This design comes from an exercise in tuning for small area, a short achievable clock period and few clock cycles on the open sky130 flow, not from production work. At most, simulation tests tie the RTL to the original design; equivalence was not proved. Some runs may be left out. An edit can pass the tests and still lose a function that they never use. Only the layout flow was run in runs 9, 10 and 12 to 14; the RTL was not checked for function there.

==> flow/design.v, too long to show whole: its modules and the start of the top module <==
// module Divider16t: 87 lines
// module div_step: 26 lines
// module div_mux8: 6 lines
// module div_sgn: 3 lines
// module div_nsel: 3 lines
// module MultDiv: 2458 lines
// module mac_fa: 4 lines
// module mac_ha: 4 lines
// module mac_pp: 3 lines
// module mac_add64: 1751 lines
// module div_sub35: 843 lines
// module pfx_pg: 4 lines
// module pfx_p: 3 lines
// module pfx_g: 3 lines
// module pfx_bn: 4 lines
// module pfx_bp: 4 lines
// module pfx_gn: 3 lines
// module pfx_gp: 3 lines
// module muldiv_unit: 174 lines
module muldiv_unit (
    input               clk,
    input               resetn,
    input               req_valid,
    output              req_ready,
    input       [2:0]   req_op,      
    input       [31:0]  req_a,
    input       [31:0]  req_b,
    input       [31:0]  req_hi,      
    input       [31:0]  req_lo,
    output              resp_valid,
    output      [31:0]  resp_hi,
    output      [31:0]  resp_lo
);
  // ...
==> flow/flow/run.sh <==
#!/bin/bash
# The standard layout (standard.sh) with two changes to how it is made:
#  - ORFS's setup repair is asked to leave a larger slack margin: the design's
#    20 ns clock leaves every path with slack, so without a margin the repair
#    never works on the critical paths;
#  - the port buffers that placement inserts on every input and output are
#    plain buffers (buf_4) rather than the slow delay cells it picks by itself.
set -euo pipefail
MARGIN=14
PORTBUF=sky130_fd_sc_hd__buf_4
sed "s|\"\${@:-finish}\"|SETUP_SLACK_MARGIN=$MARGIN 'BUFFER_PORTS_ARGS=-buffer_cell $PORTBUF' \"\${@:-finish}\"|" standard.sh > standard_mod.sh
grep -q "SETUP_SLACK_MARGIN=$MARGIN" standard_mod.sh
bash standard_mod.sh > layout.log 2>&1
==> flow/standard.sh <==
#!/bin/bash
# synth_recipe.tcl (not shown) runs the flow's synth.tcl, then flattens the netlist and writes it again
# the make line also repeats each setting of config.mk as NAME=value (left out here)
make -C /OpenROAD-flow-scripts/flow DESIGN_CONFIG=/design/flow/config.mk WORK_HOME=/design/flow/orfs CLKGATE_MAP_FILE= SYNTH_SCRIPT=/design/flow/synth_recipe.tcl "${@:-finish}"
==> flow/config.mk <==
export PLATFORM = sky130hd
export DESIGN_NAME = muldiv_unit
export DESIGN_NICKNAME = muldiv_unit
export VERILOG_FILES = /design/flow/design.v
export SDC_FILE = /design/flow/constraint.sdc
export NUM_CORES = 8
export LEC_CHECK = 0
export CAP_MARGIN = 20
export CORE_MARGIN = 2
export CORE_UTILIZATION = 40
export CTS_CLUSTER_DIAMETER = 100
export CTS_CLUSTER_SIZE = 20
export SLEW_MARGIN = 20
export SYNTH_HIERARCHICAL = 1
export SYNTH_MINIMUM_KEEP_SIZE = 0
export TNS_END_PERCENT = 10
==> flow/constraint.sdc <==
create_clock -name core_clock -period 20.0 [get_ports {clk}]
set_input_delay 4.0000 -clock core_clock [delete_from_list [all_inputs] [get_ports {clk}]]
set_output_delay 4.0000 -clock core_clock [all_outputs]
set_load 0.01 [all_outputs]
Figure 1. Power grid (run 1).
Scale bar: 100 um. Pins as bars on the die edge. Tap cells in grey.
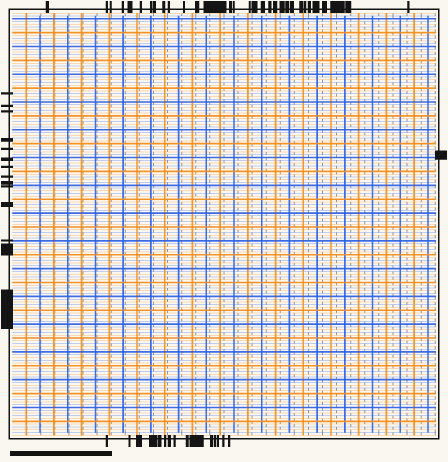
[blue] VDD
[orange] VSS
tap cells: 2310
met1 rails: 153
rows: 152
Die H: 419 um
Core Box Area: 0.172 mm^2
die width: 419 um

Figure 2. Placement by cell class (run 1).
Scale bar: 100 um.
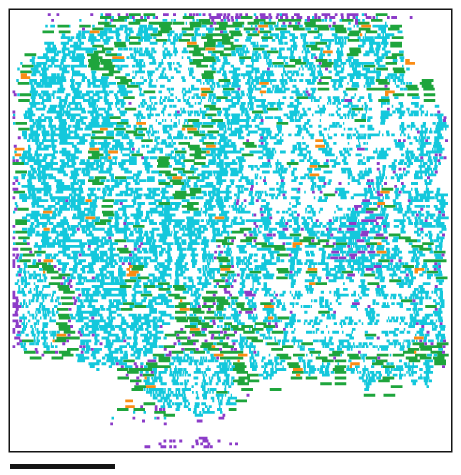
[green] flops | cells: 532 | share of their area: 21%
[purple] other buffers and delay cells | cells: 484 | share of their area: 5.4%
[orange] clock drivers and dummy loads | cells: 79 | share of their area: 2.0%
[cyan] combinational and other logic | cells: 5548 | share of their area: 71%
post-route cell area: 0.0771 mm^2
Post-Route Utilization: 0.450

Figure 3. Clock distribution (run 1).
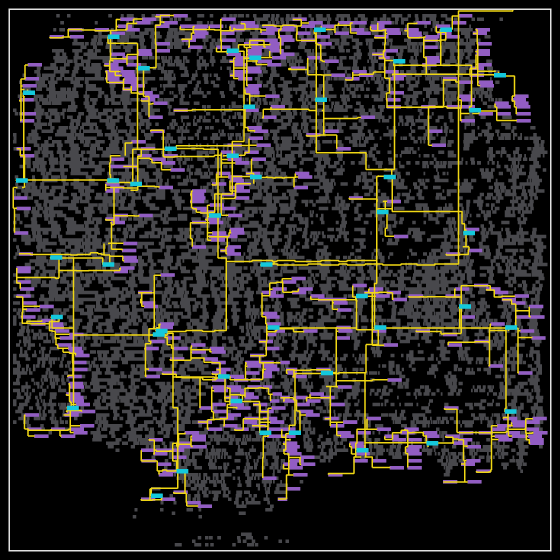
[yellow] clock wires | length: 9170 um
[purple] flip-flops | count: 532
[cyan] clock drivers | count: 44
routed clock nets: 45
flops lie: widely spread
worst skew pair latency: 0.69 ns

==> summary.md, run 1 <==
| Metric | Value |
|---|---|
| Run status | finished clean |
| Vias | ~55000 |
| Worst Path Required | 16.00 ns |
| Multi-input gate share of the layout cell area | 0.670 |
| Vias in the first global route | roughly 55000 |
| Sequential share of cell area | 0.205 |
| DR top layer | met5 |
| Detailed Routing Iterations Pass 1 | 6 |
| Mapped Area | 0.0690 mm^2 |
| CP top delay family | buffers and inverters |
| Crit-path cells | buf_4 > buf_4 > mux2_2 > buf_4 |
| Met3 GRT Util | 0.0753 |
| GR Layer Usage met1 | 0.392 |
| DPL Wire Length | approximately 220000 um |
| Tapcells inserted | 2310 |
| CTS tree | built |
| Worst-margin pin slew | 1.22 ns |
| Gpl congestion | around 1.0 |
| Clk_buf instances | between 50 and 60 |
| Avg Cell Area, Syn | roughly 11 um^2 |
| DRT met1 WL | 110000 um |
| Area-dominant class | multi-input gates |
| I/O pins | 200 |
| Multi-input logic area | a little over 0.05 mm^2 |
| Max Fclk | between 150 and 200 MHz |
| Die ar. | 0.176 mm^2 |
| Clock skew | around 0.027 ns |
| Total clock sinks | approximately 530 |
| Met3 routed WL | 25700 um |
| Busiest grt layer | met2 |
| Multi-In Gates | between 5000 and 6000 |
| Setup slack, reg-to-reg | between 10 and 15 ns |
| Final WL | between 200000 and 300000 um |
| Num CTS Buffers | 44 |
| Pre-CTS WS | roughly 13 ns |
| Worst-path clk slew | ~0.09 ns |
| Met2 wire length | about 130000 um |
| Routed len/inst | ~33 um |
| Setup TNS | 0 ns |
| Final-report hold violation count | 0 |
| Port Buffers | roughly 200 |
| Layout cell share with drive strength beyond 1 | 0.308 |
| P&R area growth vs syn | 11.8% |
| CTS max path bufs | 3 |
| # rows | roughly 150 |
| Worst Setup End Kind | output pin |
| Initial core utilization | 0.402 |
| RSZ-0062 raised after global routing | yes |
| Total GRT Usage | 0.327 |
| Cell total after placement | about 8700 |
| Post-route minimum period | roughly 6.0 ns |
| Residual DRC | 0 |
| FF-to-FF path depth | 25 |
| Logic inverters | approximately 340 |
| Worst Setup Path Type | flop to output pin |
| Post-cts gate resize count | slightly below 100 |
| Met2 Track Usage GR | 0.522 |
Testbench counts for the RTL of run 1, summed over its fixed seeds: cycles 5,290.
Figure 4. Signal wires by layer (run 1).
Scale bar: 100 um. Two of the layers only.
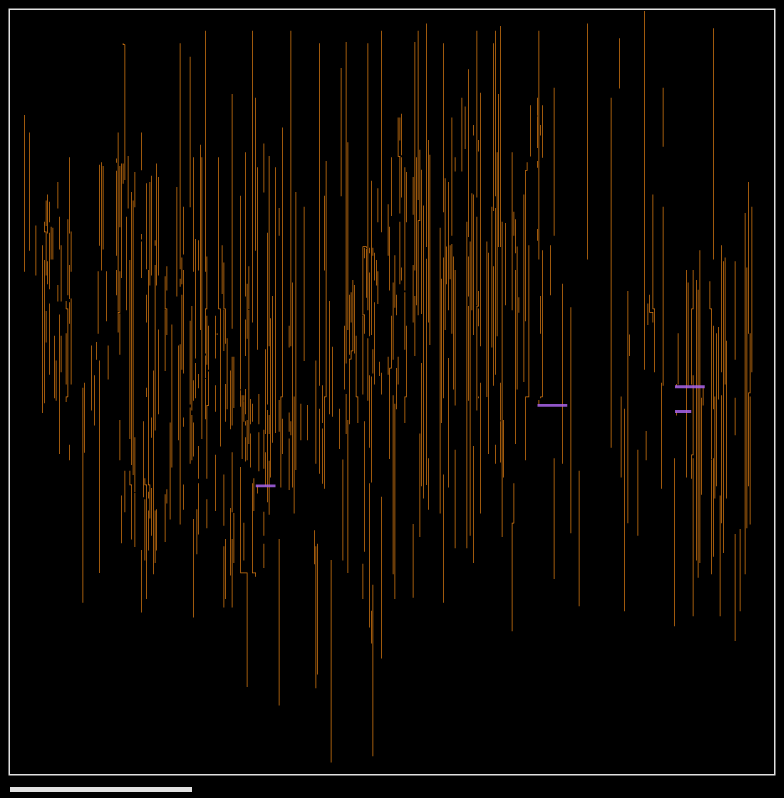

==> run 1 -> run 2 <==
--- a/flow/config.mk
+++ b/flow/config.mk
@@ -9,8 +9,5 @@
 export CORE_MARGIN = 2
 export CORE_UTILIZATION = 40
-export CTS_CLUSTER_DIAMETER = 100
-export CTS_CLUSTER_SIZE = 20
 export SLEW_MARGIN = 20
 export SYNTH_HIERARCHICAL = 1
 export SYNTH_MINIMUM_KEEP_SIZE = 0
-export TNS_END_PERCENT = 10
Figure 5. Signal wires by layer (run 2).
Scale bar: 100 um. Two of the layers only.
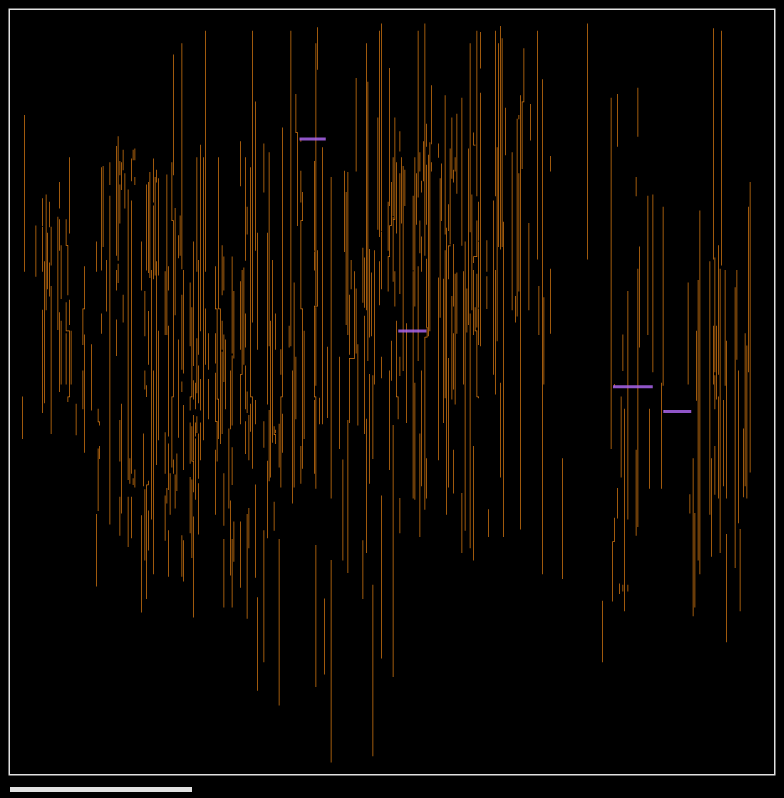
[orange] metal 4 | wire length: 23.1 mm
[purple] metal 5 | wire length: 60.7 um
routed len/inst: 32.6 um
final WL: 294000 um

==> run 2 against run 1 <==
Against the previous run:
- fmax increased by 0.47%
- cell area increased by 1.1%
- critical path type unchanged
- area after synthesis unchanged
- core utilization increased by 0.48 points
==> summary.md, run 2 <==
| Metric | Value |
|---|---|
| DR top layer | met5 |
| Final-report setup violation count | 0 |
| P&R area growth vs syn | 13.0% |
| Met2 wire length | 134000 um |
| Die ar. | between 0.15 and 0.2 mm^2 |
| GR Layer Usage met1 | 0.393 |
| Multi-In Gates | roughly 5200 |
| Slew margin rel. | 0.178 |
| Total GRT Usage | 0.329 |
| CP most frequent cell | buf_4 |
| DPL Wire Length | around 220000 um |
| Gpl congestion | 1.00 |
| Placed cell area | between 0.07 and 0.08 mm^2 |
| CTS max path bufs | 3 |
| Max Fclk | roughly 170 MHz |
| Post-route cell area | approximately 0.078 mm^2 |
| Vias/cell | 6.09 |
| Synth Warn # | 8 |
| FF-to-FF path depth | 15 |
| Multi-input logic area | 0.0514 mm^2 |
| Initial antenna violation count | 12 |
| Hold-critical path depth | 3 |
| Sequential share of cell area | 0.203 |
| I/O pins | 200 |
| Residual DRC | 0 |
| Commonest non-fill, non-tap cells in the layout | xnor2_1, fa_1, a22oi_2 |
| Multi-input gate share of the layout cell area | 0.660 |
| Worst-path clk slew | ~0.070 ns |
| Worst skew pair latency | 0.71 ns |
| Worst Path Required | 16.00 ns |
| Post-Route Utilization | 0.454 |
| Min setup slack post-route | about 14 ns |
| Die width | between 400 and 500 um |
| Worst Path Arrival | a little under 2 ns |
| Met3 routed WL | roughly 26000 um |
| Vias in the first global route | between 50000 and 60000 |
| Post-route minimum period | approximately 6 ns |
| NonClk Buf Share | 0.0514 |
| Setup TNS | 0 ns |
| Crit-path cells | buf_4 > buf_4 > mux2_2 > buf_4 |
| Commonest non-fill, non-tap cell in the layout | xnor2_1 |
| Layout cell share with drive strength beyond 1 | 0.311 |
| Setup slack, reg-to-reg | 14.10 ns |
| Syn Inst Count | about 6300 |
| Mapped Area | roughly 0.069 mm^2 |
| CP top delay family | buffers and inverters |
| Avg Cell Area, Syn | about 11 um^2 |
| Hold Buf Count CTS | 0 |
| Cell total after placement | a little under 9000 |
| Worst Setup Path Type | flop to output pin |
| Max cap viols | 0 |
| Post-cts gate resize count | 98 |
| Area-dominant class | multi-input gates |
| Stages on worst setup path | 4 |
| Final-report hold violation count | 0 |
| Worst-margin pin slew | 1.23 ns |
| Pre-CTS WS | between 10 and 15 ns |
| FFs & Latches | 532 |
| Busiest grt layer | met2 |
| Slew Limit Fails | 0 |
| CP max FO | 3 |
| Initial core utilization | 0.402 |
| DRT met1 WL | between 100000 and 150000 um |
| Met2 Track Usage GR | 0.526 |
| Final period util | 0.299 |
| Register area | between 0.015 and 0.02 mm^2 |
| Die H | ~420 um |
| Tapcells inserted | 2310 |
| Routed Antenna Nets | 0 |
| Detailed Routing Iterations Pass 1 | 6 |
| Hold WC Path Type | flop to flop |
| Buf/Inv on CP | 3 |
| Clock skew | about 0.035 ns |
| Worst Setup End Kind | output pin |
| Clk_buf instances | between 70 and 80 |
| CTS tree | built |
| Root buf cell | clkbuf_16 |
| Global-route wire length before repair | 411000 um |
| GRT Residual Overflow | 0 |
| Core Box Area | ~0.17 mm^2 |
| # rows | roughly 150 |
| Antenna diode count | 6 |
| RSZ-0062 raised after global routing | yes |
| Worst path slowest cell | edfxtp_1 |
| Logic inverters | ~340 |
| Crit-path max cell delay | around 0.43 ns |
| Fillers | ~16000 |
| Met3 GRT Util | 0.0809 |
| Run status | finished clean |
| Non-filler cells, final | roughly 9000 |
| Vias | between 50000 and 60000 |
| Port Buffers | slightly below 200 |
| Non-CTS buffers | between 400 and 500 |
| Worst hold margin | 0.537 ns |
Figure 6. Clock tree branches (run 2).
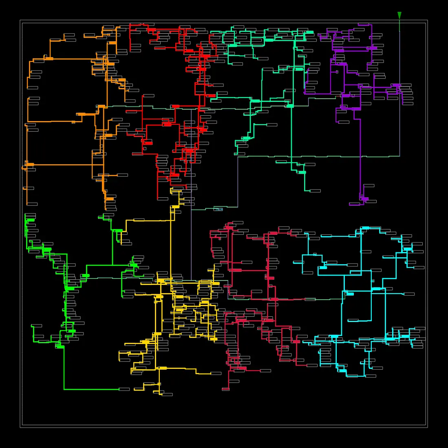
H-tree depth: 3
total clock sinks: 532
Num CTS Buffers: 73

Figure 7. Clock distribution (run 2).
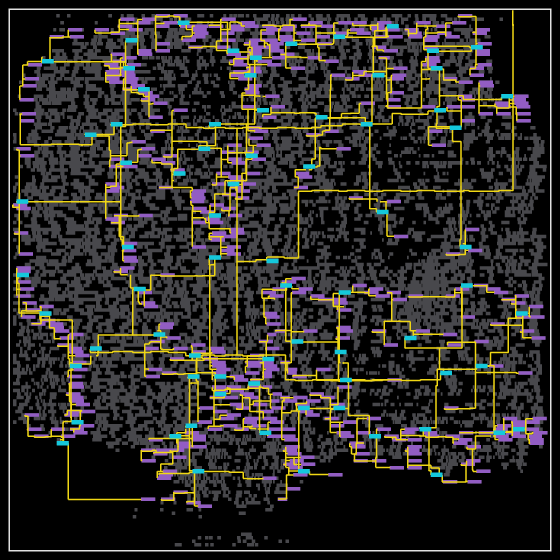

==> run 2 -> run 3 <==
--- a/flow/config.mk
+++ b/flow/config.mk
@@ -9,4 +9,6 @@
 export CORE_MARGIN = 2
 export CORE_UTILIZATION = 40
+export CTS_CLUSTER_DIAMETER = 80
+export CTS_CLUSTER_SIZE = 25
 export SLEW_MARGIN = 20
 export SYNTH_HIERARCHICAL = 1
Figure 8. Clock distribution (run 3).
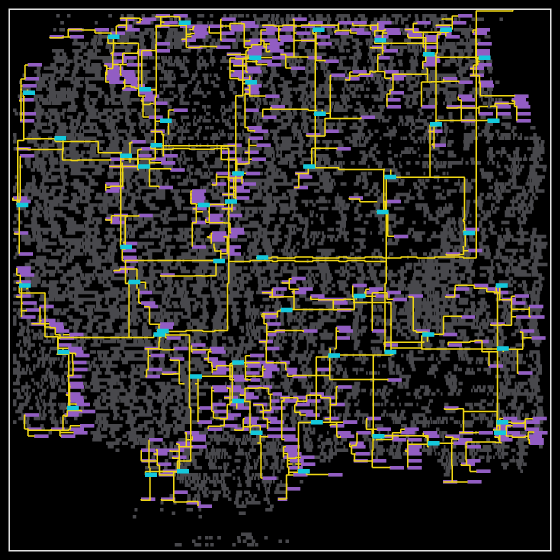
[purple] flip-flops | count: 532
[cyan] clock drivers | count: 55
[yellow] clock wires | length: 9380 um
routed clock nets: 56
flops lie: widely spread
worst skew pair latency: 0.76 ns
clock skew: 0.0521 ns

==> run 3 against run 2 <==
Against the previous run:
- clock skew is 0.017 ns higher
- register-to-register slack worse by 0.02 ns
- worst setup slack worse by 0.043 ns
- critical path depth stayed put
- core utilization is 0.16 points lower
- global-route usage is 0.11 points lower
- worst hold slack hardly changed
- non-clock buffer count is 2 higher
- first-iteration DRC count is 1.2% higher
==> summary.md, run 3 <==
| Metric | Value |
|---|---|
| P&R area growth vs syn | 12.6% |
| Worst Path Required | around 16 ns |
| NonClk Buf Share | 0.0522 |
| Multi-In Gates | about 5200 |
| Pre-CTS WS | 12.75 ns |
| Antenna diode count | 3 |
| Total clock sinks | 532 |
| Met2 wire length | about 130000 um |
| Setup slack, reg-to-reg | 14.08 ns |
| Area-dominant class | multi-input gates |
| Slew Limit Fails | 0 |
| Worst hold margin | about 0.54 ns |
| Placed cell area | approximately 0.073 mm^2 |
| Logic inverters | approximately 340 |
| Worst-margin pin slew | approximately 1.2 ns |
| Vias in the first global route | between 50000 and 60000 |
| Min setup slack post-route | around 14 ns |
| Global-route wire length before repair | 411000 um |
| DPL Wire Length | 217000 um |
| Worst Path Arrival | around 2.0 ns |
| Commonest non-fill, non-tap cells in the layout | xnor2_1, fa_1, a22oi_2 |
| Slew margin rel. | 0.178 |
| Post-route cell area | between 0.07 and 0.08 mm^2 |
| Final WL | roughly 300000 um |
| Multi-input gate share of the layout cell area | 0.662 |
| Clk_buf instances | 56 |
| Worst path slowest cell | edfxtp_1 |
| Final period util | 0.301 |
| Fillers | roughly 16000 |
| Final-report setup violation count | 0 |
| H-tree depth | 2 |
| Register area | approximately 0.016 mm^2 |
| Hold-critical path depth | 3 |
| Synth Warn # | 8 |
| Port Buffers | ~200 |
| Max cap viols | 0 |
| CTS max path bufs | 3 |
| Run status | finished clean |
| Worst Setup End Kind | output pin |
| Initial core utilization | 0.402 |
| Vias | 54684 |
| GRT Residual Overflow | 0 |
| Initial antenna violation count | 9 |
| Crit-path max cell delay | ~0.47 ns |
| Routed Antenna Nets | 0 |
| Buf/Inv on CP | 3 |
| Detailed Routing Iterations Pass 1 | 6 |
| Tapcells inserted | approximately 2300 |
| Die width | 419 um |
| Crit-path cells | buf_4 > buf_4 > mux2_2 > buf_4 |
| Total GRT Usage | 0.328 |
| Syn Inst Count | between 6000 and 7000 |
| CP max FO | 4 |
| # rows | about 150 |
| Sequential share of cell area | 0.204 |
| Post-route minimum period | between 6 and 7 ns |
| Commonest non-fill, non-tap cell in the layout | xnor2_1 |
| Final-report hold violation count | 0 |
| Core Box Area | ~0.17 mm^2 |
| Met3 GRT Util | 0.0786 |
| Max Fclk | roughly 170 MHz |
| Gpl congestion | ~1.0 |
| Die H | approximately 420 um |
| Busiest grt layer | met2 |
| I/O pins | 200 |
| Non-filler cells, final | approximately 9000 |
| Root buf cell | clkbuf_16 |
| Worst-path clk slew | 0.10 ns |
| Vias/cell | just over 6 |
| Hold WC Path Type | flop to flop |
| Cell total after placement | approximately 8700 |
| RSZ-0062 raised after global routing | yes |
| CP top delay family | buffers and inverters |
| Layout cell share with drive strength beyond 1 | 0.309 |
| Worst Setup Path Type | flop to output pin |
| Num CTS Buffers | 55 |
| Hold Buf Count CTS | 0 |
| Residual DRC | 0 |
| Met3 routed WL | between 20000 and 30000 um |
| Mapped Area | ~0.07 mm^2 |
Figure 9. Routing congestion (run 3).
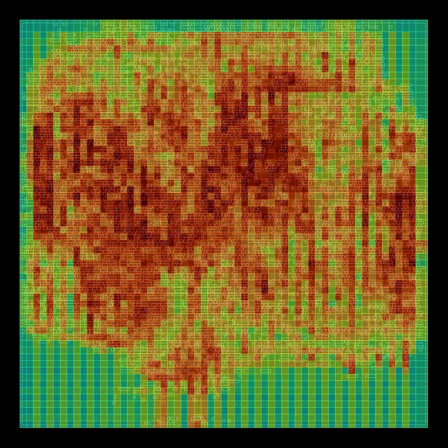
GR Layer Usage met1: 0.390
Post-Route Utilization: 0.453

Figure 10. Clock tree branches (run 3).
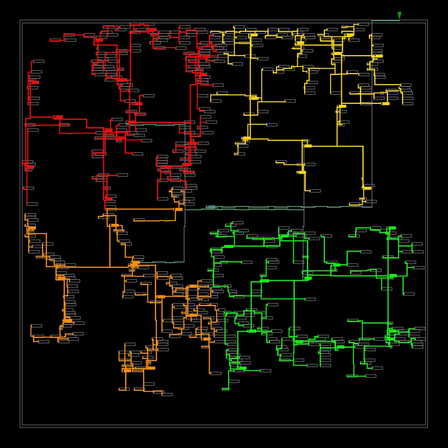

==> run 3 -> run 4 <==
--- a/flow/design.v
+++ b/flow/design.v
@@ -127,7 +127,6 @@
 module MultDiv (
     input  [31:0] a,
-    input  [16:0] one,
-    input  [16:0] two,
-    input  [16:0] neg,
+    input  [31:0] b,
+    input         flip,    
     input  [63:0] x,
     output [63:0] r0,      
@@ -1346,4 +1345,14 @@
     wire s1211;
     wire c1212;
+    wire [34:0] bx = {2'b00, b, 1'b0};
+    wire [16:0] one, two, neg;
+    genvar j;
+    generate
+        for (j = 0; j < 17; j = j + 1) begin : enc
+            assign one[j] = bx[2*j+1] ^ bx[2*j];
+            assign two[j] = (bx[2*j+2] & !bx[2*j+1] & !bx[2*j]) | (!bx[2*j+2] & bx[2*j+1] & bx[2*j]);
+            assign neg[j] = bx[2*j+2] ^ flip;
+        end
+    endgenerate
     wire [34:0] pp_0;
     assign pp_0[0] = ((one[0] & a[0])) ^ neg[0];
@@ -5230,5 +5239,5 @@
     reg         ir_div, ir_sa, ir_sb;
     reg [31:0]  ir_a, ir_b, ir_hi, ir_lo;
-    reg [16:0]  ir_one, ir_two, ir_neg;
+    reg         ir_flip;             
     reg [5:0]   ir_lza, ir_lzb;      
     wire        rq_sgn = !req_op[0];
@@ -5236,16 +5245,5 @@
     wire        rq_sa  = rq_sgn && req_a[31];
     wire        rq_sb  = rq_sgn && req_b[31];
-    wire [34:0] rq_bx  = {{2{rq_sb}}, req_b, 1'b0};
-    wire        rq_flip = rq_sub ^ rq_sa;       
-    reg  [16:0] rq_one, rq_two, rq_neg;
-    integer j;
-    always @(*) begin
-        for (j = 0; j < 17; j = j + 1) begin
-            rq_one[j] = rq_bx[2*j+1] ^ rq_bx[2*j];
-            rq_two[j] = (rq_bx[2*j+2] & !rq_bx[2*j+1] & !rq_bx[2*j]) |
-                        (!rq_bx[2*j+2] & rq_bx[2*j+1] & rq_bx[2*j]);
-            rq_neg[j] = rq_bx[2*j+2] ^ rq_flip;
-        end
-    end
+    wire        rq_flip = rq_sub ^ rq_sa ^ rq_sb;
     function [5:0] lzc32;
         input [31:0] v;
@@ -5344,7 +5342,5 @@
             ir_a   <= rq_sa ? rq_na : req_a;
             ir_b   <= rq_sb ? rq_nb : req_b;
-            ir_one <= rq_one;
-            ir_two <= rq_two;
-            ir_neg <= rq_neg;
+            ir_flip <= rq_flip;
             ir_lza <= rq_lza;
             ir_lzb <= rq_lzb;
@@ -5361,7 +5357,6 @@
     MultDiv u_mac (
         .a   ( ir_a            ),
-        .one ( ir_one          ),
-        .two ( ir_two          ),
-        .neg ( ir_neg          ),
+        .b   ( ir_b            ),
+        .flip( ir_flip         ),
         .x   ( {ir_hi, ir_lo}  ),
         .r0  ( mac_r0          ),
--- a/flow/config.mk
+++ b/flow/config.mk
@@ -8,7 +8,8 @@
 export CAP_MARGIN = 20
 export CORE_MARGIN = 2
-export CORE_UTILIZATION = 40
-export CTS_CLUSTER_DIAMETER = 80
-export CTS_CLUSTER_SIZE = 25
+export CORE_UTILIZATION = 50
+export CTS_CLUSTER_DIAMETER = 100
+export CTS_CLUSTER_SIZE = 20
+export PLACE_DENSITY = 0.7
 export SLEW_MARGIN = 20
 export SYNTH_HIERARCHICAL = 1
Figure 11. Clock tree branches (run 4).
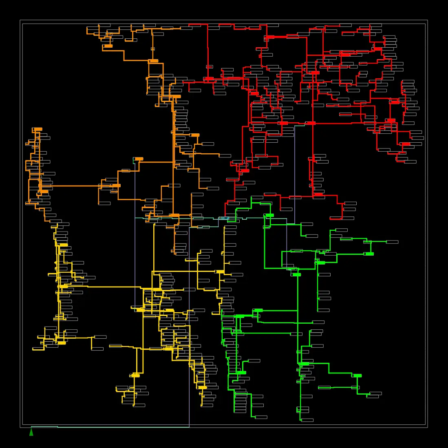
Num CTS Buffers: 42
H-tree depth: 2
FFs & Latches: 484
total clock sinks: 484

==> run 4 against run 3 <==
Against the previous run:
- count of clock-buffer cells in the layout shrank 8
- non-clock buffer count shrank 47
- register-to-register slack got worse by 0.05 ns
- routed wire length is 11% lower
- final cell count fell by 6.6%
- sequential share of layout area decreased by 1.5 points
==> summary.md, run 4 <==
| Metric | Value |
|---|---|
| Run status | finished clean |
| Cell total after placement | 8189 |
| Max Fclk | roughly 170 MHz |
| Hold-critical path depth | 2 |
| Met2 wire length | 117000 um |
| Hold Buf Count CTS | 0 |
| Final-report hold violation count | 0 |
| Layout cell share with drive strength beyond 1 | 0.323 |
| Initial antenna violation count | 11 |
| Commonest non-fill, non-tap cell in the layout | xnor2_1 |
| Min setup slack post-route | between 10 and 15 ns |
| DRT met1 WL | between 100000 and 150000 um |
| Die H | ~370 um |
| Placed cell area | around 0.072 mm^2 |
| Max cap viols | 0 |
| Worst-margin pin slew | about 1.1 ns |
| Detailed Routing Iterations Pass 1 | 6 |
| Antenna diode count | 4 |
| Post-route cell area | 0.0761 mm^2 |
| DPL Wire Length | a little under 200000 um |
| Final-report setup violation count | 0 |
| FF-to-FF path depth | 26 |
| Mapped Area | ~0.07 mm^2 |
| Pre-CTS WS | approximately 13 ns |
| Multi-input gate share of the layout cell area | 0.699 |
| Worst-path clk slew | around 0.090 ns |
| Busiest grt layer | met2 |
| Commonest non-fill, non-tap cells in the layout | xnor2_1, a22oi_2, edfxtp_1 |
| Port Buffers | roughly 200 |
| CP top delay family | flip-flops |
| Syn Inst Count | ~6300 |
| Worst path slowest cell | edfxtp_1 |
| CTS max path bufs | 3 |
| Routed Antenna Nets | 0 |
| Routed len/inst | 31.2 um |
| Root buf cell | clkbuf_16 |
| Die width | approximately 370 um |
| Fillers | between 10000 and 15000 |
| Crit-path cells | buf_4 > buf_4 > mux2_2 > buf_4 |
| CP most frequent cell | buf_4 |
| Die ar. | 0.139 mm^2 |
| Worst Path Arrival | approximately 2 ns |
| NonClk Buf Share | 0.0482 |
| P&R area growth vs syn | 11.6% |
| CP max FO | 6 |
| Worst Setup End Kind | output pin |
| Setup TNS | 0 ns |
| Register area | roughly 0.014 mm^2 |
| Tapcells inserted | ~1800 |
| Vias in the first global route | between 50000 and 60000 |
| Avg Cell Area, Syn | ~11 um^2 |
| Stages on worst setup path | 4 |
| Synth Warn # | 8 |
| Slew margin rel. | 0.258 |
| # rows | between 100 and 150 |
| Crit-path max cell delay | 0.54 ns |
| Worst skew pair latency | 0.69 ns |
| Post-cts gate resize count | 124 |
| Global-route wire length before repair | about 380000 um |
| Multi-input logic area | 0.0532 mm^2 |
| Non-filler cells, final | about 8400 |
| DR top layer | met5 |
| Hold WC Path Type | flop to flop |
| Post-route minimum period | 6.01 ns |
| Non-CTS buffers | about 440 |
Testbench counts for the RTL of run 4, summed over its fixed seeds: cycles 5,290.
Figure 12. Routing congestion (run 4).
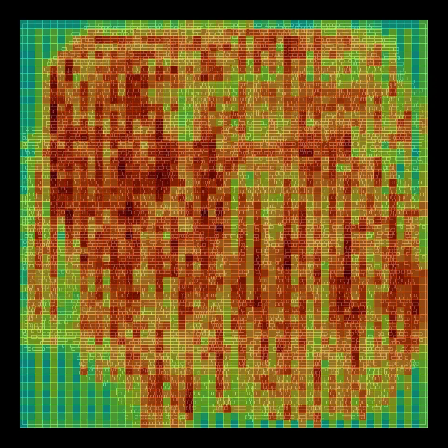
met3 GRT Util: 0.0851
Post-Route Utilization: 0.562
Total GRT Usage: 0.366

Figure 13. Clock distribution (run 4).
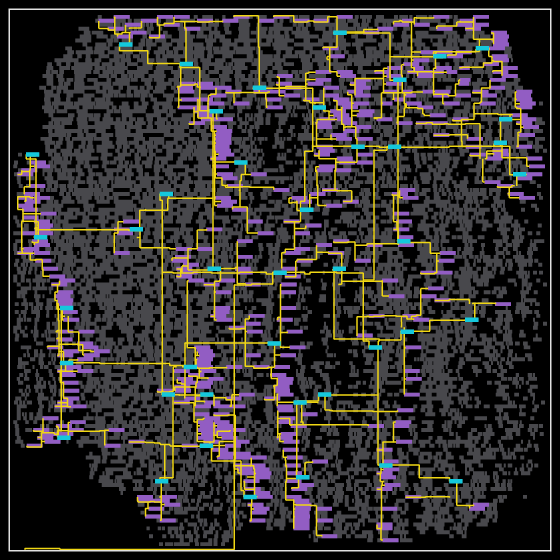

==> run 4 -> run 5 <==
--- a/flow/flow/run.sh
+++ b/flow/flow/run.sh
@@ -7,5 +7,5 @@
 #    plain buffers (buf_4) rather than the slow delay cells it picks by itself.
 set -euo pipefail
-MARGIN=14
+MARGIN=14.1
 PORTBUF=sky130_fd_sc_hd__buf_4
 sed "s|\"\${@:-finish}\"|SETUP_SLACK_MARGIN=$MARGIN 'BUFFER_PORTS_ARGS=-buffer_cell $PORTBUF' \"\${@:-finish}\"|" standard.sh > standard_mod.sh
--- a/flow/config.mk
+++ b/flow/config.mk
@@ -8,8 +8,7 @@
 export CAP_MARGIN = 20
 export CORE_MARGIN = 2
-export CORE_UTILIZATION = 50
+export CORE_UTILIZATION = 40
 export CTS_CLUSTER_DIAMETER = 100
 export CTS_CLUSTER_SIZE = 20
-export PLACE_DENSITY = 0.7
 export SLEW_MARGIN = 20
 export SYNTH_HIERARCHICAL = 1
Figure 14. Clock distribution (run 5).
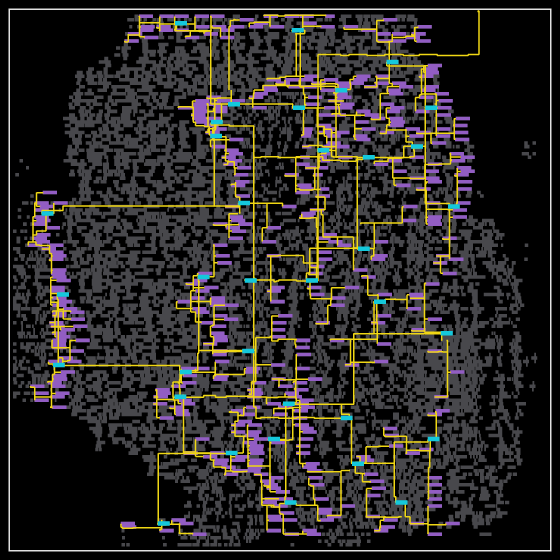
[yellow] clock wires | length: 7920 um
[cyan] clock drivers | count: 35
[purple] flip-flops | count: 484
routed clock nets: 36
flops lie: widely spread
worst skew pair latency: 0.67 ns

Figure 15. Signal wires by layer (run 5).
Scale bar: 100 um. Two of the layers only.
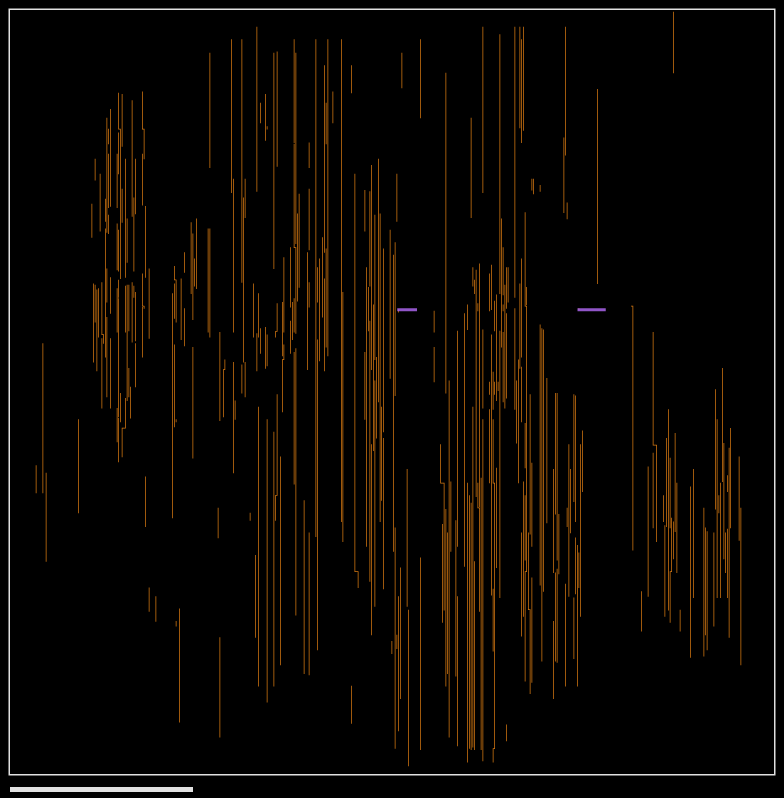
[purple] metal 5 | wire length: 23.0 um
[orange] metal 4 | wire length: 18800 um
final WL: 266000 um
vias: 53839
Total GRT Usage: 0.296
routed len/inst: 30.1 um

==> run 5 against run 4 <==
Against the previous run:
- critical path type unchanged
- cell area up 0.96%
- sequential share of layout area down 0.18 points
- critical endpoint is now resp_hi[6]
- routed wire length up 1.6%
- via count down 1.3%
- area after synthesis unchanged
- highest routed layer unchanged
==> summary.md, run 5 <==
| Metric | Value |
|---|---|
| Run status | finished clean |
| Final-report setup violation count | 0 |
| Die H | between 400 and 500 um |
| Min setup slack post-route | ~14 ns |
| Worst Setup Path Type | flop to output pin |
| Tapcells inserted | 2218 |
| Layout cell share with drive strength beyond 1 | 0.330 |
| GRT Residual Overflow | 0 |
| Hold Buf Count CTS | 0 |
| Root buf cell | clkbuf_16 |
| Stages on worst setup path | 4 |
| Post-route cell area | roughly 0.077 mm^2 |
| Worst Path Required | ~16 ns |
| Worst Setup End Kind | output pin |
| Worst Path Arrival | ~2 ns |
| DPL Wire Length | 191000 um |
| Hold-critical path depth | 3 |
| CTS tree | built |
| Worst-margin pin slew | 1.08 ns |
| Gpl congestion | between 1 and 1.5 |
| Multi-input gate share of the layout cell area | 0.692 |
| I/O pins | 200 |
| Num CTS Buffers | 35 |
| Multi-In Gates | 5297 |
| Antenna diode count | 1 |
| CP top delay family | flip-flops |
| Slew Limit Fails | 0 |
| Non-filler cells, final | ~9000 |
| Met3 routed WL | ~21000 um |
| FFs & Latches | a little under 500 |
| Met2 Track Usage GR | 0.468 |
| Setup TNS | 0 ns |
| Post-route minimum period | 6.01 ns |
| Worst path slowest cell | edfxtp_1 |
| CTS max path bufs | 3 |
| Slew margin rel. | 0.281 |
| Setup slack, reg-to-reg | 14.17 ns |
| Avg Cell Area, Syn | about 11 um^2 |
| Initial core utilization | 0.403 |
| DRT met1 WL | between 100000 and 150000 um |
| Met2 wire length | 120000 um |
| Placed cell area | just over 0.07 mm^2 |
| Hold WC Path Type | flop to flop |
| CP max FO | 5 |
| Final-report hold violation count | 0 |
| Vias in the first global route | roughly 55000 |
| Vias/cell | slightly above 6 |
| Busiest grt layer | met2 |
| RSZ-0062 raised after global routing | yes |
| Logic inverters | around 310 |
| Final period util | 0.301 |
| Die ar. | around 0.17 mm^2 |
| Routed Antenna Nets | 0 |
| Buf/Inv on CP | 3 |
| GR Layer Usage met1 | 0.382 |
| Worst hold margin | roughly 0.56 ns |
| Initial antenna violation count | 5 |
| Syn Inst Count | about 6300 |
| Port Buffers | approximately 200 |
| P&R area growth vs syn | 12.6% |
| Non-CTS buffers | between 400 and 500 |
| # rows | 151 |
| Cell total after placement | 8621 |
| Commonest non-fill, non-tap cells in the layout | xnor2_1, a22oi_2, edfxtp_1 |
| DR top layer | met5 |
| Crit-path max cell delay | around 0.55 ns |
| Synth Warn # | 8 |
| Crit-path cells | buf_4 > buf_6 > mux2_4 > buf_4 |
| Multi-input logic area | between 0.05 and 0.06 mm^2 |
| Area-dominant class | multi-input gates |
| Clk_buf instances | 46 |
| Global-route wire length before repair | ~380000 um |
| Post-Route Utilization | 0.454 |
| Worst-path clk slew | around 0.080 ns |
| Register area | 0.0144 mm^2 |
| Fillers | approximately 16000 |
Figure 16. Clock tree branches (run 5).
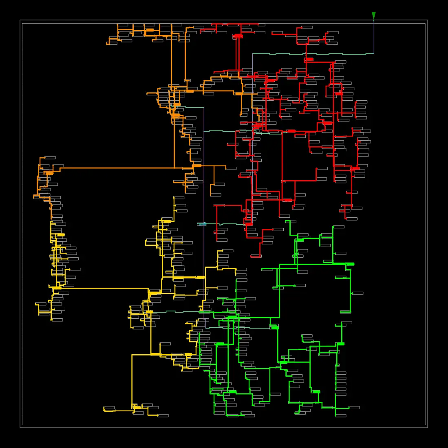

==> run 5 -> run 6 <==
--- a/flow/flow/run.sh
+++ b/flow/flow/run.sh
@@ -7,5 +7,5 @@
 #    plain buffers (buf_4) rather than the slow delay cells it picks by itself.
 set -euo pipefail
-MARGIN=14.1
+MARGIN=14
 PORTBUF=sky130_fd_sc_hd__buf_4
 sed "s|\"\${@:-finish}\"|SETUP_SLACK_MARGIN=$MARGIN 'BUFFER_PORTS_ARGS=-buffer_cell $PORTBUF' \"\${@:-finish}\"|" standard.sh > standard_mod.sh
--- a/flow/config.mk
+++ b/flow/config.mk
@@ -11,4 +11,5 @@
 export CTS_CLUSTER_DIAMETER = 100
 export CTS_CLUSTER_SIZE = 20
+export GPL_TIMING_DRIVEN = 0
 export SLEW_MARGIN = 20
 export SYNTH_HIERARCHICAL = 1
Figure 17. Clock tree branches (run 6).
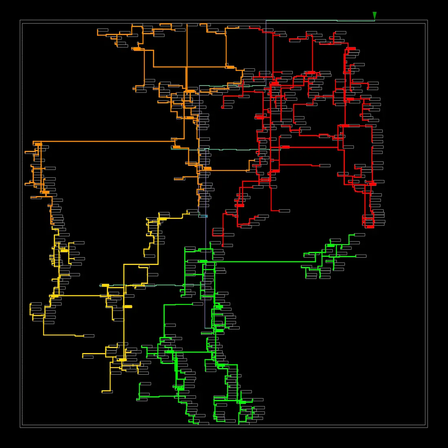
root buf cell: clkbuf_16
Num CTS Buffers: 34

Figure 18. Routing congestion (run 6).
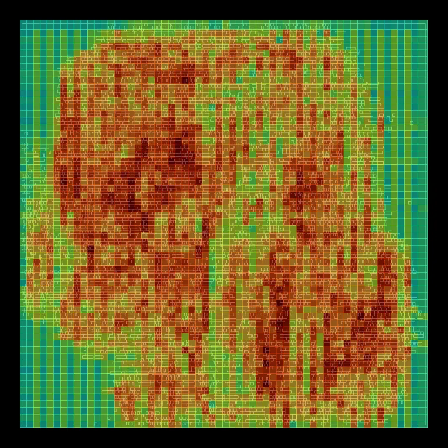
busiest grt layer: met2
met3 GRT Util: 0.0587
routed len/inst: 30.8 um
Post-Route Utilization: 0.496

==> run 6 against run 5 <==
Against the previous run:
- still clean
- fmax up 0.42%
- flip-flop and latch count unchanged
- clock skew increased by 0.013 ns
- final cell count up 4.9%
- non-clock buffer count is 443 higher
- core utilization increased by 4.3 points
- critical path depth did not move
- sequential share of layout area fell by 1.6 points
- area after synthesis unchanged
- register-to-register slack worse by 0.11 ns
- critical endpoint is now resp_hi[16]
- largest cell class unchanged
==> summary.md, run 6 <==
| Metric | Value |
|---|---|
| Run status | finished clean |
| Multi-In Gates | 5295 |
| Stages on worst setup path | 4 |
| Post-cts gate resize count | between 200 and 250 |
| Global-route wire length before repair | 405000 um |
| Multi-input gate share of the layout cell area | 0.642 |
| GRT Residual Overflow | 0 |
| Pre-CTS WS | between 10 and 15 ns |
| H-tree depth | 2 |
| Non-filler cells, final | 9292 |
| Worst Path Arrival | between 1.5 and 2 ns |
| CTS max path bufs | 3 |
| Hold WC Path Type | flop to flop |
| Logic inverters | ~310 |
| Total clock sinks | around 480 |
| Slew Limit Fails | 0 |
| Worst Setup End Kind | output pin |
| Final period util | 0.299 |
| Post-route cell area | between 0.08 and 0.09 mm^2 |
| Setup slack, reg-to-reg | between 10 and 15 ns |
| Commonest non-fill, non-tap cell in the layout | xnor2_1 |
| Met2 wire length | 128000 um |
| CP max FO | 10 |
| Vias/cell | roughly 6.0 |
| Multi-input logic area | approximately 0.054 mm^2 |
| Tapcells inserted | roughly 2200 |
| Initial core utilization | 0.403 |
| Layout cell share with drive strength beyond 1 | 0.371 |
| Hold Buf Count CTS | 0 |
| Crit-path max cell delay | around 0.45 ns |
| Met2 Track Usage GR | 0.504 |
| Avg Cell Area, Syn | around 11 um^2 |
| P&R area growth vs syn | 23.2% |
| Vias | 56122 |
| DR top layer | met5 |
| Core Box Area | between 0.15 and 0.2 mm^2 |
| Register area | ~0.014 mm^2 |
| Crit-path cells | clkbuf_8 > buf_4 > mux2_2 > buf_4 |
| Final-report setup violation count | 0 |
| Buf/Inv on CP | 3 |
| Total GRT Usage | 0.320 |
| Placed cell area | between 0.07 and 0.08 mm^2 |
| FFs & Latches | slightly below 500 |
| Area-dominant class | multi-input gates |
| Final-report hold violation count | 0 |
| Worst skew pair latency | 0.65 ns |
| # rows | 151 |
| RSZ-0062 raised after global routing | yes |
| Worst hold margin | 0.586 ns |
| Detailed Routing Iterations Pass 1 | 7 |
| Post-route minimum period | about 6 ns |
| Final WL | 286000 um |
| Die width | 417 um |
| Port Buffers | 162 |
| Initial antenna violation count | 8 |
| Worst Setup Path Type | flop to output pin |
| Fillers | between 15000 and 20000 |
| Routed Antenna Nets | 0 |
| Met3 routed WL | 24800 um |
| Hold-critical path depth | 1 |
| Residual DRC | 0 |
| Max cap viols | 0 |
| Die ar. | roughly 0.17 mm^2 |
| Syn Inst Count | 6334 |
| I/O pins | 200 |
| DPL Wire Length | 230000 um |
| Worst-margin pin slew | approximately 1.2 ns |
| Vias in the first global route | approximately 56000 |
| Max Fclk | about 170 MHz |
Figure 19. Placement by cell class (run 6).
Scale bar: 100 um.
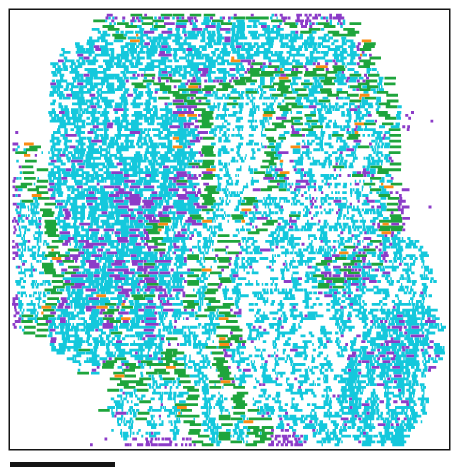

==> run 6 -> run 7 <==
--- a/flow/config.mk
+++ b/flow/config.mk
@@ -11,5 +11,5 @@
 export CTS_CLUSTER_DIAMETER = 100
 export CTS_CLUSTER_SIZE = 20
-export GPL_TIMING_DRIVEN = 0
+export PLACE_DENSITY = 0.5
 export SLEW_MARGIN = 20
 export SYNTH_HIERARCHICAL = 1
Figure 20. Placement by cell class (run 7).
Scale bar: 100 um.
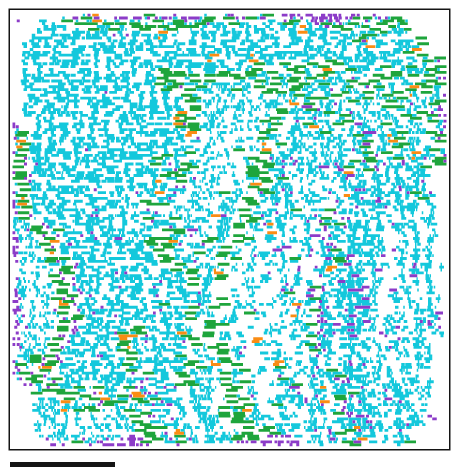
[cyan] combinational and other logic | cells: 5610 | share of their area: 73%
[green] flops | cells: 484 | share of their area: 19%
[orange] clock drivers and dummy loads | cells: 81 | share of their area: 2.1%
[purple] other buffers and delay cells | cells: 525 | share of their area: 6.0%
# rows: 151
sequential share of cell area: 0.185
post-route cell area: 0.0778 mm^2
Core Box Area: 0.169 mm^2
Post-Route Utilization: 0.460

==> run 7 against run 6 <==
Against the previous run:
- still clean on timing, DRC and antenna
- cell area down 7.4%
- critical path depth did not move
- first-iteration DRC count decreased by 12%
- final cell count fell by 4.0%
- non-clock buffer count shrank 401
- sequential share of layout area is 1.4 points higher
- critical endpoint is now resp_hi[9]
==> summary.md, run 7 <==
| Metric | Value |
|---|---|
| Run status | finished clean |
| Post-cts gate resize count | 197 |
| Die H | 417 um |
| Placed cell area | about 0.073 mm^2 |
| Hold WC Path Type | flop to flop |
| Routed len/inst | around 33 um |
| Final period util | 0.303 |
| Vias in the first global route | 54717 |
| Min setup slack post-route | roughly 14 ns |
| Worst path slowest cell | edfxtp_1 |
| Gpl congestion | 0.941 |
| Met2 wire length | about 140000 um |
| Setup TNS | 0 ns |
| Layout cell share with drive strength beyond 1 | 0.337 |
| Commonest non-fill, non-tap cells in the layout | xnor2_1, a22oi_2, edfxtp_1 |
| Max cap viols | 0 |
| Initial core utilization | 0.403 |
| Final-report setup violation count | 0 |
| Post-route minimum period | between 6 and 7 ns |
| Worst Path Arrival | 2.06 ns |
| CP top delay family | flip-flops |
| Commonest non-fill, non-tap cell in the layout | xnor2_1 |
| Met3 GRT Util | 0.0504 |
| P&R area growth vs syn | 14.1% |
| Initial antenna violation count | 9 |
| GR Layer Usage met1 | 0.454 |
| Routed Antenna Nets | 0 |
| Final WL | approximately 300000 um |
| Buf/Inv on CP | 3 |
| FFs & Latches | 484 |
| Worst Setup Path Type | flop to output pin |
| Final-report hold violation count | 0 |
| Detailed Routing Iterations Pass 1 | 6 |
| CP max FO | 6 |
| I/O pins | 200 |
| Met3 routed WL | about 21000 um |
| Port Buffers | between 150 and 200 |
| Total GRT Usage | 0.336 |
| Setup slack, reg-to-reg | around 14 ns |
| Tapcells inserted | between 2000 and 2500 |
| Slew Limit Fails | 0 |
| Synth Warn # | 8 |
| Logic inverters | 313 |
| Worst Setup End Kind | output pin |
| Die width | ~420 um |
| Crit-path max cell delay | 0.53 ns |
Figure 21. Clock distribution (run 7).
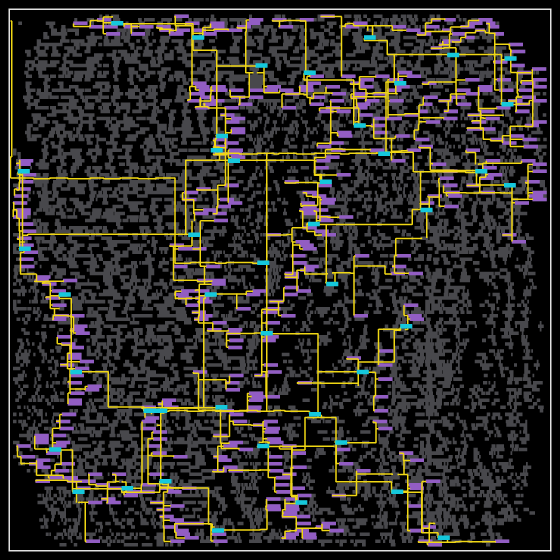
[purple] flip-flops | count: 484
[yellow] clock wires | length: 9140 um
[cyan] clock drivers | count: 44
routed clock nets: 45
flops lie: widely spread
worst skew pair latency: 0.70 ns
clock skew: 0.0467 ns

Figure 22. Clock tree branches (run 7).
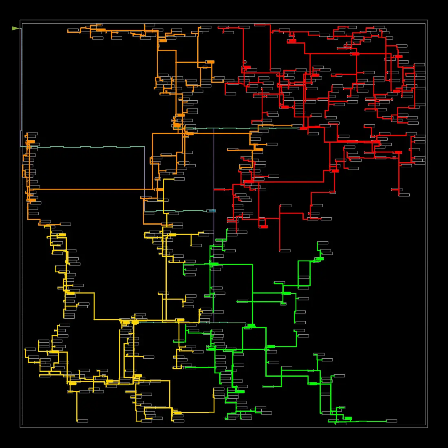

==> run 7 -> run 8 <==
--- a/flow/config.mk
+++ b/flow/config.mk
@@ -11,5 +11,4 @@
 export CTS_CLUSTER_DIAMETER = 100
 export CTS_CLUSTER_SIZE = 20
-export PLACE_DENSITY = 0.5
 export SLEW_MARGIN = 20
 export SYNTH_HIERARCHICAL = 1
Figure 23. Clock tree branches (run 8).
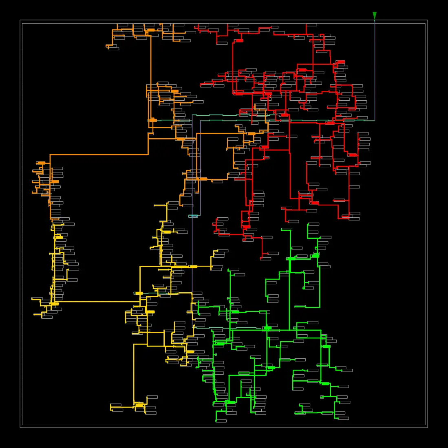
Num CTS Buffers: 37

==> run 8 against run 7 <==
Against the previous run:
- flip-flop and latch count is the same
- die area stayed put
- cell area shrank 2.5%
- via count is essentially flat
- synthesized cell count is the same
- register-to-register slack got worse by 0.02 ns
==> summary.md, run 8 <==
| Metric | Value |
|---|---|
| Run status | finished clean |
| Die width | between 400 and 500 um |
| Commonest non-fill, non-tap cells in the layout | xnor2_1, a22oi_2, edfxtp_1 |
| Multi-input gate share of the layout cell area | 0.695 |
| Hold Buf Count CTS | 0 |
| Met3 routed WL | around 21000 um |
| Cell total after placement | about 8600 |
| Post-cts gate resize count | around 110 |
| Port Buffers | ~200 |
| Clock skew | between 0.04 and 0.05 ns |
| Residual DRC | 0 |
| Hold WC Path Type | flop to flop |
| Vias | between 50000 and 60000 |
| Commonest non-fill, non-tap cell in the layout | xnor2_1 |
| Vias in the first global route | 54839 |
| Global-route wire length before repair | between 300000 and 400000 um |
| Routed Antenna Nets | 0 |
| DRT met1 WL | 109000 um |
| CTS max path bufs | 3 |
| NonClk Buf Share | 0.0473 |
| Pre-CTS WS | 12.74 ns |
| Met2 wire length | 122000 um |
| Tapcells inserted | roughly 2200 |
| Initial antenna violation count | 2 |
| Multi-In Gates | approximately 5300 |
| Setup TNS | 0 ns |
| Gpl congestion | 1.02 |
| Antenna diode count | 2 |
| Slew margin rel. | 0.275 |
| CP max FO | 5 |
| Busiest grt layer | met2 |
| CP top delay family | buffers and inverters |
| Detailed Routing Iterations Pass 1 | 6 |
| Worst Path Required | approximately 16 ns |
| Worst Setup End Kind | output pin |
| H-tree depth | 2 |
| Worst Setup Path Type | flop to output pin |
| Final period util | 0.303 |
| Max Fclk | roughly 160 MHz |
| Sequential share of cell area | 0.190 |
| Max cap viols | 0 |
| Initial core utilization | 0.403 |
| Worst-path clk slew | ~0.09 ns |
| Non-CTS buffers | 424 |
| Stages on worst setup path | 4 |
| GRT Residual Overflow | 0 |
| FFs & Latches | a little under 500 |
| Syn Inst Count | about 6300 |
| Final-report setup violation count | 0 |
| Crit-path cells | buf_4 > buf_4 > mux2_2 > buf_4 |
| Non-filler cells, final | just under 9000 |
| Register area | about 0.014 mm^2 |
Figure 24. Routing congestion (run 8).
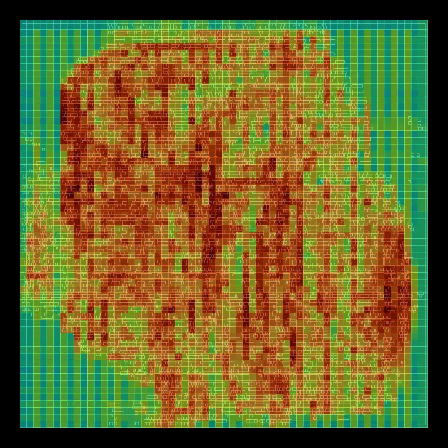
routed len/inst: 30.5 um
Total GRT Usage: 0.302
GR Layer Usage met1: 0.395
met3 GRT Util: 0.0533
met2 Track Usage GR: 0.476

Figure 25. Power grid (run 8).
Scale bar: 100 um. Pins as bars on the die edge. Tap cells in grey.
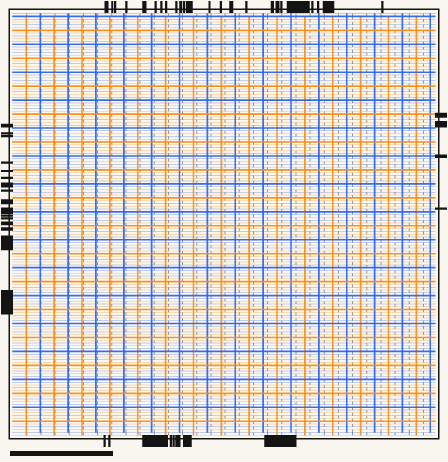

==> run 8 -> run 9 <==
--- a/flow/design.v
+++ b/flow/design.v
@@ -8,6 +8,4 @@
     input       [31:0]  a,           
     input       [31:0]  b,           
-    input       [5:0]   lza,         
-    input       [5:0]   lzb,         
     input               take,        
     output              idle,        
@@ -24,5 +22,32 @@
     reg [33:0]  d3n;             
     reg         q_neg, r_neg;
-    wire [6:0]  nq3 = {1'b0, lzb} - {1'b0, lza} + {6'd0, sa} + 7'd4;    
+    function [5:0] lzc32;
+        input [31:0] v;
+        reg   [7:0]  nz4;
+        reg   [15:0] l4;         
+        reg   [3:0]  nz8;
+        reg   [11:0] l8;         
+        reg   [1:0]  nz16;
+        reg   [7:0]  l16;        
+        integer i;
+        begin
+            for (i = 0; i < 8; i = i + 1) begin
+                nz4[i] = |v[4*i +: 4];
+                l4[2*i +: 2] = v[4*i+3] ? 2'd0 : v[4*i+2] ? 2'd1 : v[4*i+1] ? 2'd2 : 2'd3;
+            end
+            for (i = 0; i < 4; i = i + 1) begin
+                nz8[i] = nz4[2*i+1] | nz4[2*i];
+                l8[3*i +: 3] = nz4[2*i+1] ? {1'b0, l4[4*i+2 +: 2]} : {1'b1, l4[4*i +: 2]};
+            end
+            for (i = 0; i < 2; i = i + 1) begin
+                nz16[i] = nz8[2*i+1] | nz8[2*i];
+                l16[4*i +: 4] = nz8[2*i+1] ? {1'b0, l8[6*i+3 +: 3]} : {1'b1, l8[6*i +: 3]};
+            end
+            lzc32 = nz16[1] ? {2'b00, l16[7:4]} : nz16[0] ? {2'b01, l16[3:0]} : 6'd32;
+        end
+    endfunction
+    wire [5:0]  za  = lzc32(a);
+    wire [5:0]  zb  = lzc32(b);
+    wire [6:0]  nq3 = {1'b0, zb} - {1'b0, za} + 7'd4;                   
     wire        qz  = nq3[6] || nq3[5:0] < 6'd4;                       
     wire [3:0]  kq  = nq3[5] ? 4'd8 : {1'b0, nq3[4:2]};                 
@@ -5240,5 +5265,4 @@
     reg [31:0]  ir_a, ir_b, ir_hi, ir_lo;
     reg         ir_flip;             
-    reg [5:0]   ir_lza, ir_lzb;      
     wire        rq_sgn = !req_op[0];
     wire        rq_sub = req_op[2] && req_op[1];
@@ -5246,31 +5270,4 @@
     wire        rq_sb  = rq_sgn && req_b[31];
     wire        rq_flip = rq_sub ^ rq_sa ^ rq_sb;
-    function [5:0] lzc32;
-        input [31:0] v;
-        reg   [7:0]  nz4;
-        reg   [15:0] l4;         
-        reg   [3:0]  nz8;
-        reg   [11:0] l8;         
-        reg   [1:0]  nz16;
-        reg   [7:0]  l16;        
-        integer i;
-        begin
-            for (i = 0; i < 8; i = i + 1) begin
-                nz4[i] = |v[4*i +: 4];
-                l4[2*i +: 2] = v[4*i+3] ? 2'd0 : v[4*i+2] ? 2'd1 : v[4*i+1] ? 2'd2 : 2'd3;
-            end
-            for (i = 0; i < 4; i = i + 1) begin
-                nz8[i] = nz4[2*i+1] | nz4[2*i];
-                l8[3*i +: 3] = nz4[2*i+1] ? {1'b0, l4[4*i+2 +: 2]} : {1'b1, l4[4*i +: 2]};
-            end
-            for (i = 0; i < 2; i = i + 1) begin
-                nz16[i] = nz8[2*i+1] | nz8[2*i];
-                l16[4*i +: 4] = nz8[2*i+1] ? {1'b0, l8[6*i+3 +: 3]} : {1'b1, l8[6*i +: 3]};
-            end
-            lzc32 = nz16[1] ? {2'b00, l16[7:4]} : nz16[0] ? {2'b01, l16[3:0]} : 6'd32;
-        end
-    endfunction
-    wire [5:0]  rq_lza = rq_sa ? lzc32(~req_a) : lzc32(req_a);
-    wire [5:0]  rq_lzb = rq_sb ? lzc32(~req_b) : lzc32(req_b);
     wire [31:0] rq_na = -req_a;
     wire [31:0] rq_nb = -req_b;
@@ -5343,6 +5340,4 @@
             ir_b   <= rq_sb ? rq_nb : req_b;
             ir_flip <= rq_flip;
-            ir_lza <= rq_lza;
-            ir_lzb <= rq_lzb;
             ir_hi  <= req_op[2] ? req_hi : 32'd0;
             ir_lo  <= req_op[2] ? req_lo : 32'd0;
@@ -5372,6 +5367,4 @@
         .a      ( ir_a      ),
         .b      ( ir_b      ),
-        .lza    ( ir_lza    ),
-        .lzb    ( ir_lzb    ),
         .take   ( resp_div  ),
         .idle   ( div_idle  ),
Figure 26. Power grid (run 9).
Scale bar: 100 um. Pins as bars on the die edge. Tap cells in grey.
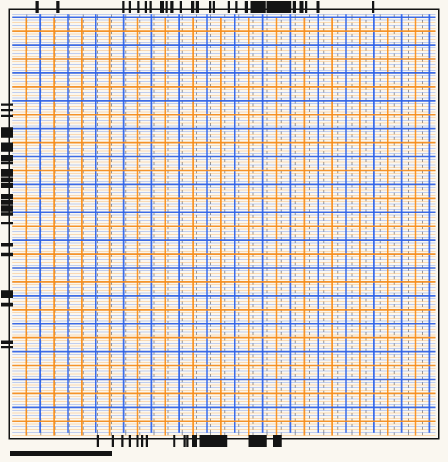
[blue] VDD
[orange] VSS
signal pins: 200
met1 rails: 152
met5 straps: 30
rows: 151
met4 straps: 30
Die H: 418 um
Core Box Area: 0.170 mm^2

==> run 9 against run 8 <==
Against the previous run:
- clock skew grew 0.0092 ns
- largest cell class unchanged
- worst hold slack lost 0.0047 ns
- worst setup slack gained 0.042 ns
- still clean
- sequential share of layout area shrank 1.0 points
- flip-flop and latch count shrank 12
- critical endpoint is now resp_hi[1]
- critical path type unchanged
==> summary.md, run 9 <==
| Metric | Value |
|---|---|
| Met3 routed WL | 21500 um |
| Worst Path Required | around 16 ns |
| Worst hold margin | 0.562 ns |
| Stages on worst setup path | 3 |
| Clock skew | just under 0.05 ns |
| # rows | around 150 |
| Setup slack, reg-to-reg | around 14 ns |
| Initial antenna violation count | 8 |
| FF-to-FF path depth | 25 |
| Avg Cell Area, Syn | 10.8 um^2 |
| Max cap viols | 0 |
| Tapcells inserted | around 2200 |
| Pre-CTS WS | 12.03 ns |
| Residual DRC | 0 |
| Vias/cell | slightly above 6 |
| Slew margin rel. | 0.272 |
| CP top delay family | flip-flops |
| Busiest grt layer | met2 |
| Worst skew pair latency | 0.66 ns |
| Setup TNS | 0 ns |
| Layout cell share with drive strength beyond 1 | 0.350 |
| Routed Antenna Nets | 0 |
| Clk_buf instances | 46 |
| Worst-path clk slew | 0.09 ns |
| DR top layer | met5 |
| Min setup slack post-route | between 10 and 15 ns |
| CP max FO | 14 |
| CTS tree | built |
| GR Layer Usage met1 | 0.417 |
| Final period util | 0.301 |
| Antenna diode count | 1 |
| CTS max path bufs | 3 |
| Detailed Routing Iterations Pass 1 | 6 |
| Post-Route Utilization | 0.462 |
| DRT met1 WL | 116000 um |
| Commonest non-fill, non-tap cells in the layout | xnor2_1, a22oi_2, buf_4 |
| Met2 Track Usage GR | 0.523 |
| Routed len/inst | approximately 32 um |
| I/O pins | 200 |
| Worst Path Arrival | just over 2 ns |
| Worst-margin pin slew | 1.08 ns |
| RSZ-0062 raised after global routing | yes |
| Worst Setup End Kind | output pin |
| GRT Residual Overflow | 0 |
| Run status | finished clean |
| Port Buffers | between 150 and 200 |
| NonClk Buf Share | 0.0592 |
| Logic inverters | 301 |
| Global-route wire length before repair | approximately 410000 um |
| H-tree depth | 2 |
| Gpl congestion | around 1.0 |
| Multi-input gate share of the layout cell area | 0.694 |
| Slew Limit Fails | 0 |
| Initial core utilization | 0.404 |
| Commonest non-fill, non-tap cell in the layout | xnor2_1 |
| Met2 wire length | between 100000 and 150000 um |
| Sequential share of cell area | 0.179 |
| Cell total after placement | a little under 9000 |
| Die width | between 400 and 500 um |
| Crit-path max cell delay | roughly 0.50 ns |
| Register area | roughly 0.014 mm^2 |
| Buf/Inv on CP | 2 |
| Non-filler cells, final | 8977 |
| Vias in the first global route | approximately 57000 |
| Crit-path cells | clkbuf_16 > mux2_2 > buf_4 |
| Worst Setup Path Type | flop to output pin |
| Final-report setup violation count | 0 |
| Die ar. | 0.175 mm^2 |
| Non-CTS buffers | between 500 and 600 |
| Post-route minimum period | 6.02 ns |
| Max Fclk | around 170 MHz |
| Synth Warn # | 8 |
| Placed cell area | roughly 0.073 mm^2 |
| Root buf cell | clkbuf_16 |
| Hold Buf Count CTS | 0 |
| Syn Inst Count | approximately 6400 |
| Area-dominant class | multi-input gates |
| Hold WC Path Type | flop to flop |
| Hold-critical path depth | 1 |
| Multi-input logic area | about 0.054 mm^2 |
Figure 27. Clock tree branches (run 9).
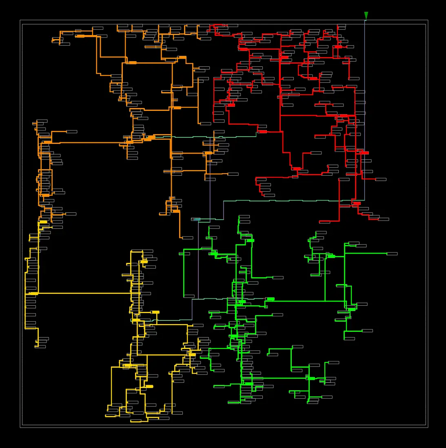
FFs & Latches: 472
total clock sinks: 472

Figure 28. Routing congestion (run 9).
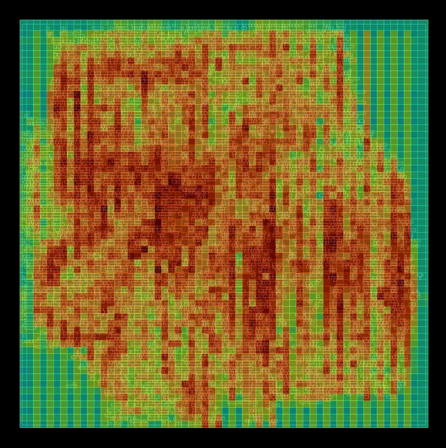

==> run 9 -> run 10 <==
--- a/flow/design.v
+++ b/flow/design.v
@@ -8,4 +8,6 @@
     input       [31:0]  a,           
     input       [31:0]  b,           
+    input       [5:0]   lza,         
+    input       [5:0]   lzb,         
     input               take,        
     output              idle,        
@@ -22,32 +24,5 @@
     reg [33:0]  d3n;             
     reg         q_neg, r_neg;
-    function [5:0] lzc32;
-        input [31:0] v;
-        reg   [7:0]  nz4;
-        reg   [15:0] l4;         
-        reg   [3:0]  nz8;
-        reg   [11:0] l8;         
-        reg   [1:0]  nz16;
-        reg   [7:0]  l16;        
-        integer i;
-        begin
-            for (i = 0; i < 8; i = i + 1) begin
-                nz4[i] = |v[4*i +: 4];
-                l4[2*i +: 2] = v[4*i+3] ? 2'd0 : v[4*i+2] ? 2'd1 : v[4*i+1] ? 2'd2 : 2'd3;
-            end
-            for (i = 0; i < 4; i = i + 1) begin
-                nz8[i] = nz4[2*i+1] | nz4[2*i];
-                l8[3*i +: 3] = nz4[2*i+1] ? {1'b0, l4[4*i+2 +: 2]} : {1'b1, l4[4*i +: 2]};
-            end
-            for (i = 0; i < 2; i = i + 1) begin
-                nz16[i] = nz8[2*i+1] | nz8[2*i];
-                l16[4*i +: 4] = nz8[2*i+1] ? {1'b0, l8[6*i+3 +: 3]} : {1'b1, l8[6*i +: 3]};
-            end
-            lzc32 = nz16[1] ? {2'b00, l16[7:4]} : nz16[0] ? {2'b01, l16[3:0]} : 6'd32;
-        end
-    endfunction
-    wire [5:0]  za  = lzc32(a);
-    wire [5:0]  zb  = lzc32(b);
-    wire [6:0]  nq3 = {1'b0, zb} - {1'b0, za} + 7'd4;                   
+    wire [6:0]  nq3 = {1'b0, lzb} - {1'b0, lza} + {6'd0, sa} + 7'd4;    
     wire        qz  = nq3[6] || nq3[5:0] < 6'd4;                       
     wire [3:0]  kq  = nq3[5] ? 4'd8 : {1'b0, nq3[4:2]};                 
@@ -5265,4 +5240,5 @@
     reg [31:0]  ir_a, ir_b, ir_hi, ir_lo;
     reg         ir_flip;             
+    reg [5:0]   ir_lza, ir_lzb;      
     wire        rq_sgn = !req_op[0];
     wire        rq_sub = req_op[2] && req_op[1];
@@ -5270,9 +5246,37 @@
     wire        rq_sb  = rq_sgn && req_b[31];
     wire        rq_flip = rq_sub ^ rq_sa ^ rq_sb;
+    function [5:0] lzc32;
+        input [31:0] v;
+        reg   [7:0]  nz4;
+        reg   [15:0] l4;         
+        reg   [3:0]  nz8;
+        reg   [11:0] l8;         
+        reg   [1:0]  nz16;
+        reg   [7:0]  l16;        
+        integer i;
+        begin
+            for (i = 0; i < 8; i = i + 1) begin
+                nz4[i] = |v[4*i +: 4];
+                l4[2*i +: 2] = v[4*i+3] ? 2'd0 : v[4*i+2] ? 2'd1 : v[4*i+1] ? 2'd2 : 2'd3;
+            end
+            for (i = 0; i < 4; i = i + 1) begin
+                nz8[i] = nz4[2*i+1] | nz4[2*i];
+                l8[3*i +: 3] = nz4[2*i+1] ? {1'b0, l4[4*i+2 +: 2]} : {1'b1, l4[4*i +: 2]};
+            end
+            for (i = 0; i < 2; i = i + 1) begin
+                nz16[i] = nz8[2*i+1] | nz8[2*i];
+                l16[4*i +: 4] = nz8[2*i+1] ? {1'b0, l8[6*i+3 +: 3]} : {1'b1, l8[6*i +: 3]};
+            end
+            lzc32 = nz16[1] ? {2'b00, l16[7:4]} : nz16[0] ? {2'b01, l16[3:0]} : 6'd32;
+        end
+    endfunction
+    wire [5:0]  rq_lza = rq_sa ? lzc32(~req_a) : lzc32(req_a);
+    wire [5:0]  rq_lzb = rq_sb ? lzc32(~req_b) : lzc32(req_b);
     wire [31:0] rq_na = -req_a;
     wire [31:0] rq_nb = -req_b;
     reg         b_valid, b_wait;     
     reg         e0_full, e0_wait;    
-    reg [63:0]  e0_res;
+    reg         e1_full, e1_wait;    
+    reg [63:0]  e0_res, e1_res;
     reg         resp_e0, resp_div;   
     reg         resp_any;            
@@ -5293,12 +5297,18 @@
     assign resp_hi    = resp_div ? div_res[63:32] : e0_res[63:32];
     assign resp_lo    = resp_div ? div_res[31:0]  : e0_res[31:0];
-    wire        b_land   = b_valid && (!e0_full || resp_e0);
+    wire        q_one    = resp_e0 ? e1_full : (e0_full && !e1_full);   
+    wire        q_two    = !resp_e0 && e1_full;                         
+    wire        b_land   = b_valid && !q_two;
     wire        div_busy = !dv_idle_n;
-    wire        e0_nf    = b_land || (e0_full && !resp_e0);
-    wire        e0_nw    = b_land ? b_wait && !resp_div : e0_wait && !resp_div;
+    wire        b_wl     = b_wait && !resp_div;
+    wire        e0_nf    = q_one || q_two || b_land;
+    wire        e1_nf    = q_two || (q_one && b_land);
+    wire        e0_nw    = resp_e0 ? (e1_full ? e1_wait && !resp_div : b_wl)
+                                   : (e0_full ? e0_wait && !resp_div : b_wl);
+    wire        e1_nw    = q_one ? b_wl : e1_wait && !resp_div;
     wire        b_nv     = mul_issue || (b_valid && !b_land);
-    wire        b_nw     = mul_issue ? div_busy : b_wait && !resp_div;
+    wire        b_nw     = mul_issue ? div_busy : b_wl;
     wire        e0_rn    = e0_nf && !e0_nw;      
-    wire        mul_ok_n = !b_nv || (!e0_nf || e0_rn);
+    wire        mul_ok_n = !b_nv || !e1_nf || e0_rn;
     wire        div_ok_n = dv_idle_n || (dv_done_n && !e0_rn);
     wire        ir_valid_n = req_ready ? req_valid : (ir_valid && !consume);
@@ -5311,4 +5321,6 @@
             e0_full  <= 1'b0;
             e0_wait  <= 1'b0;
+            e1_full  <= 1'b0;
+            e1_wait  <= 1'b0;
             resp_e0  <= 1'b0;
             resp_div <= 1'b0;
@@ -5324,4 +5336,6 @@
             e0_full  <= e0_nf;
             e0_wait  <= e0_nw;
+            e1_full  <= e1_nf;
+            e1_wait  <= e1_nw;
             resp_e0  <= e0_rn;
             resp_div <= dv_done_n && !e0_rn;
@@ -5340,4 +5354,6 @@
             ir_b   <= rq_sb ? rq_nb : req_b;
             ir_flip <= rq_flip;
+            ir_lza <= rq_lza;
+            ir_lzb <= rq_lzb;
             ir_hi  <= req_op[2] ? req_hi : 32'd0;
             ir_lo  <= req_op[2] ? req_lo : 32'd0;
@@ -5347,6 +5363,10 @@
             b_r1 <= mac_r1;
         end
-        if (b_land)
+        if (resp_e0 && e1_full)
+            e0_res <= e1_res;
+        else if (!q_one && !q_two)
             e0_res <= mac_res;
+        if (q_one)
+            e1_res <= mac_res;
     end
     MultDiv u_mac (
@@ -5367,4 +5387,6 @@
         .a      ( ir_a      ),
         .b      ( ir_b      ),
+        .lza    ( ir_lza    ),
+        .lzb    ( ir_lzb    ),
         .take   ( resp_div  ),
         .idle   ( div_idle  ),
Figure 29. Routing congestion (run 10).
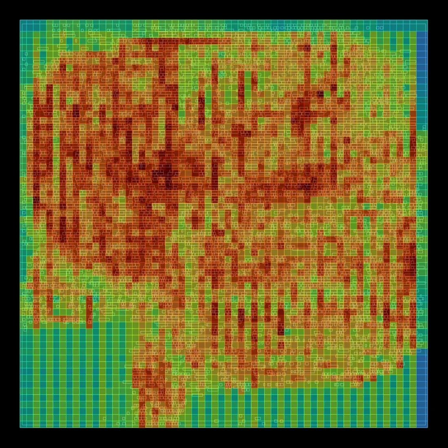
GR Layer Usage met1: 0.423
Post-Route Utilization: 0.451

==> run 10 against run 9 <==
Against the previous run:
- register-to-register slack lost 0.05 ns
- fmax shrank 0.55%
- count of clock-buffer cells in the layout grew 8
- final cell count grew 1.6%
- critical path depth grew 1
- critical endpoint is now resp_hi[18]
==> summary.md, run 10 <==
| Metric | Value |
|---|---|
| Run status | finished clean |
| Worst Setup End Kind | output pin |
| Core Box Area | 0.176 mm^2 |
| CP top delay family | buffers and inverters |
| P&R area growth vs syn | 12.0% |
| Global-route wire length before repair | between 400000 and 500000 um |
| Commonest non-fill, non-tap cell in the layout | xnor2_1 |
| I/O pins | 200 |
| Vias in the first global route | between 50000 and 60000 |
| NonClk Buf Share | 0.0508 |
| Hold-critical path depth | 1 |
| Gpl congestion | roughly 1.0 |
| Multi-input logic area | 0.0537 mm^2 |
| Pre-CTS WS | approximately 13 ns |
| Avg Cell Area, Syn | ~11 um^2 |
| Placed cell area | 0.0756 mm^2 |
| Worst Path Required | 16.00 ns |
| # rows | between 150 and 200 |
| Commonest non-fill, non-tap cells in the layout | xnor2_1, edfxtp_1, a22oi_2 |
| CTS tree | built |
| Post-route cell area | 0.0796 mm^2 |
| Hold Buf Count CTS | 0 |
| Synth Warn # | 8 |
| Post-route minimum period | slightly above 6 ns |
| Vias/cell | a little over 6 |
| Initial antenna violation count | 10 |
| Max cap viols | 0 |
| Clk_buf instances | 54 |
| Final-report hold violation count | 0 |
| Worst path slowest cell | mux2_2 |
| Worst-margin pin slew | around 1.3 ns |
| Die ar. | around 0.18 mm^2 |
| Stages on worst setup path | 4 |
| Syn Inst Count | between 6000 and 7000 |
| RSZ-0062 raised after global routing | yes |
| Met2 wire length | 129000 um |
| Met3 GRT Util | 0.0720 |
| Worst-path clk slew | 0.10 ns |
| Multi-input gate share of the layout cell area | 0.674 |
| Vias | around 56000 |
| GRT Residual Overflow | 0 |
| Met2 Track Usage GR | 0.484 |
| Die width | around 430 um |
| Cell total after placement | 8910 |
| Port Buffers | a little under 200 |
| Setup TNS | 0 ns |
| Slew Limit Fails | 0 |
| Total GRT Usage | 0.319 |
| Sequential share of cell area | 0.205 |
| Slew margin rel. | 0.144 |
| Tapcells inserted | approximately 2300 |
| Worst Path Arrival | 2.05 ns |
| CP max FO | 8 |
| Busiest grt layer | met2 |
| Worst hold margin | approximately 0.53 ns |
| Worst Setup Path Type | flop to output pin |
| Initial core utilization | 0.403 |
| Logic inverters | 312 |
| Routed len/inst | ~32 um |
| Final-report setup violation count | 0 |
| Final WL | between 200000 and 300000 um |
| Crit-path cells | buf_12 > buf_16 > mux2_2 > buf_4 |
| Hold WC Path Type | flop to flop |
| Max Fclk | between 150 and 200 MHz |
| Non-CTS buffers | 469 |
| Root buf cell | clkbuf_16 |
| Area-dominant class | multi-input gates |
| H-tree depth | 2 |
| Mapped Area | around 0.071 mm^2 |
| Post-cts gate resize count | roughly 130 |
| Layout cell share with drive strength beyond 1 | 0.326 |
| FF-to-FF path depth | 11 |
| Multi-In Gates | roughly 5400 |
| Die H | between 400 and 500 um |
| Buf/Inv on CP | 3 |
| Clock skew | ~0.03 ns |
| Routed Antenna Nets | 0 |
| Residual DRC | 0 |
| Antenna diode count | 4 |
| Met3 routed WL | 27200 um |
| Setup slack, reg-to-reg | approximately 14 ns |
| DR top layer | met5 |
| Final period util | 0.303 |
| Register area | around 0.016 mm^2 |
| Detailed Routing Iterations Pass 1 | 6 |
| CTS max path bufs | 3 |
Figure 30. Clock tree branches (run 10).
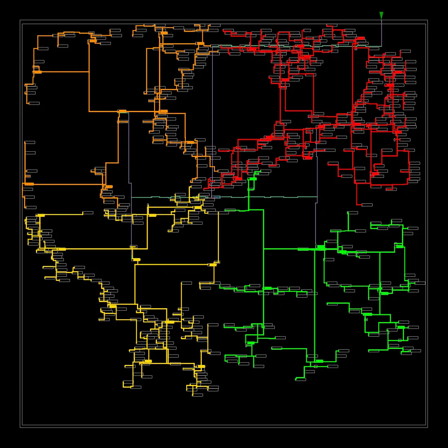
total clock sinks: 550
Num CTS Buffers: 44
FFs & Latches: 550

Figure 31. Signal wires by layer (run 10).
Scale bar: 100 um. Two of the layers only.
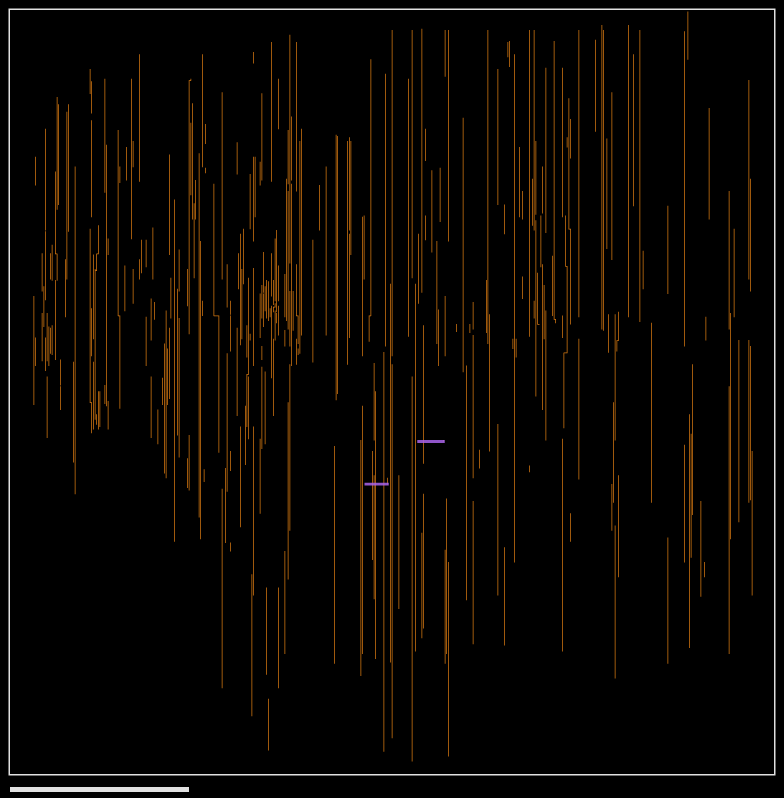

==> run 10 -> run 11 <==
--- a/flow/design.v
+++ b/flow/design.v
@@ -5277,6 +5277,5 @@
     reg         b_valid, b_wait;     
     reg         e0_full, e0_wait;    
-    reg         e1_full, e1_wait;    
-    reg [63:0]  e0_res, e1_res;
+    reg [63:0]  e0_res;
     reg         resp_e0, resp_div;   
     reg         resp_any;            
@@ -5297,18 +5296,12 @@
     assign resp_hi    = resp_div ? div_res[63:32] : e0_res[63:32];
     assign resp_lo    = resp_div ? div_res[31:0]  : e0_res[31:0];
-    wire        q_one    = resp_e0 ? e1_full : (e0_full && !e1_full);   
-    wire        q_two    = !resp_e0 && e1_full;                         
-    wire        b_land   = b_valid && !q_two;
+    wire        b_land   = b_valid && (!e0_full || resp_e0);
     wire        div_busy = !dv_idle_n;
-    wire        b_wl     = b_wait && !resp_div;
-    wire        e0_nf    = q_one || q_two || b_land;
-    wire        e1_nf    = q_two || (q_one && b_land);
-    wire        e0_nw    = resp_e0 ? (e1_full ? e1_wait && !resp_div : b_wl)
-                                   : (e0_full ? e0_wait && !resp_div : b_wl);
-    wire        e1_nw    = q_one ? b_wl : e1_wait && !resp_div;
+    wire        e0_nf    = b_land || (e0_full && !resp_e0);
+    wire        e0_nw    = b_land ? b_wait && !resp_div : e0_wait && !resp_div;
     wire        b_nv     = mul_issue || (b_valid && !b_land);
-    wire        b_nw     = mul_issue ? div_busy : b_wl;
+    wire        b_nw     = mul_issue ? div_busy : b_wait && !resp_div;
     wire        e0_rn    = e0_nf && !e0_nw;      
-    wire        mul_ok_n = !b_nv || !e1_nf || e0_rn;
+    wire        mul_ok_n = !b_nv || (!e0_nf || e0_rn);
     wire        div_ok_n = dv_idle_n || (dv_done_n && !e0_rn);
     wire        ir_valid_n = req_ready ? req_valid : (ir_valid && !consume);
@@ -5321,6 +5314,4 @@
             e0_full  <= 1'b0;
             e0_wait  <= 1'b0;
-            e1_full  <= 1'b0;
-            e1_wait  <= 1'b0;
             resp_e0  <= 1'b0;
             resp_div <= 1'b0;
@@ -5336,6 +5327,4 @@
             e0_full  <= e0_nf;
             e0_wait  <= e0_nw;
-            e1_full  <= e1_nf;
-            e1_wait  <= e1_nw;
             resp_e0  <= e0_rn;
             resp_div <= dv_done_n && !e0_rn;
@@ -5363,10 +5352,6 @@
             b_r1 <= mac_r1;
         end
-        if (resp_e0 && e1_full)
-            e0_res <= e1_res;
-        else if (!q_one && !q_two)
+        if (b_land)
             e0_res <= mac_res;
-        if (q_one)
-            e1_res <= mac_res;
     end
     MultDiv u_mac (
==> flow/flow/run.sh (replaced) <==
#!/bin/bash
# The standard layout (standard.sh) with changes to how it is made:
#  - ORFS's setup repair is asked to leave a larger slack margin after clock
#    tree synthesis and global routing: the design's 20 ns clock leaves every
#    path with slack, so without a margin the repair never works on the
#    critical paths (the repair after synthesis keeps a smaller margin);
#  - the port buffers that placement inserts on every input and output are
#    plain buffers (buf_4) rather than the slow delay cells it picks by itself.
set -euo pipefail
EARLY=10
MARGIN=14
PORTBUF=sky130_fd_sc_hd__buf_4
mk() {
  sed "s|\"\${@:-finish}\"|SETUP_SLACK_MARGIN=$1 'BUFFER_PORTS_ARGS=-buffer_cell $PORTBUF' \"\${@:-finish}\"|" standard.sh > standard_m$1.sh
  grep -q "SETUP_SLACK_MARGIN=$1" standard_m$1.sh
}
mk $EARLY
mk $MARGIN
bash standard_m$EARLY.sh synth floorplan place > layout_early.log 2>&1
bash standard_m$MARGIN.sh > layout.log 2>&1
Figure 32. Signal wires by layer (run 11).
Scale bar: 100 um. Two of the layers only.
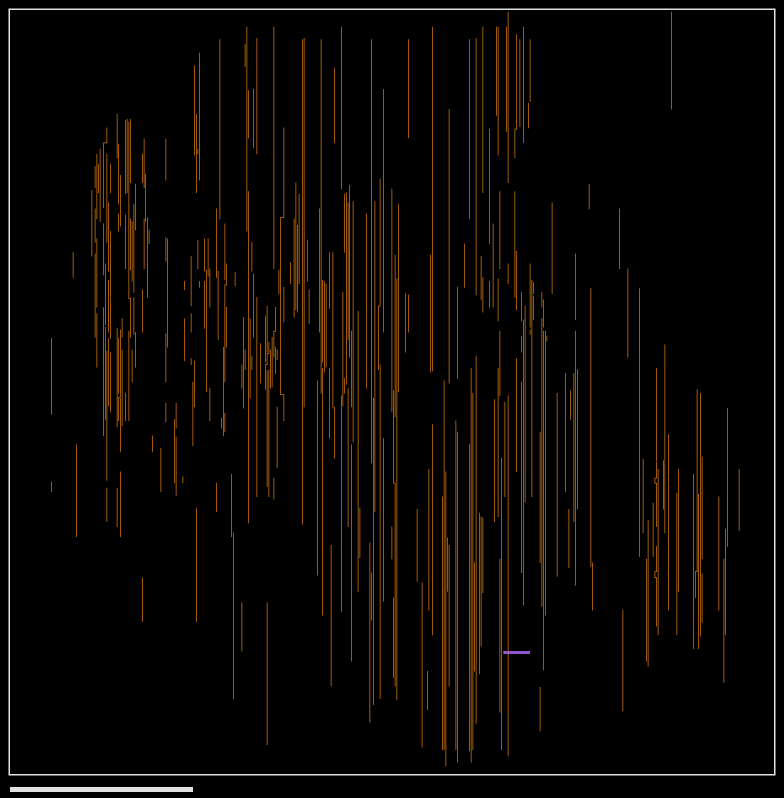
[purple] metal 5 | wire length: 12.9 um
[orange] metal 4 | wire length: 18400 um
routed len/inst: 30.2 um
vias: 54050
Total GRT Usage: 0.300

==> run 11 against run 10 <==
Against the previous run:
- still clean
- sequential share of layout area is 1.8 points lower
- via count fell by 3.1%
- first-iteration DRC count down 6.8%
- critical path depth rose by 1
- critical path type unchanged
- largest cell class unchanged
==> summary.md, run 11 <==
| Metric | Value |
|---|---|
| CP most frequent cell | buf_4 |
| GR Layer Usage met1 | 0.383 |
| Mapped Area | between 0.06 and 0.07 mm^2 |
| Vias/cell | between 6 and 7 |
| Synth Warn # | 8 |
| Commonest non-fill, non-tap cells in the layout | xnor2_1, fa_1, a22oi_2 |
| Setup slack, reg-to-reg | ~14 ns |
| Initial core utilization | 0.403 |
| Worst-margin pin slew | 1.10 ns |
| Root buf cell | clkbuf_16 |
| Die H | 417 um |
| Clk_buf instances | 46 |
| Hold Buf Count CTS | 0 |
| Cell total after placement | 8616 |
| Worst Setup End Kind | output pin |
| Worst path slowest cell | edfxtp_1 |
| Port Buffers | between 150 and 200 |
| Die width | between 400 and 500 um |
| Initial antenna violation count | 7 |
| Routed Antenna Nets | 0 |
| Run status | finished clean |
| Residual DRC | 0 |
| Worst skew pair latency | approximately 0.67 ns |
| DR top layer | met5 |
| Slew Limit Fails | 0 |
| H-tree depth | 2 |
| Hold WC Path Type | flop to flop |
| Multi-input gate share of the layout cell area | 0.692 |
| Multi-input logic area | 0.0531 mm^2 |
| Gpl congestion | approximately 1.0 |
| Detailed Routing Iterations Pass 1 | 6 |
| Met2 Track Usage GR | 0.474 |
| Final-report setup violation count | 0 |
| Worst Path Required | between 15 and 20 ns |
| I/O pins | 200 |
| Final period util | 0.303 |
| Post-route cell area | about 0.077 mm^2 |
| Slew margin rel. | 0.268 |
| GRT Residual Overflow | 0 |
| Register area | between 0.01 and 0.015 mm^2 |
| Vias in the first global route | 55173 |
| Non-CTS buffers | between 400 and 500 |
| DPL Wire Length | a little under 200000 um |
| Max cap viols | 0 |
| Max Fclk | 165 MHz |
| Worst-path clk slew | ~0.090 ns |
| Met3 routed WL | 21600 um |
| Final WL | 268000 um |
| Crit-path max cell delay | ~0.37 ns |
| Non-filler cells, final | between 8000 and 9000 |
| Worst hold margin | 0.558 ns |
| CTS max path bufs | 3 |
| Worst Path Arrival | about 2.1 ns |
| RSZ-0062 raised after global routing | yes |
| Placed cell area | between 0.07 and 0.08 mm^2 |
| CP top delay family | buffers and inverters |
| Tapcells inserted | 2218 |
| CTS tree | built |
| Crit-path cells | buf_4 > buf_4 > buf_4 > mux2_2 > buf_4 |
| # rows | around 150 |
| Post-cts gate resize count | about 100 |
| Post-Route Utilization | 0.453 |
| Clock skew | approximately 0.054 ns |
| Total clock sinks | around 480 |
| Area-dominant class | multi-input gates |
| Met2 wire length | approximately 120000 um |
| Global-route wire length before repair | between 300000 and 400000 um |
| Sequential share of cell area | 0.188 |
| Syn Inst Count | between 6000 and 7000 |
Testbench counts for the RTL of run 11, summed over its fixed seeds: cycles 5,290.
Figure 33. Power grid (run 11).
Scale bar: 100 um. Pins as bars on the die edge. Tap cells in grey.
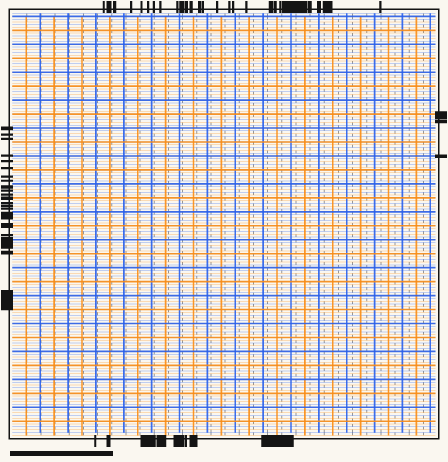
[blue] VDD
[orange] VSS
rows: 151
signal pins: 200
met4 straps: 30
Core Box Area: 0.169 mm^2

Figure 34. Clock tree branches (run 11).
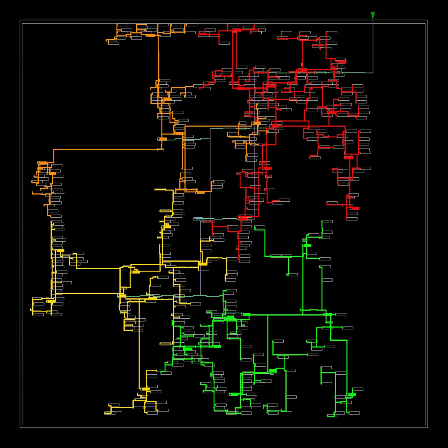

--- run 12: outline of the changes from run 11 ---
flow/design.v: 5383 -> 5759 lines; modules unchanged: 17
  MultDiv: edited, 2467 -> 2458 lines
  neg32: new, 354 lines
  pfx_and_n: new, 3 lines
  pfx_and_p: new, 3 lines
  muldiv_unit: edited, 160 -> 185 lines
==> module muldiv_unit as of run 12 <==
module muldiv_unit (
    input               clk,
    input               resetn,
    input               req_valid,
    output              req_ready,
    input       [2:0]   req_op,      
    input       [31:0]  req_a,
    input       [31:0]  req_b,
    input       [31:0]  req_hi,      
    input       [31:0]  req_lo,
    output              resp_valid,
    output      [31:0]  resp_hi,
    output      [31:0]  resp_lo
);
    reg         ir_valid;
    reg         ir_div, ir_sa, ir_sb;
    reg [31:0]  ir_a, ir_b, ir_hi, ir_lo;
    reg [16:0]  ir_one, ir_two, ir_neg;
    reg [5:0]   ir_lza, ir_lzb;      
    wire        rq_sgn = !req_op[0];
    wire        rq_sub = req_op[2] && req_op[1];
    wire        rq_sa  = rq_sgn && req_a[31];
    wire        rq_sb  = rq_sgn && req_b[31];
    wire [34:0] rq_bx  = {{2{rq_sb}}, req_b, 1'b0};
    wire        rq_flip = rq_sub ^ rq_sa;       
    reg  [16:0] rq_one, rq_two, rq_neg;
    integer j;
    always @(*) begin
        for (j = 0; j < 17; j = j + 1) begin
            rq_one[j] = rq_bx[2*j+1] ^ rq_bx[2*j];
            rq_two[j] = (rq_bx[2*j+2] & !rq_bx[2*j+1] & !rq_bx[2*j]) |
                        (!rq_bx[2*j+2] & rq_bx[2*j+1] & rq_bx[2*j]);
            rq_neg[j] = rq_bx[2*j+2] ^ rq_flip;
        end
    end
    function [5:0] lzc32;
        input [31:0] v;
        reg   [7:0]  nz4;
        reg   [15:0] l4;         
        reg   [3:0]  nz8;
        reg   [11:0] l8;         
        reg   [1:0]  nz16;
        reg   [7:0]  l16;        
        integer i;
        begin
            for (i = 0; i < 8; i = i + 1) begin
                nz4[i] = |v[4*i +: 4];
                l4[2*i +: 2] = v[4*i+3] ? 2'd0 : v[4*i+2] ? 2'd1 : v[4*i+1] ? 2'd2 : 2'd3;
            end
            for (i = 0; i < 4; i = i + 1) begin
                nz8[i] = nz4[2*i+1] | nz4[2*i];
                l8[3*i +: 3] = nz4[2*i+1] ? {1'b0, l4[4*i+2 +: 2]} : {1'b1, l4[4*i +: 2]};
            end
            for (i = 0; i < 2; i = i + 1) begin
                nz16[i] = nz8[2*i+1] | nz8[2*i];
                l16[4*i +: 4] = nz8[2*i+1] ? {1'b0, l8[6*i+3 +: 3]} : {1'b1, l8[6*i +: 3]};
            end
            lzc32 = nz16[1] ? {2'b00, l16[7:4]} : nz16[0] ? {2'b01, l16[3:0]} : 6'd32;
        end
    endfunction
    wire [5:0]  rq_lza = rq_sa ? lzc32(~req_a) : lzc32(req_a);
    wire [5:0]  rq_lzb = rq_sb ? lzc32(~req_b) : lzc32(req_b);
    wire [31:0] rq_na, rq_nb;
    neg32 u_nega (req_a, rq_na);
    neg32 u_negb (req_b, rq_nb);
    reg         b_valid, b_wait;     
    reg         e0_full, e1_full;    
    reg         e0_wait, e1_wait;    
    reg [63:0]  e0_res, e1_res;
    reg         resp_e0, resp_div;   
    reg         resp_any;            
    reg         mul_ok, div_ok;      
    reg         rdy;                 
    wire        div_idle, div_done;
    wire        dv_idle_n, dv_done_n;    
    wire [63:0] div_res;
    wire [63:0] mac_r0, mac_r1;
    reg  [63:0] b_r0, b_r1;
    wire [63:0] mac_res;
    wire        mac_co, mac_ct, mac_pt;
    wire        mul_issue = ir_valid && !ir_div && mul_ok;
    wire        div_issue = ir_valid &&  ir_div && div_ok;
    wire        consume   = mul_issue || div_issue;
    assign req_ready  = rdy;             
    assign resp_valid = resp_any;
    assign resp_hi    = resp_div ? div_res[63:32] : e0_res[63:32];
    assign resp_lo    = resp_div ? div_res[31:0]  : e0_res[31:0];
    wire        q1     = resp_e0 ? e1_full : (e0_full && !e1_full);     
    wire        q2     = !resp_e0 && e1_full;                           
    wire        e0_nf  = q1 || q2 || b_valid;
    wire        e1_nf  = q2 || (q1 && b_valid);
    wire        div_busy = !dv_idle_n;
    wire        b_wait_l = b_wait && !resp_div;
    wire        e0_nw  = resp_e0 ? (e1_full ? e1_wait && !resp_div : b_wait_l)
                                 : (e0_full ? e0_wait && !resp_div : b_wait_l);
    wire        e1_nw  = q1 ? b_wait_l : (e1_wait && !resp_div);
    wire        e0_rn  = e0_nf && !e0_nw;        
    wire        mul_ok_n = !e0_nf || (!e1_nf && (!mul_issue || e0_rn)) || (e1_nf && e0_rn && !mul_issue);
    wire        div_ok_n = dv_idle_n || (dv_done_n && !e0_rn);
    wire        ir_valid_n = req_ready ? req_valid : (ir_valid && !consume);
    wire        ir_div_n   = req_ready ? (!req_op[2] && req_op[1]) : ir_div;
    always @(posedge clk) begin
        if (!resetn) begin
            ir_valid <= 1'b0;
            b_valid  <= 1'b0;
            b_wait   <= 1'b0;
            e0_full  <= 1'b0;
            e1_full  <= 1'b0;
            e0_wait  <= 1'b0;
            e1_wait  <= 1'b0;
            resp_e0  <= 1'b0;
            resp_div <= 1'b0;
            resp_any <= 1'b0;
            rdy      <= 1'b1;
            mul_ok   <= 1'b1;
            div_ok   <= 1'b1;
        end
        else begin
            ir_valid <= ir_valid_n;
            b_valid  <= mul_issue;
            b_wait   <= div_busy;
            e0_full  <= e0_nf;
            e1_full  <= e1_nf;
            e0_wait  <= e0_nw;
            e1_wait  <= e1_nw;
            resp_e0  <= e0_rn;
            resp_div <= dv_done_n && !e0_rn;
            resp_any <= e0_rn || dv_done_n;
            mul_ok   <= mul_ok_n;
            div_ok   <= div_ok_n;
            rdy      <= !ir_valid_n || (ir_div_n ? div_ok_n : mul_ok_n);
        end
    end
    always @(posedge clk) begin
        if (req_ready) begin
            ir_div <= !req_op[2] && req_op[1];
            ir_sa  <= rq_sa;
            ir_sb  <= rq_sb;
            ir_a   <= rq_sa ? rq_na : req_a;
            ir_b   <= rq_sb ? rq_nb : req_b;
            ir_one <= rq_one;
            ir_two <= rq_two;
            ir_neg <= rq_neg;
            ir_lza <= rq_lza;
            ir_lzb <= rq_lzb;
            ir_hi  <= req_op[2] ? req_hi : 32'd0;
            ir_lo  <= req_op[2] ? req_lo : 32'd0;
        end
        b_r0 <= mac_r0;
        b_r1 <= mac_r1;
        if (resp_e0 && e1_full)
            e0_res <= e1_res;
        else if (!e0_full || resp_e0)
            e0_res <= mac_res;
        if (q1)
            e1_res <= mac_res;
    end
    MultDiv u_mac (
        .a   ( ir_a            ),
        .one ( ir_one          ),
        .two ( ir_two          ),
        .neg ( ir_neg          ),
        .x   ( {ir_hi, ir_lo}  ),
        .r0  ( mac_r0          ),
        .r1  ( mac_r1          )
    );
    mac_add64 u_cpa (b_r0, b_r1, 1'b0, mac_res, mac_co, mac_ct, mac_pt);
    Divider16t u_div (
        .clk    ( clk       ),
        .resetn ( resetn    ),
        .start  ( div_issue ),
        .sa     ( ir_sa     ),
        .sb     ( ir_sb     ),
        .a      ( ir_a      ),
        .b      ( ir_b      ),
        .lza    ( ir_lza    ),
        .lzb    ( ir_lzb    ),
        .take   ( resp_div  ),
        .idle   ( div_idle  ),
        .done   ( div_done  ),
        .idle_n ( dv_idle_n ),
        .done_n ( dv_done_n ),
        .res    ( div_res   )
    );
endmodule
==> module pfx_and_p as of run 12 <==
module pfx_and_p (input a_n, input b_n, output y);
    assign y = ~(a_n | b_n);
endmodule
==> module pfx_and_n as of run 12 <==
module pfx_and_n (input a, input b, output y_n);
    assign y_n = ~(a & b);
endmodule
==> flow/flow/run.sh (replaced) <==
#!/bin/bash
# The standard layout (standard.sh) with two changes to how it is made:
#  - ORFS's setup repair is asked to leave a larger slack margin: the design's
#    20 ns clock leaves every path with slack, so without a margin the repair
#    never works on the critical paths;
#  - the port buffers that placement inserts on every input and output are
#    plain buffers (buf_4) rather than the slow delay cells it picks by itself.
set -euo pipefail
MARGIN=14
PORTBUF=sky130_fd_sc_hd__buf_4
sed "s|\"\${@:-finish}\"|SETUP_SLACK_MARGIN=$MARGIN 'BUFFER_PORTS_ARGS=-buffer_cell $PORTBUF' \"\${@:-finish}\"|" standard.sh > standard_mod.sh
grep -q "SETUP_SLACK_MARGIN=$MARGIN" standard_mod.sh
bash standard_mod.sh > layout.log 2>&1
--- a/flow/config.mk
+++ b/flow/config.mk
@@ -9,6 +9,4 @@
 export CORE_MARGIN = 2
 export CORE_UTILIZATION = 40
-export CTS_CLUSTER_DIAMETER = 100
-export CTS_CLUSTER_SIZE = 20
 export SLEW_MARGIN = 20
 export SYNTH_HIERARCHICAL = 1
Figure 35. Clock tree branches (run 12).
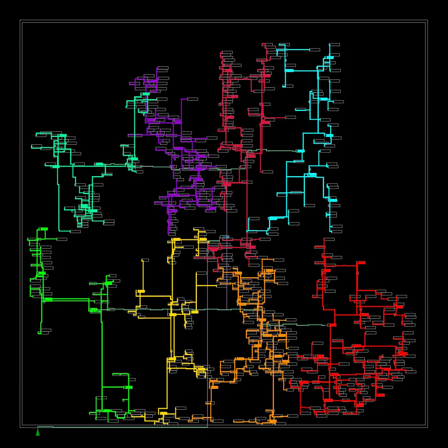
H-tree depth: 3
total clock sinks: 599
FFs & Latches: 599

==> run 12 against run 11 <==
Against the previous run:
- core utilization increased by 0.20 points
- sequential share of layout area increased by 1.7 points
- critical endpoint is now resp_hi[18]
- register-to-register slack about the same
- via count increased by 4.8%
- non-clock buffer count decreased by 32
- first-iteration DRC count increased by 8.9%
- die area increased by 4.9%
- still clean
- routed wire length increased by 8.7%
- highest routed layer unchanged
- global-route usage increased by 1.4 points
- largest cell class unchanged
==> summary.md, run 12 <==
| Metric | Value |
|---|---|
| Routed Antenna Nets | 0 |
| Antenna diode count | 2 |
| Worst Setup End Kind | output pin |
| Max Fclk | ~170 MHz |
| DR top layer | met5 |
| I/O pins | 200 |
| Worst hold margin | roughly 0.47 ns |
| CP max FO | 17 |
| Non-CTS buffers | around 450 |
| Mapped Area | roughly 0.072 mm^2 |
| Core Box Area | ~0.18 mm^2 |
| P&R area growth vs syn | 13.1% |
| Worst Path Arrival | ~2 ns |
| RSZ-0062 raised after global routing | yes |
| Slew Limit Fails | 0 |
| NonClk Buf Share | 0.0473 |
| Hold WC Path Type | flop to flop |
| Multi-In Gates | ~5600 |
| Root buf cell | clkbuf_16 |
| Worst Setup Path Type | flop to output pin |
| Min setup slack post-route | 14.00 ns |
| Tapcells inserted | around 2400 |
| GRT Residual Overflow | 0 |
| Final-report hold violation count | 0 |
| Num CTS Buffers | 77 |
| Die H | 427 um |
| Commonest non-fill, non-tap cells in the layout | xnor2_1, nand2_1, fa_1 |
| Commonest non-fill, non-tap cell in the layout | xnor2_1 |
| Fillers | 16753 |
| Setup TNS | 0 ns |
| Met2 wire length | about 130000 um |
| Die ar. | approximately 0.18 mm^2 |
| Routed len/inst | ~31 um |
| Post-route cell area | 0.0810 mm^2 |
| Worst Path Required | 16.00 ns |
| Detailed Routing Iterations Pass 1 | 9 |
| Met2 Track Usage GR | 0.505 |
| Layout cell share with drive strength beyond 1 | 0.308 |
| Non-filler cells, final | about 9500 |
| Register area | about 0.017 mm^2 |
| Port Buffers | 199 |
| Vias/cell | 5.99 |
| FF-to-FF path depth | 16 |
| Hold Buf Count CTS | 0 |
| Final period util | 0.300 |
| Stages on worst setup path | 3 |
| Slew margin rel. | 0.218 |
| Busiest grt layer | met2 |
| GR Layer Usage met1 | 0.397 |
| # rows | roughly 160 |
| DRT met1 WL | 115000 um |
| Post-route minimum period | 6.00 ns |
| Post-cts gate resize count | roughly 150 |
| Sequential share of cell area | 0.204 |
| Final-report setup violation count | 0 |
| Met3 routed WL | roughly 24000 um |
| CP top delay family | multiplexers |
| Clk_buf instances | between 100 and 150 |
| Setup slack, reg-to-reg | 14.08 ns |
| Residual DRC | 0 |
| Die width | 427 um |
| CTS tree | built |
| Gpl congestion | slightly above 1 |
| Global-route wire length before repair | between 400000 and 500000 um |
| Placed cell area | roughly 0.075 mm^2 |
| Max cap viols | 0 |
| Worst-path clk slew | about 0.06 ns |
| Post-Route Utilization | 0.455 |
| Avg Cell Area, Syn | about 11 um^2 |
| Multi-input gate share of the layout cell area | 0.663 |
| Hold-critical path depth | 1 |
| Worst path slowest cell | mux2_4 |
| Cell total after placement | roughly 9000 |
| Initial core utilization | 0.402 |
| Worst-margin pin slew | 1.17 ns |
| Syn Inst Count | approximately 6700 |
| Run status | finished clean |
| Largest net degree at the start of global routing | 70 |
| Vias in the first global route | between 50000 and 60000 |
| Multi-input logic area | around 0.054 mm^2 |
Figure 36. Clock distribution (run 12).
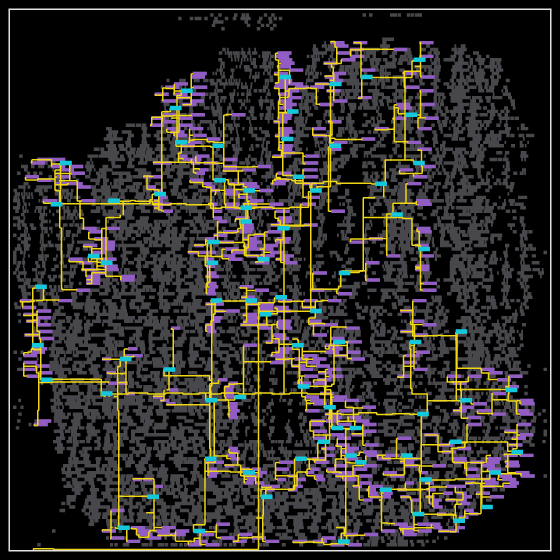
[purple] flip-flops | count: 599
[yellow] clock wires | length: 10300 um
[cyan] clock drivers | count: 77
flops lie: widely spread
worst skew pair latency: 0.73 ns
clock skew: 0.0662 ns

Figure 37. Power grid (run 12).
Scale bar: 100 um. Pins as bars on the die edge. Tap cells in grey.
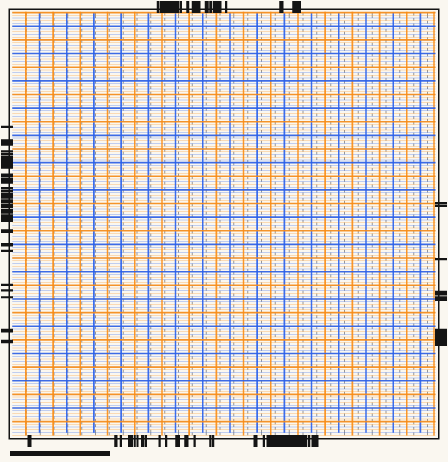

==> run 12 -> run 13 <==
--- a/flow/design.v
+++ b/flow/design.v
@@ -127,7 +127,6 @@
 module MultDiv (
     input  [31:0] a,
-    input  [16:0] one,
-    input  [16:0] two,
-    input  [16:0] neg,
+    input  [31:0] b,
+    input         flip,    
     input  [63:0] x,
     output [63:0] r0,      
@@ -1346,4 +1345,14 @@
     wire s1211;
     wire c1212;
+    wire [34:0] bx = {2'b00, b, 1'b0};
+    wire [16:0] one, two, neg;
+    genvar j;
+    generate
+        for (j = 0; j < 17; j = j + 1) begin : enc
+            assign one[j] = bx[2*j+1] ^ bx[2*j];
+            assign two[j] = (bx[2*j+2] & !bx[2*j+1] & !bx[2*j]) | (!bx[2*j+2] & bx[2*j+1] & bx[2*j]);
+            assign neg[j] = bx[2*j+2] ^ flip;
+        end
+    endgenerate
     wire [34:0] pp_0;
     assign pp_0[0] = ((one[0] & a[0])) ^ neg[0];
@@ -5590,5 +5599,5 @@
     reg         ir_div, ir_sa, ir_sb;
     reg [31:0]  ir_a, ir_b, ir_hi, ir_lo;
-    reg [16:0]  ir_one, ir_two, ir_neg;
+    reg         ir_flip;             
     reg [5:0]   ir_lza, ir_lzb;      
     wire        rq_sgn = !req_op[0];
@@ -5596,43 +5605,12 @@
     wire        rq_sa  = rq_sgn && req_a[31];
     wire        rq_sb  = rq_sgn && req_b[31];
-    wire [34:0] rq_bx  = {{2{rq_sb}}, req_b, 1'b0};
-    wire        rq_flip = rq_sub ^ rq_sa;       
-    reg  [16:0] rq_one, rq_two, rq_neg;
-    integer j;
-    always @(*) begin
-        for (j = 0; j < 17; j = j + 1) begin
-            rq_one[j] = rq_bx[2*j+1] ^ rq_bx[2*j];
-            rq_two[j] = (rq_bx[2*j+2] & !rq_bx[2*j+1] & !rq_bx[2*j]) |
-                        (!rq_bx[2*j+2] & rq_bx[2*j+1] & rq_bx[2*j]);
-            rq_neg[j] = rq_bx[2*j+2] ^ rq_flip;
-        end
-    end
-    function [5:0] lzc32;
-        input [31:0] v;
-        reg   [7:0]  nz4;
-        reg   [15:0] l4;         
-        reg   [3:0]  nz8;
-        reg   [11:0] l8;         
-        reg   [1:0]  nz16;
-        reg   [7:0]  l16;        
-        integer i;
-        begin
-            for (i = 0; i < 8; i = i + 1) begin
-                nz4[i] = |v[4*i +: 4];
-                l4[2*i +: 2] = v[4*i+3] ? 2'd0 : v[4*i+2] ? 2'd1 : v[4*i+1] ? 2'd2 : 2'd3;
-            end
-            for (i = 0; i < 4; i = i + 1) begin
-                nz8[i] = nz4[2*i+1] | nz4[2*i];
-                l8[3*i +: 3] = nz4[2*i+1] ? {1'b0, l4[4*i+2 +: 2]} : {1'b1, l4[4*i +: 2]};
-            end
-            for (i = 0; i < 2; i = i + 1) begin
-                nz16[i] = nz8[2*i+1] | nz8[2*i];
-                l16[4*i +: 4] = nz8[2*i+1] ? {1'b0, l8[6*i+3 +: 3]} : {1'b1, l8[6*i +: 3]};
-            end
-            lzc32 = nz16[1] ? {2'b00, l16[7:4]} : nz16[0] ? {2'b01, l16[3:0]} : 6'd32;
-        end
-    endfunction
-    wire [5:0]  rq_lza = rq_sa ? lzc32(~req_a) : lzc32(req_a);
-    wire [5:0]  rq_lzb = rq_sb ? lzc32(~req_b) : lzc32(req_b);
+    wire        rq_flip = rq_sub ^ rq_sa ^ rq_sb;
+    wire [5:0]  lz_a0, lz_a1, lz_b0, lz_b1;
+    lzc32 u_lza0 (req_a, lz_a0);
+    loc32 u_lza1 (req_a, lz_a1);
+    lzc32 u_lzb0 (req_b, lz_b0);
+    loc32 u_lzb1 (req_b, lz_b1);
+    wire [5:0]  rq_lza = rq_sa ? lz_a1 : lz_a0;
+    wire [5:0]  rq_lzb = rq_sb ? lz_b1 : lz_b0;
     wire [31:0] rq_na, rq_nb;
     neg32 u_nega (req_a, rq_na);
@@ -5658,6 +5636,15 @@
     assign req_ready  = rdy;             
     assign resp_valid = resp_any;
-    assign resp_hi    = resp_div ? div_res[63:32] : e0_res[63:32];
-    assign resp_lo    = resp_div ? div_res[31:0]  : e0_res[31:0];
+    wire        resp_div_n;
+    wire [63:0] resp_data;
+    genvar g;
+    generate
+        for (g = 0; g < 4; g = g + 1) begin : osel
+            resp_mux u_m (clk, resetn, resp_div_n, div_res[16*g +: 16], e0_res[16*g +: 16],
+                          resp_data[16*g +: 16]);
+        end
+    endgenerate
+    assign resp_hi = resp_data[63:32];
+    assign resp_lo = resp_data[31:0];
     wire        q1     = resp_e0 ? e1_full : (e0_full && !e1_full);     
     wire        q2     = !resp_e0 && e1_full;                           
@@ -5670,4 +5657,5 @@
     wire        e1_nw  = q1 ? b_wait_l : (e1_wait && !resp_div);
     wire        e0_rn  = e0_nf && !e0_nw;        
+    assign      resp_div_n = dv_done_n && !e0_rn;    
     wire        mul_ok_n = !e0_nf || (!e1_nf && (!mul_issue || e0_rn)) || (e1_nf && e0_rn && !mul_issue);
     wire        div_ok_n = dv_idle_n || (dv_done_n && !e0_rn);
@@ -5699,5 +5687,5 @@
             e1_wait  <= e1_nw;
             resp_e0  <= e0_rn;
-            resp_div <= dv_done_n && !e0_rn;
+            resp_div <= resp_div_n;
             resp_any <= e0_rn || dv_done_n;
             mul_ok   <= mul_ok_n;
@@ -5713,7 +5701,5 @@
             ir_a   <= rq_sa ? rq_na : req_a;
             ir_b   <= rq_sb ? rq_nb : req_b;
-            ir_one <= rq_one;
-            ir_two <= rq_two;
-            ir_neg <= rq_neg;
+            ir_flip <= rq_flip;
             ir_lza <= rq_lza;
             ir_lzb <= rq_lzb;
@@ -5732,7 +5718,6 @@
     MultDiv u_mac (
         .a   ( ir_a            ),
-        .one ( ir_one          ),
-        .two ( ir_two          ),
-        .neg ( ir_neg          ),
+        .b   ( ir_b            ),
+        .flip( ir_flip         ),
         .x   ( {ir_hi, ir_lo}  ),
         .r0  ( mac_r0          ),
@@ -5758,2 +5743,80 @@
     );
 endmodule
+module resp_mux (
+    input               clk,
+    input               resetn,
+    input               sel_n,       
+    input       [15:0]  a,           
+    input       [15:0]  b,           
+    output      [15:0]  y
+);
+    reg sel;
+    always @(posedge clk) begin
+        if (!resetn)
+            sel <= 1'b0;
+        else
+            sel <= sel_n;
+    end
+    assign y = sel ? a : b;
+endmodule
+module lzc32 (input [31:0] v, output [5:0] n);
+    wire [7:0]  z4;          
+    wire [15:0] c4;
+    genvar i;
+    generate
+        for (i = 0; i < 8; i = i + 1) begin : nib
+            lz_nib u_n (v[4*i +: 4], z4[i], c4[2*i +: 2]);
+        end
+    endgenerate
+    lz_tree u_t (z4, c4, n);
+endmodule
+module loc32 (input [31:0] v, output [5:0] n);
+    wire [7:0]  z4;          
+    wire [15:0] c4;
+    genvar i;
+    generate
+        for (i = 0; i < 8; i = i + 1) begin : nib
+            lo_nib u_n (v[4*i +: 4], z4[i], c4[2*i +: 2]);
+        end
+    endgenerate
+    lz_tree u_t (z4, c4, n);
+endmodule
+module lz_tree (input [7:0] z4, input [15:0] c4, output [5:0] n);
+    wire [3:0]  z8;
+    wire [11:0] c8;
+    wire [1:0]  z16;
+    wire [7:0]  c16;
+    wire        z32;
+    wire [4:0]  c32;
+    genvar i;
+    generate
+        for (i = 0; i < 4; i = i + 1) begin : byt
+            lz_m2 u_m (z4[2*i+1], c4[4*i+2 +: 2], z4[2*i], c4[4*i +: 2], z8[i], c8[3*i +: 3]);
+        end
+        for (i = 0; i < 2; i = i + 1) begin : hlf
+            lz_m3 u_m (z8[2*i+1], c8[6*i+3 +: 3], z8[2*i], c8[6*i +: 3], z16[i], c16[4*i +: 4]);
+        end
+    endgenerate
+    lz_m4 u_m32 (z16[1], c16[7:4], z16[0], c16[3:0], z32, c32);
+    assign n = z32 ? {1'b0, c32} : 6'd32;
+endmodule
+module lo_nib (input [3:0] v, output nz, output [1:0] c);
+    assign nz = ~&v;
+    assign c  = !v[3] ? 2'd0 : !v[2] ? 2'd1 : !v[1] ? 2'd2 : 2'd3;
+endmodule
+module lz_nib (input [3:0] v, output nz, output [1:0] c);
+    assign nz = |v;
+    assign c  = v[3] ? 2'd0 : v[2] ? 2'd1 : v[1] ? 2'd2 : 2'd3;
+endmodule
+module lz_m2 (input zh, input [1:0] ch, input zl, input [1:0] cl, output z, output [2:0] c);
+    assign z = zh | zl;
+    assign c = zh ? {1'b0, ch} : {1'b1, cl};
+endmodule
+module lz_m3 (input zh, input [2:0] ch, input zl, input [2:0] cl, output z, output [3:0] c);
+    assign z = zh | zl;
+    assign c = zh ? {1'b0, ch} : {1'b1, cl};
+endmodule
+module lz_m4 (input zh, input [3:0] ch, input zl, input [3:0] cl, output z, output [4:0] c);
+    assign z = zh | zl;
+    assign c = zh ? {1'b0, ch} : {1'b1, cl};
+endmodule
Figure 38. Power grid (run 13).
Scale bar: 100 um. Pins as bars on the die edge. Tap cells in grey.
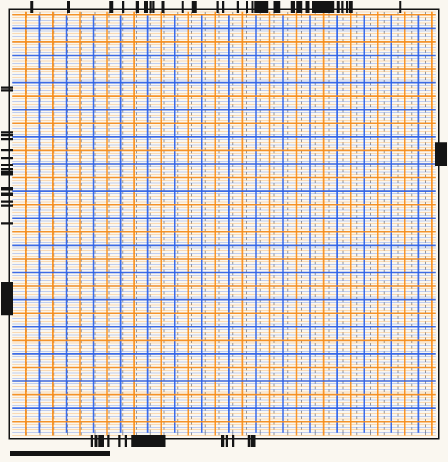
[blue] VDD
[orange] VSS
tap cells: 2370
met4 straps: 31
Core Box Area: 0.180 mm^2

Figure 39. Signal wires by layer (run 13).
Scale bar: 100 um. Two of the layers only.
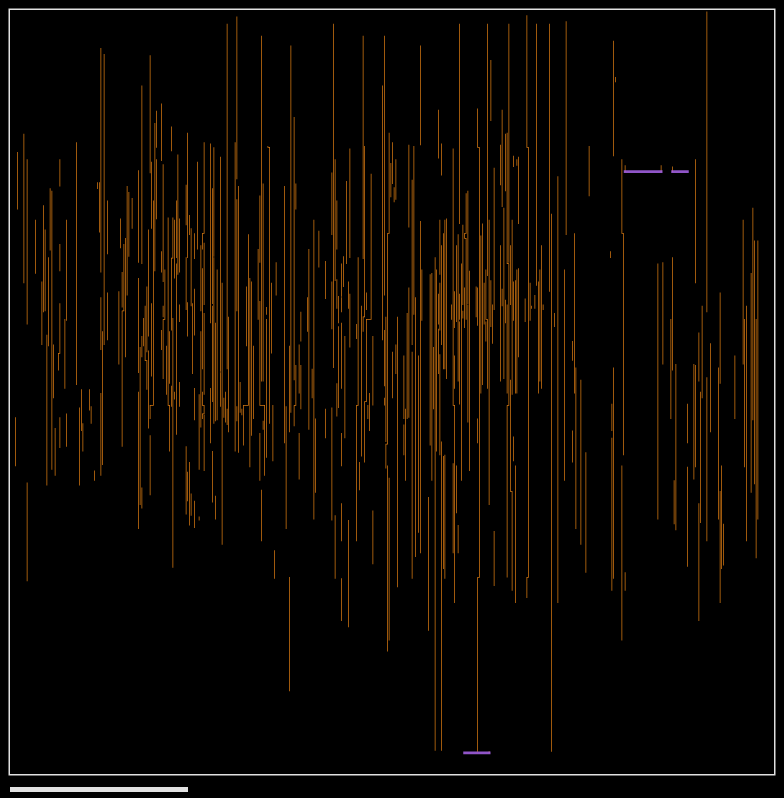
[purple] metal 5 | wire length: 42.3 um
[orange] metal 4 | wire length: 23.4 mm
vias: 56720
routed len/inst: 31.4 um

==> run 13 against run 12 <==
Against the previous run:
- still clean
- final cell count rose by 0.73%
- via count grew 0.14%
- synthesized cell count increased by 0.40%
- core utilization is 0.091 points lower
- area after synthesis rose by 1.0%
- non-clock buffer count is 46 higher
- worst setup slack better by 0.035 ns
- clock skew fell by 0.029 ns
- die area grew 1.0%
- count of clock-buffer cells in the layout fell by 26
==> summary.md, run 13 <==
| Metric | Value |
|---|---|
| Total clock sinks | 554 |
| Routed Antenna Nets | 0 |
| Num CTS Buffers | slightly below 70 |
| Cell total after placement | 9235 |
| DRT met1 WL | between 100000 and 150000 um |
| Hold Buf Count CTS | 0 |
| Run status | finished clean |
| P&R area growth vs syn | 13.1% |
| Root buf cell | clkbuf_16 |
| CP max FO | 4 |
| Pre-CTS WS | approximately 13 ns |
| Busiest grt layer | met2 |
| Max Fclk | approximately 170 MHz |
| Mapped Area | around 0.072 mm^2 |
| Initial antenna violation count | 10 |
| Post-route minimum period | a little under 6 ns |
| Max cap viols | 0 |
| CTS max path bufs | 3 |
| Residual DRC | 0 |
| Commonest non-fill, non-tap cell in the layout | xnor2_1 |
| Antenna diode count | 2 |
| Global-route wire length before repair | 418000 um |
| # rows | between 150 and 200 |
| Die ar. | ~0.18 mm^2 |
| Die H | 429 um |
| Hold-critical path depth | 1 |
| Multi-In Gates | roughly 5600 |
| FF-to-FF path depth | 25 |
| CTS tree | built |
| Final period util | 0.298 |
| Worst Path Required | 16.00 ns |
| Setup slack, reg-to-reg | 14.06 ns |
| Met3 GRT Util | 0.0674 |
| CP top delay family | buffers and inverters |
| Non-CTS buffers | 500 |
| Slew Limit Fails | 0 |
| Worst hold margin | approximately 0.47 ns |
| DPL Wire Length | ~220000 um |
| Vias in the first global route | around 57000 |
| Sequential share of cell area | 0.186 |
| Hold WC Path Type | flop to flop |
| CP most frequent cell | buf_4 |
| GRT Residual Overflow | 0 |
| Layout cell share with drive strength beyond 1 | 0.350 |
| Area-dominant class | multi-input gates |
| Crit-path max cell delay | ~0.45 ns |
| Worst path slowest cell | edfxtp_1 |
| Clk_buf instances | 83 |
| Worst Setup End Kind | output pin |
| Fillers | between 15000 and 20000 |
| Final WL | approximately 300000 um |
| Min setup slack post-route | ~14 ns |
| Setup TNS | 0 ns |
| Final-report setup violation count | 0 |
| Crit-path cells | buf_4 > buf_4 > mux2_2 > buf_4 |
| FFs & Latches | about 550 |
| Post-route cell area | just over 0.08 mm^2 |
Figure 40. Clock tree branches (run 13).
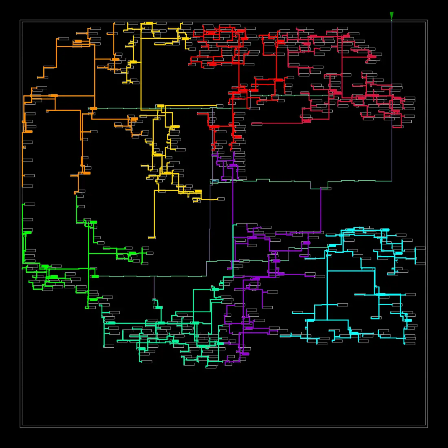

## Run 14: large edit since run 13, in outline
flow/design.v: 5822 -> 5321 lines; modules unchanged: 8
  Divider16t: edited, 87 -> 85 lines
  div_sub35: edited, 843 -> 841 lines
  MultDiv: edited, 2467 -> 2460 lines
  mac_ppn: new, 3 lines
  mac_add64: edited, 1751 -> 1749 lines
  muldiv_unit: edited, 161 -> 152 lines
  removed: div_step, div_mux8, div_sgn, div_nsel, neg32, pfx_p, pfx_g, pfx_and_n, pfx_and_p, resp_mux, lzc32, loc32, lz_tree, lo_nib, lz_nib, lz_m2, lz_m3, lz_m4
==> module mac_ppn as of run 14 <==
module mac_ppn (input one, input two, input neg, input akn, input ak1n, output p);
    assign p = ((one & ~akn) | (two & ~ak1n)) ^ neg;
endmodule
--- a/flow/flow/run.sh
+++ b/flow/flow/run.sh
@@ -7,5 +7,5 @@
 #    plain buffers (buf_4) rather than the slow delay cells it picks by itself.
 set -euo pipefail
-MARGIN=14
+MARGIN=13
 PORTBUF=sky130_fd_sc_hd__buf_4
 sed "s|\"\${@:-finish}\"|SETUP_SLACK_MARGIN=$MARGIN 'BUFFER_PORTS_ARGS=-buffer_cell $PORTBUF' \"\${@:-finish}\"|" standard.sh > standard_mod.sh
Figure 41. Clock tree branches (run 14).
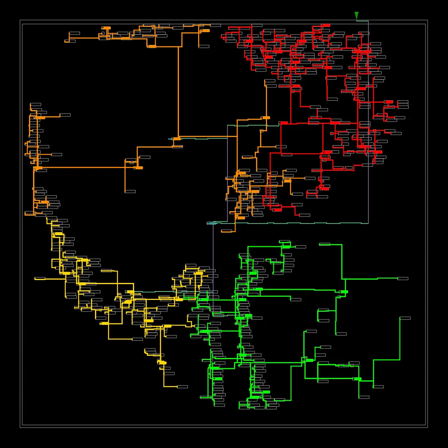
total clock sinks: 494
Num CTS Buffers: 61
H-tree depth: 2
FFs & Latches: 494

==> run 14 against run 13 <==
Against the previous run:
- still clean on timing, DRC and antenna
- fmax is 15% lower
- worst hold slack better by 0.042 ns
- routed wire length up 2.6%
- flip-flop and latch count is 60 lower
- non-clock buffer count decreased by 57
- cell area shrank 4.3%
- via count is 3.7% higher
- clock skew is 0.049 ns higher
- critical endpoint is now u_div.rr[23]
==> summary.md, run 14 <==
| Metric | Value |
|---|---|
| CP max FO | 16 |
| Root buf cell | clkbuf_16 |
| Logic inverters | roughly 930 |
| Final-report setup violation count | 0 |
| DPL Wire Length | 227000 um |
| Clock skew | 0.0865 ns |
| Post-route cell area | 0.0782 mm^2 |
| Stages on worst setup path | 32 |
| Initial antenna violation count | 10 |
| Routed Antenna Nets | 0 |
| Mapped Area | 0.0693 mm^2 |
| Post-Route Utilization | 0.455 |
| I/O pins | 200 |
| CTS tree | built |
| Hold Buf Count CTS | 0 |
| Slew Limit Fails | 0 |
| CTS max path bufs | 3 |
| Vias in the first global route | ~57000 |
| Worst skew pair latency | between 0.7 and 0.8 ns |
| Clk_buf instances | 63 |
| Final period util | 0.353 |
| Busiest grt layer | met2 |
| Worst Setup Path Type | flop to flop |
| Die width | 420 um |
| Area-dominant class | multi-input gates |
| Core Box Area | about 0.17 mm^2 |
| Detailed Routing Iterations Pass 1 | 9 |
| Residual DRC | 0 |
| Post-route minimum period | 7.05 ns |
| Die H | ~420 um |
| Buf/Inv on CP | 4 |
| # rows | ~150 |
| Worst-path clk slew | roughly 0.060 ns |
| Register area | 0.0148 mm^2 |
| Run status | finished clean |
| Max Fclk | 142 MHz |
| Initial core utilization | 0.403 |
| Placed cell area | roughly 0.074 mm^2 |
| Die ar. | between 0.15 and 0.2 mm^2 |
| Avg Cell Area, Syn | 9.97 um^2 |
| Largest net degree at the start of global routing | between 150 and 200 |
| Gpl congestion | roughly 1.1 |
Figure 42. Signal wires by layer (run 14).
Scale bar: 100 um. Two of the layers only.
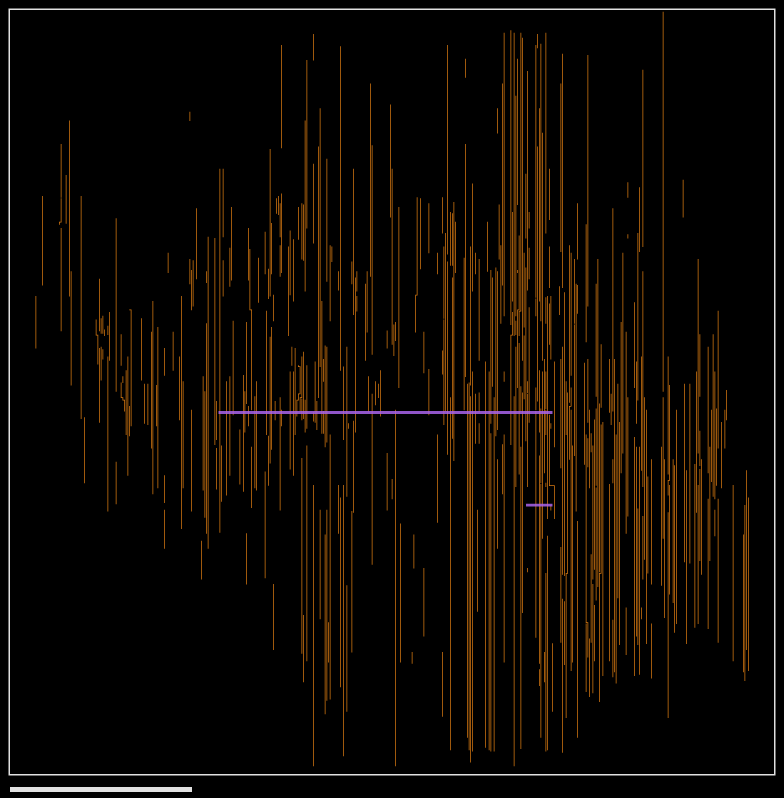
[purple] metal 5 | wire length: 195 um
[orange] metal 4 | wire length: 26.3 mm
final WL: 307000 um
routed len/inst: 31.6 um
Total GRT Usage: 0.339
vias: 58815

-- static timing again, ports no longer ideal --
The results above use ideal ports. As a check the final layouts listed here were re-extracted and re-timed, cells and wires unchanged. Step 1 sets driving cells, clkbuf_16 on the clock port and buf_2 on the other inputs (assumed; they add their load-dependent delay and slew). Step 2, shift: input delay + t, output delay - t, t = (earliest + latest rising clock arrival at the registers) / 2. This alone moves slack from input paths to output paths. Slacks: ideal ports / drivers / drivers and shift; pairs: ideal ports / drivers.
run	t, ns	setup WS [ns]	slew at the worst register clock pin (ns)	worst slew at a driven data input, ns
run 1	0.773	13.997 / 13.903 / 13.445	0.10 / 0.10	0.08
run 2	0.779	14.025 / 13.937 / 13.477	0.07 / 0.07	0.08
run 3	0.822	13.982 / 13.891 / 13.413	0.10 / 0.10	0.08
run 4	0.749	13.991 / 13.911 / 13.505	0.09 / 0.09	0.08
run 5	0.730	13.986 / 13.899 / 13.400	0.10 / 0.10	0.10
run 6	0.707	14.011 / 13.930 / 13.454	0.09 / 0.09	0.11
run 7	0.765	13.940 / 13.854 / 13.516	0.10 / 0.10	0.07
run 8	0.740	13.939 / 13.850 / 13.344	0.09 / 0.09	0.10
run 9	0.728	13.981 / 13.894 / 13.608	0.10 / 0.10	0.07
run 10	0.780	13.947 / 13.863 / 13.626	0.10 / 0.10	0.11
run 11	0.727	13.950 / 13.866 / 13.469	0.10 / 0.10	0.13
run 12	0.773	14.003 / 13.923 / 13.474	0.07 / 0.07	0.08
run 13	0.776	14.038 / 13.947 / 13.674	0.07 / 0.07	0.08
run 14	0.797	12.947 / 12.947 / 12.904	0.08 / 0.08	0.09
After both steps setup and hold are still met in every run listed. The setup slack of run 8, which loses most, moves by -0.089 ns with the drivers and by -0.595 ns with both steps.
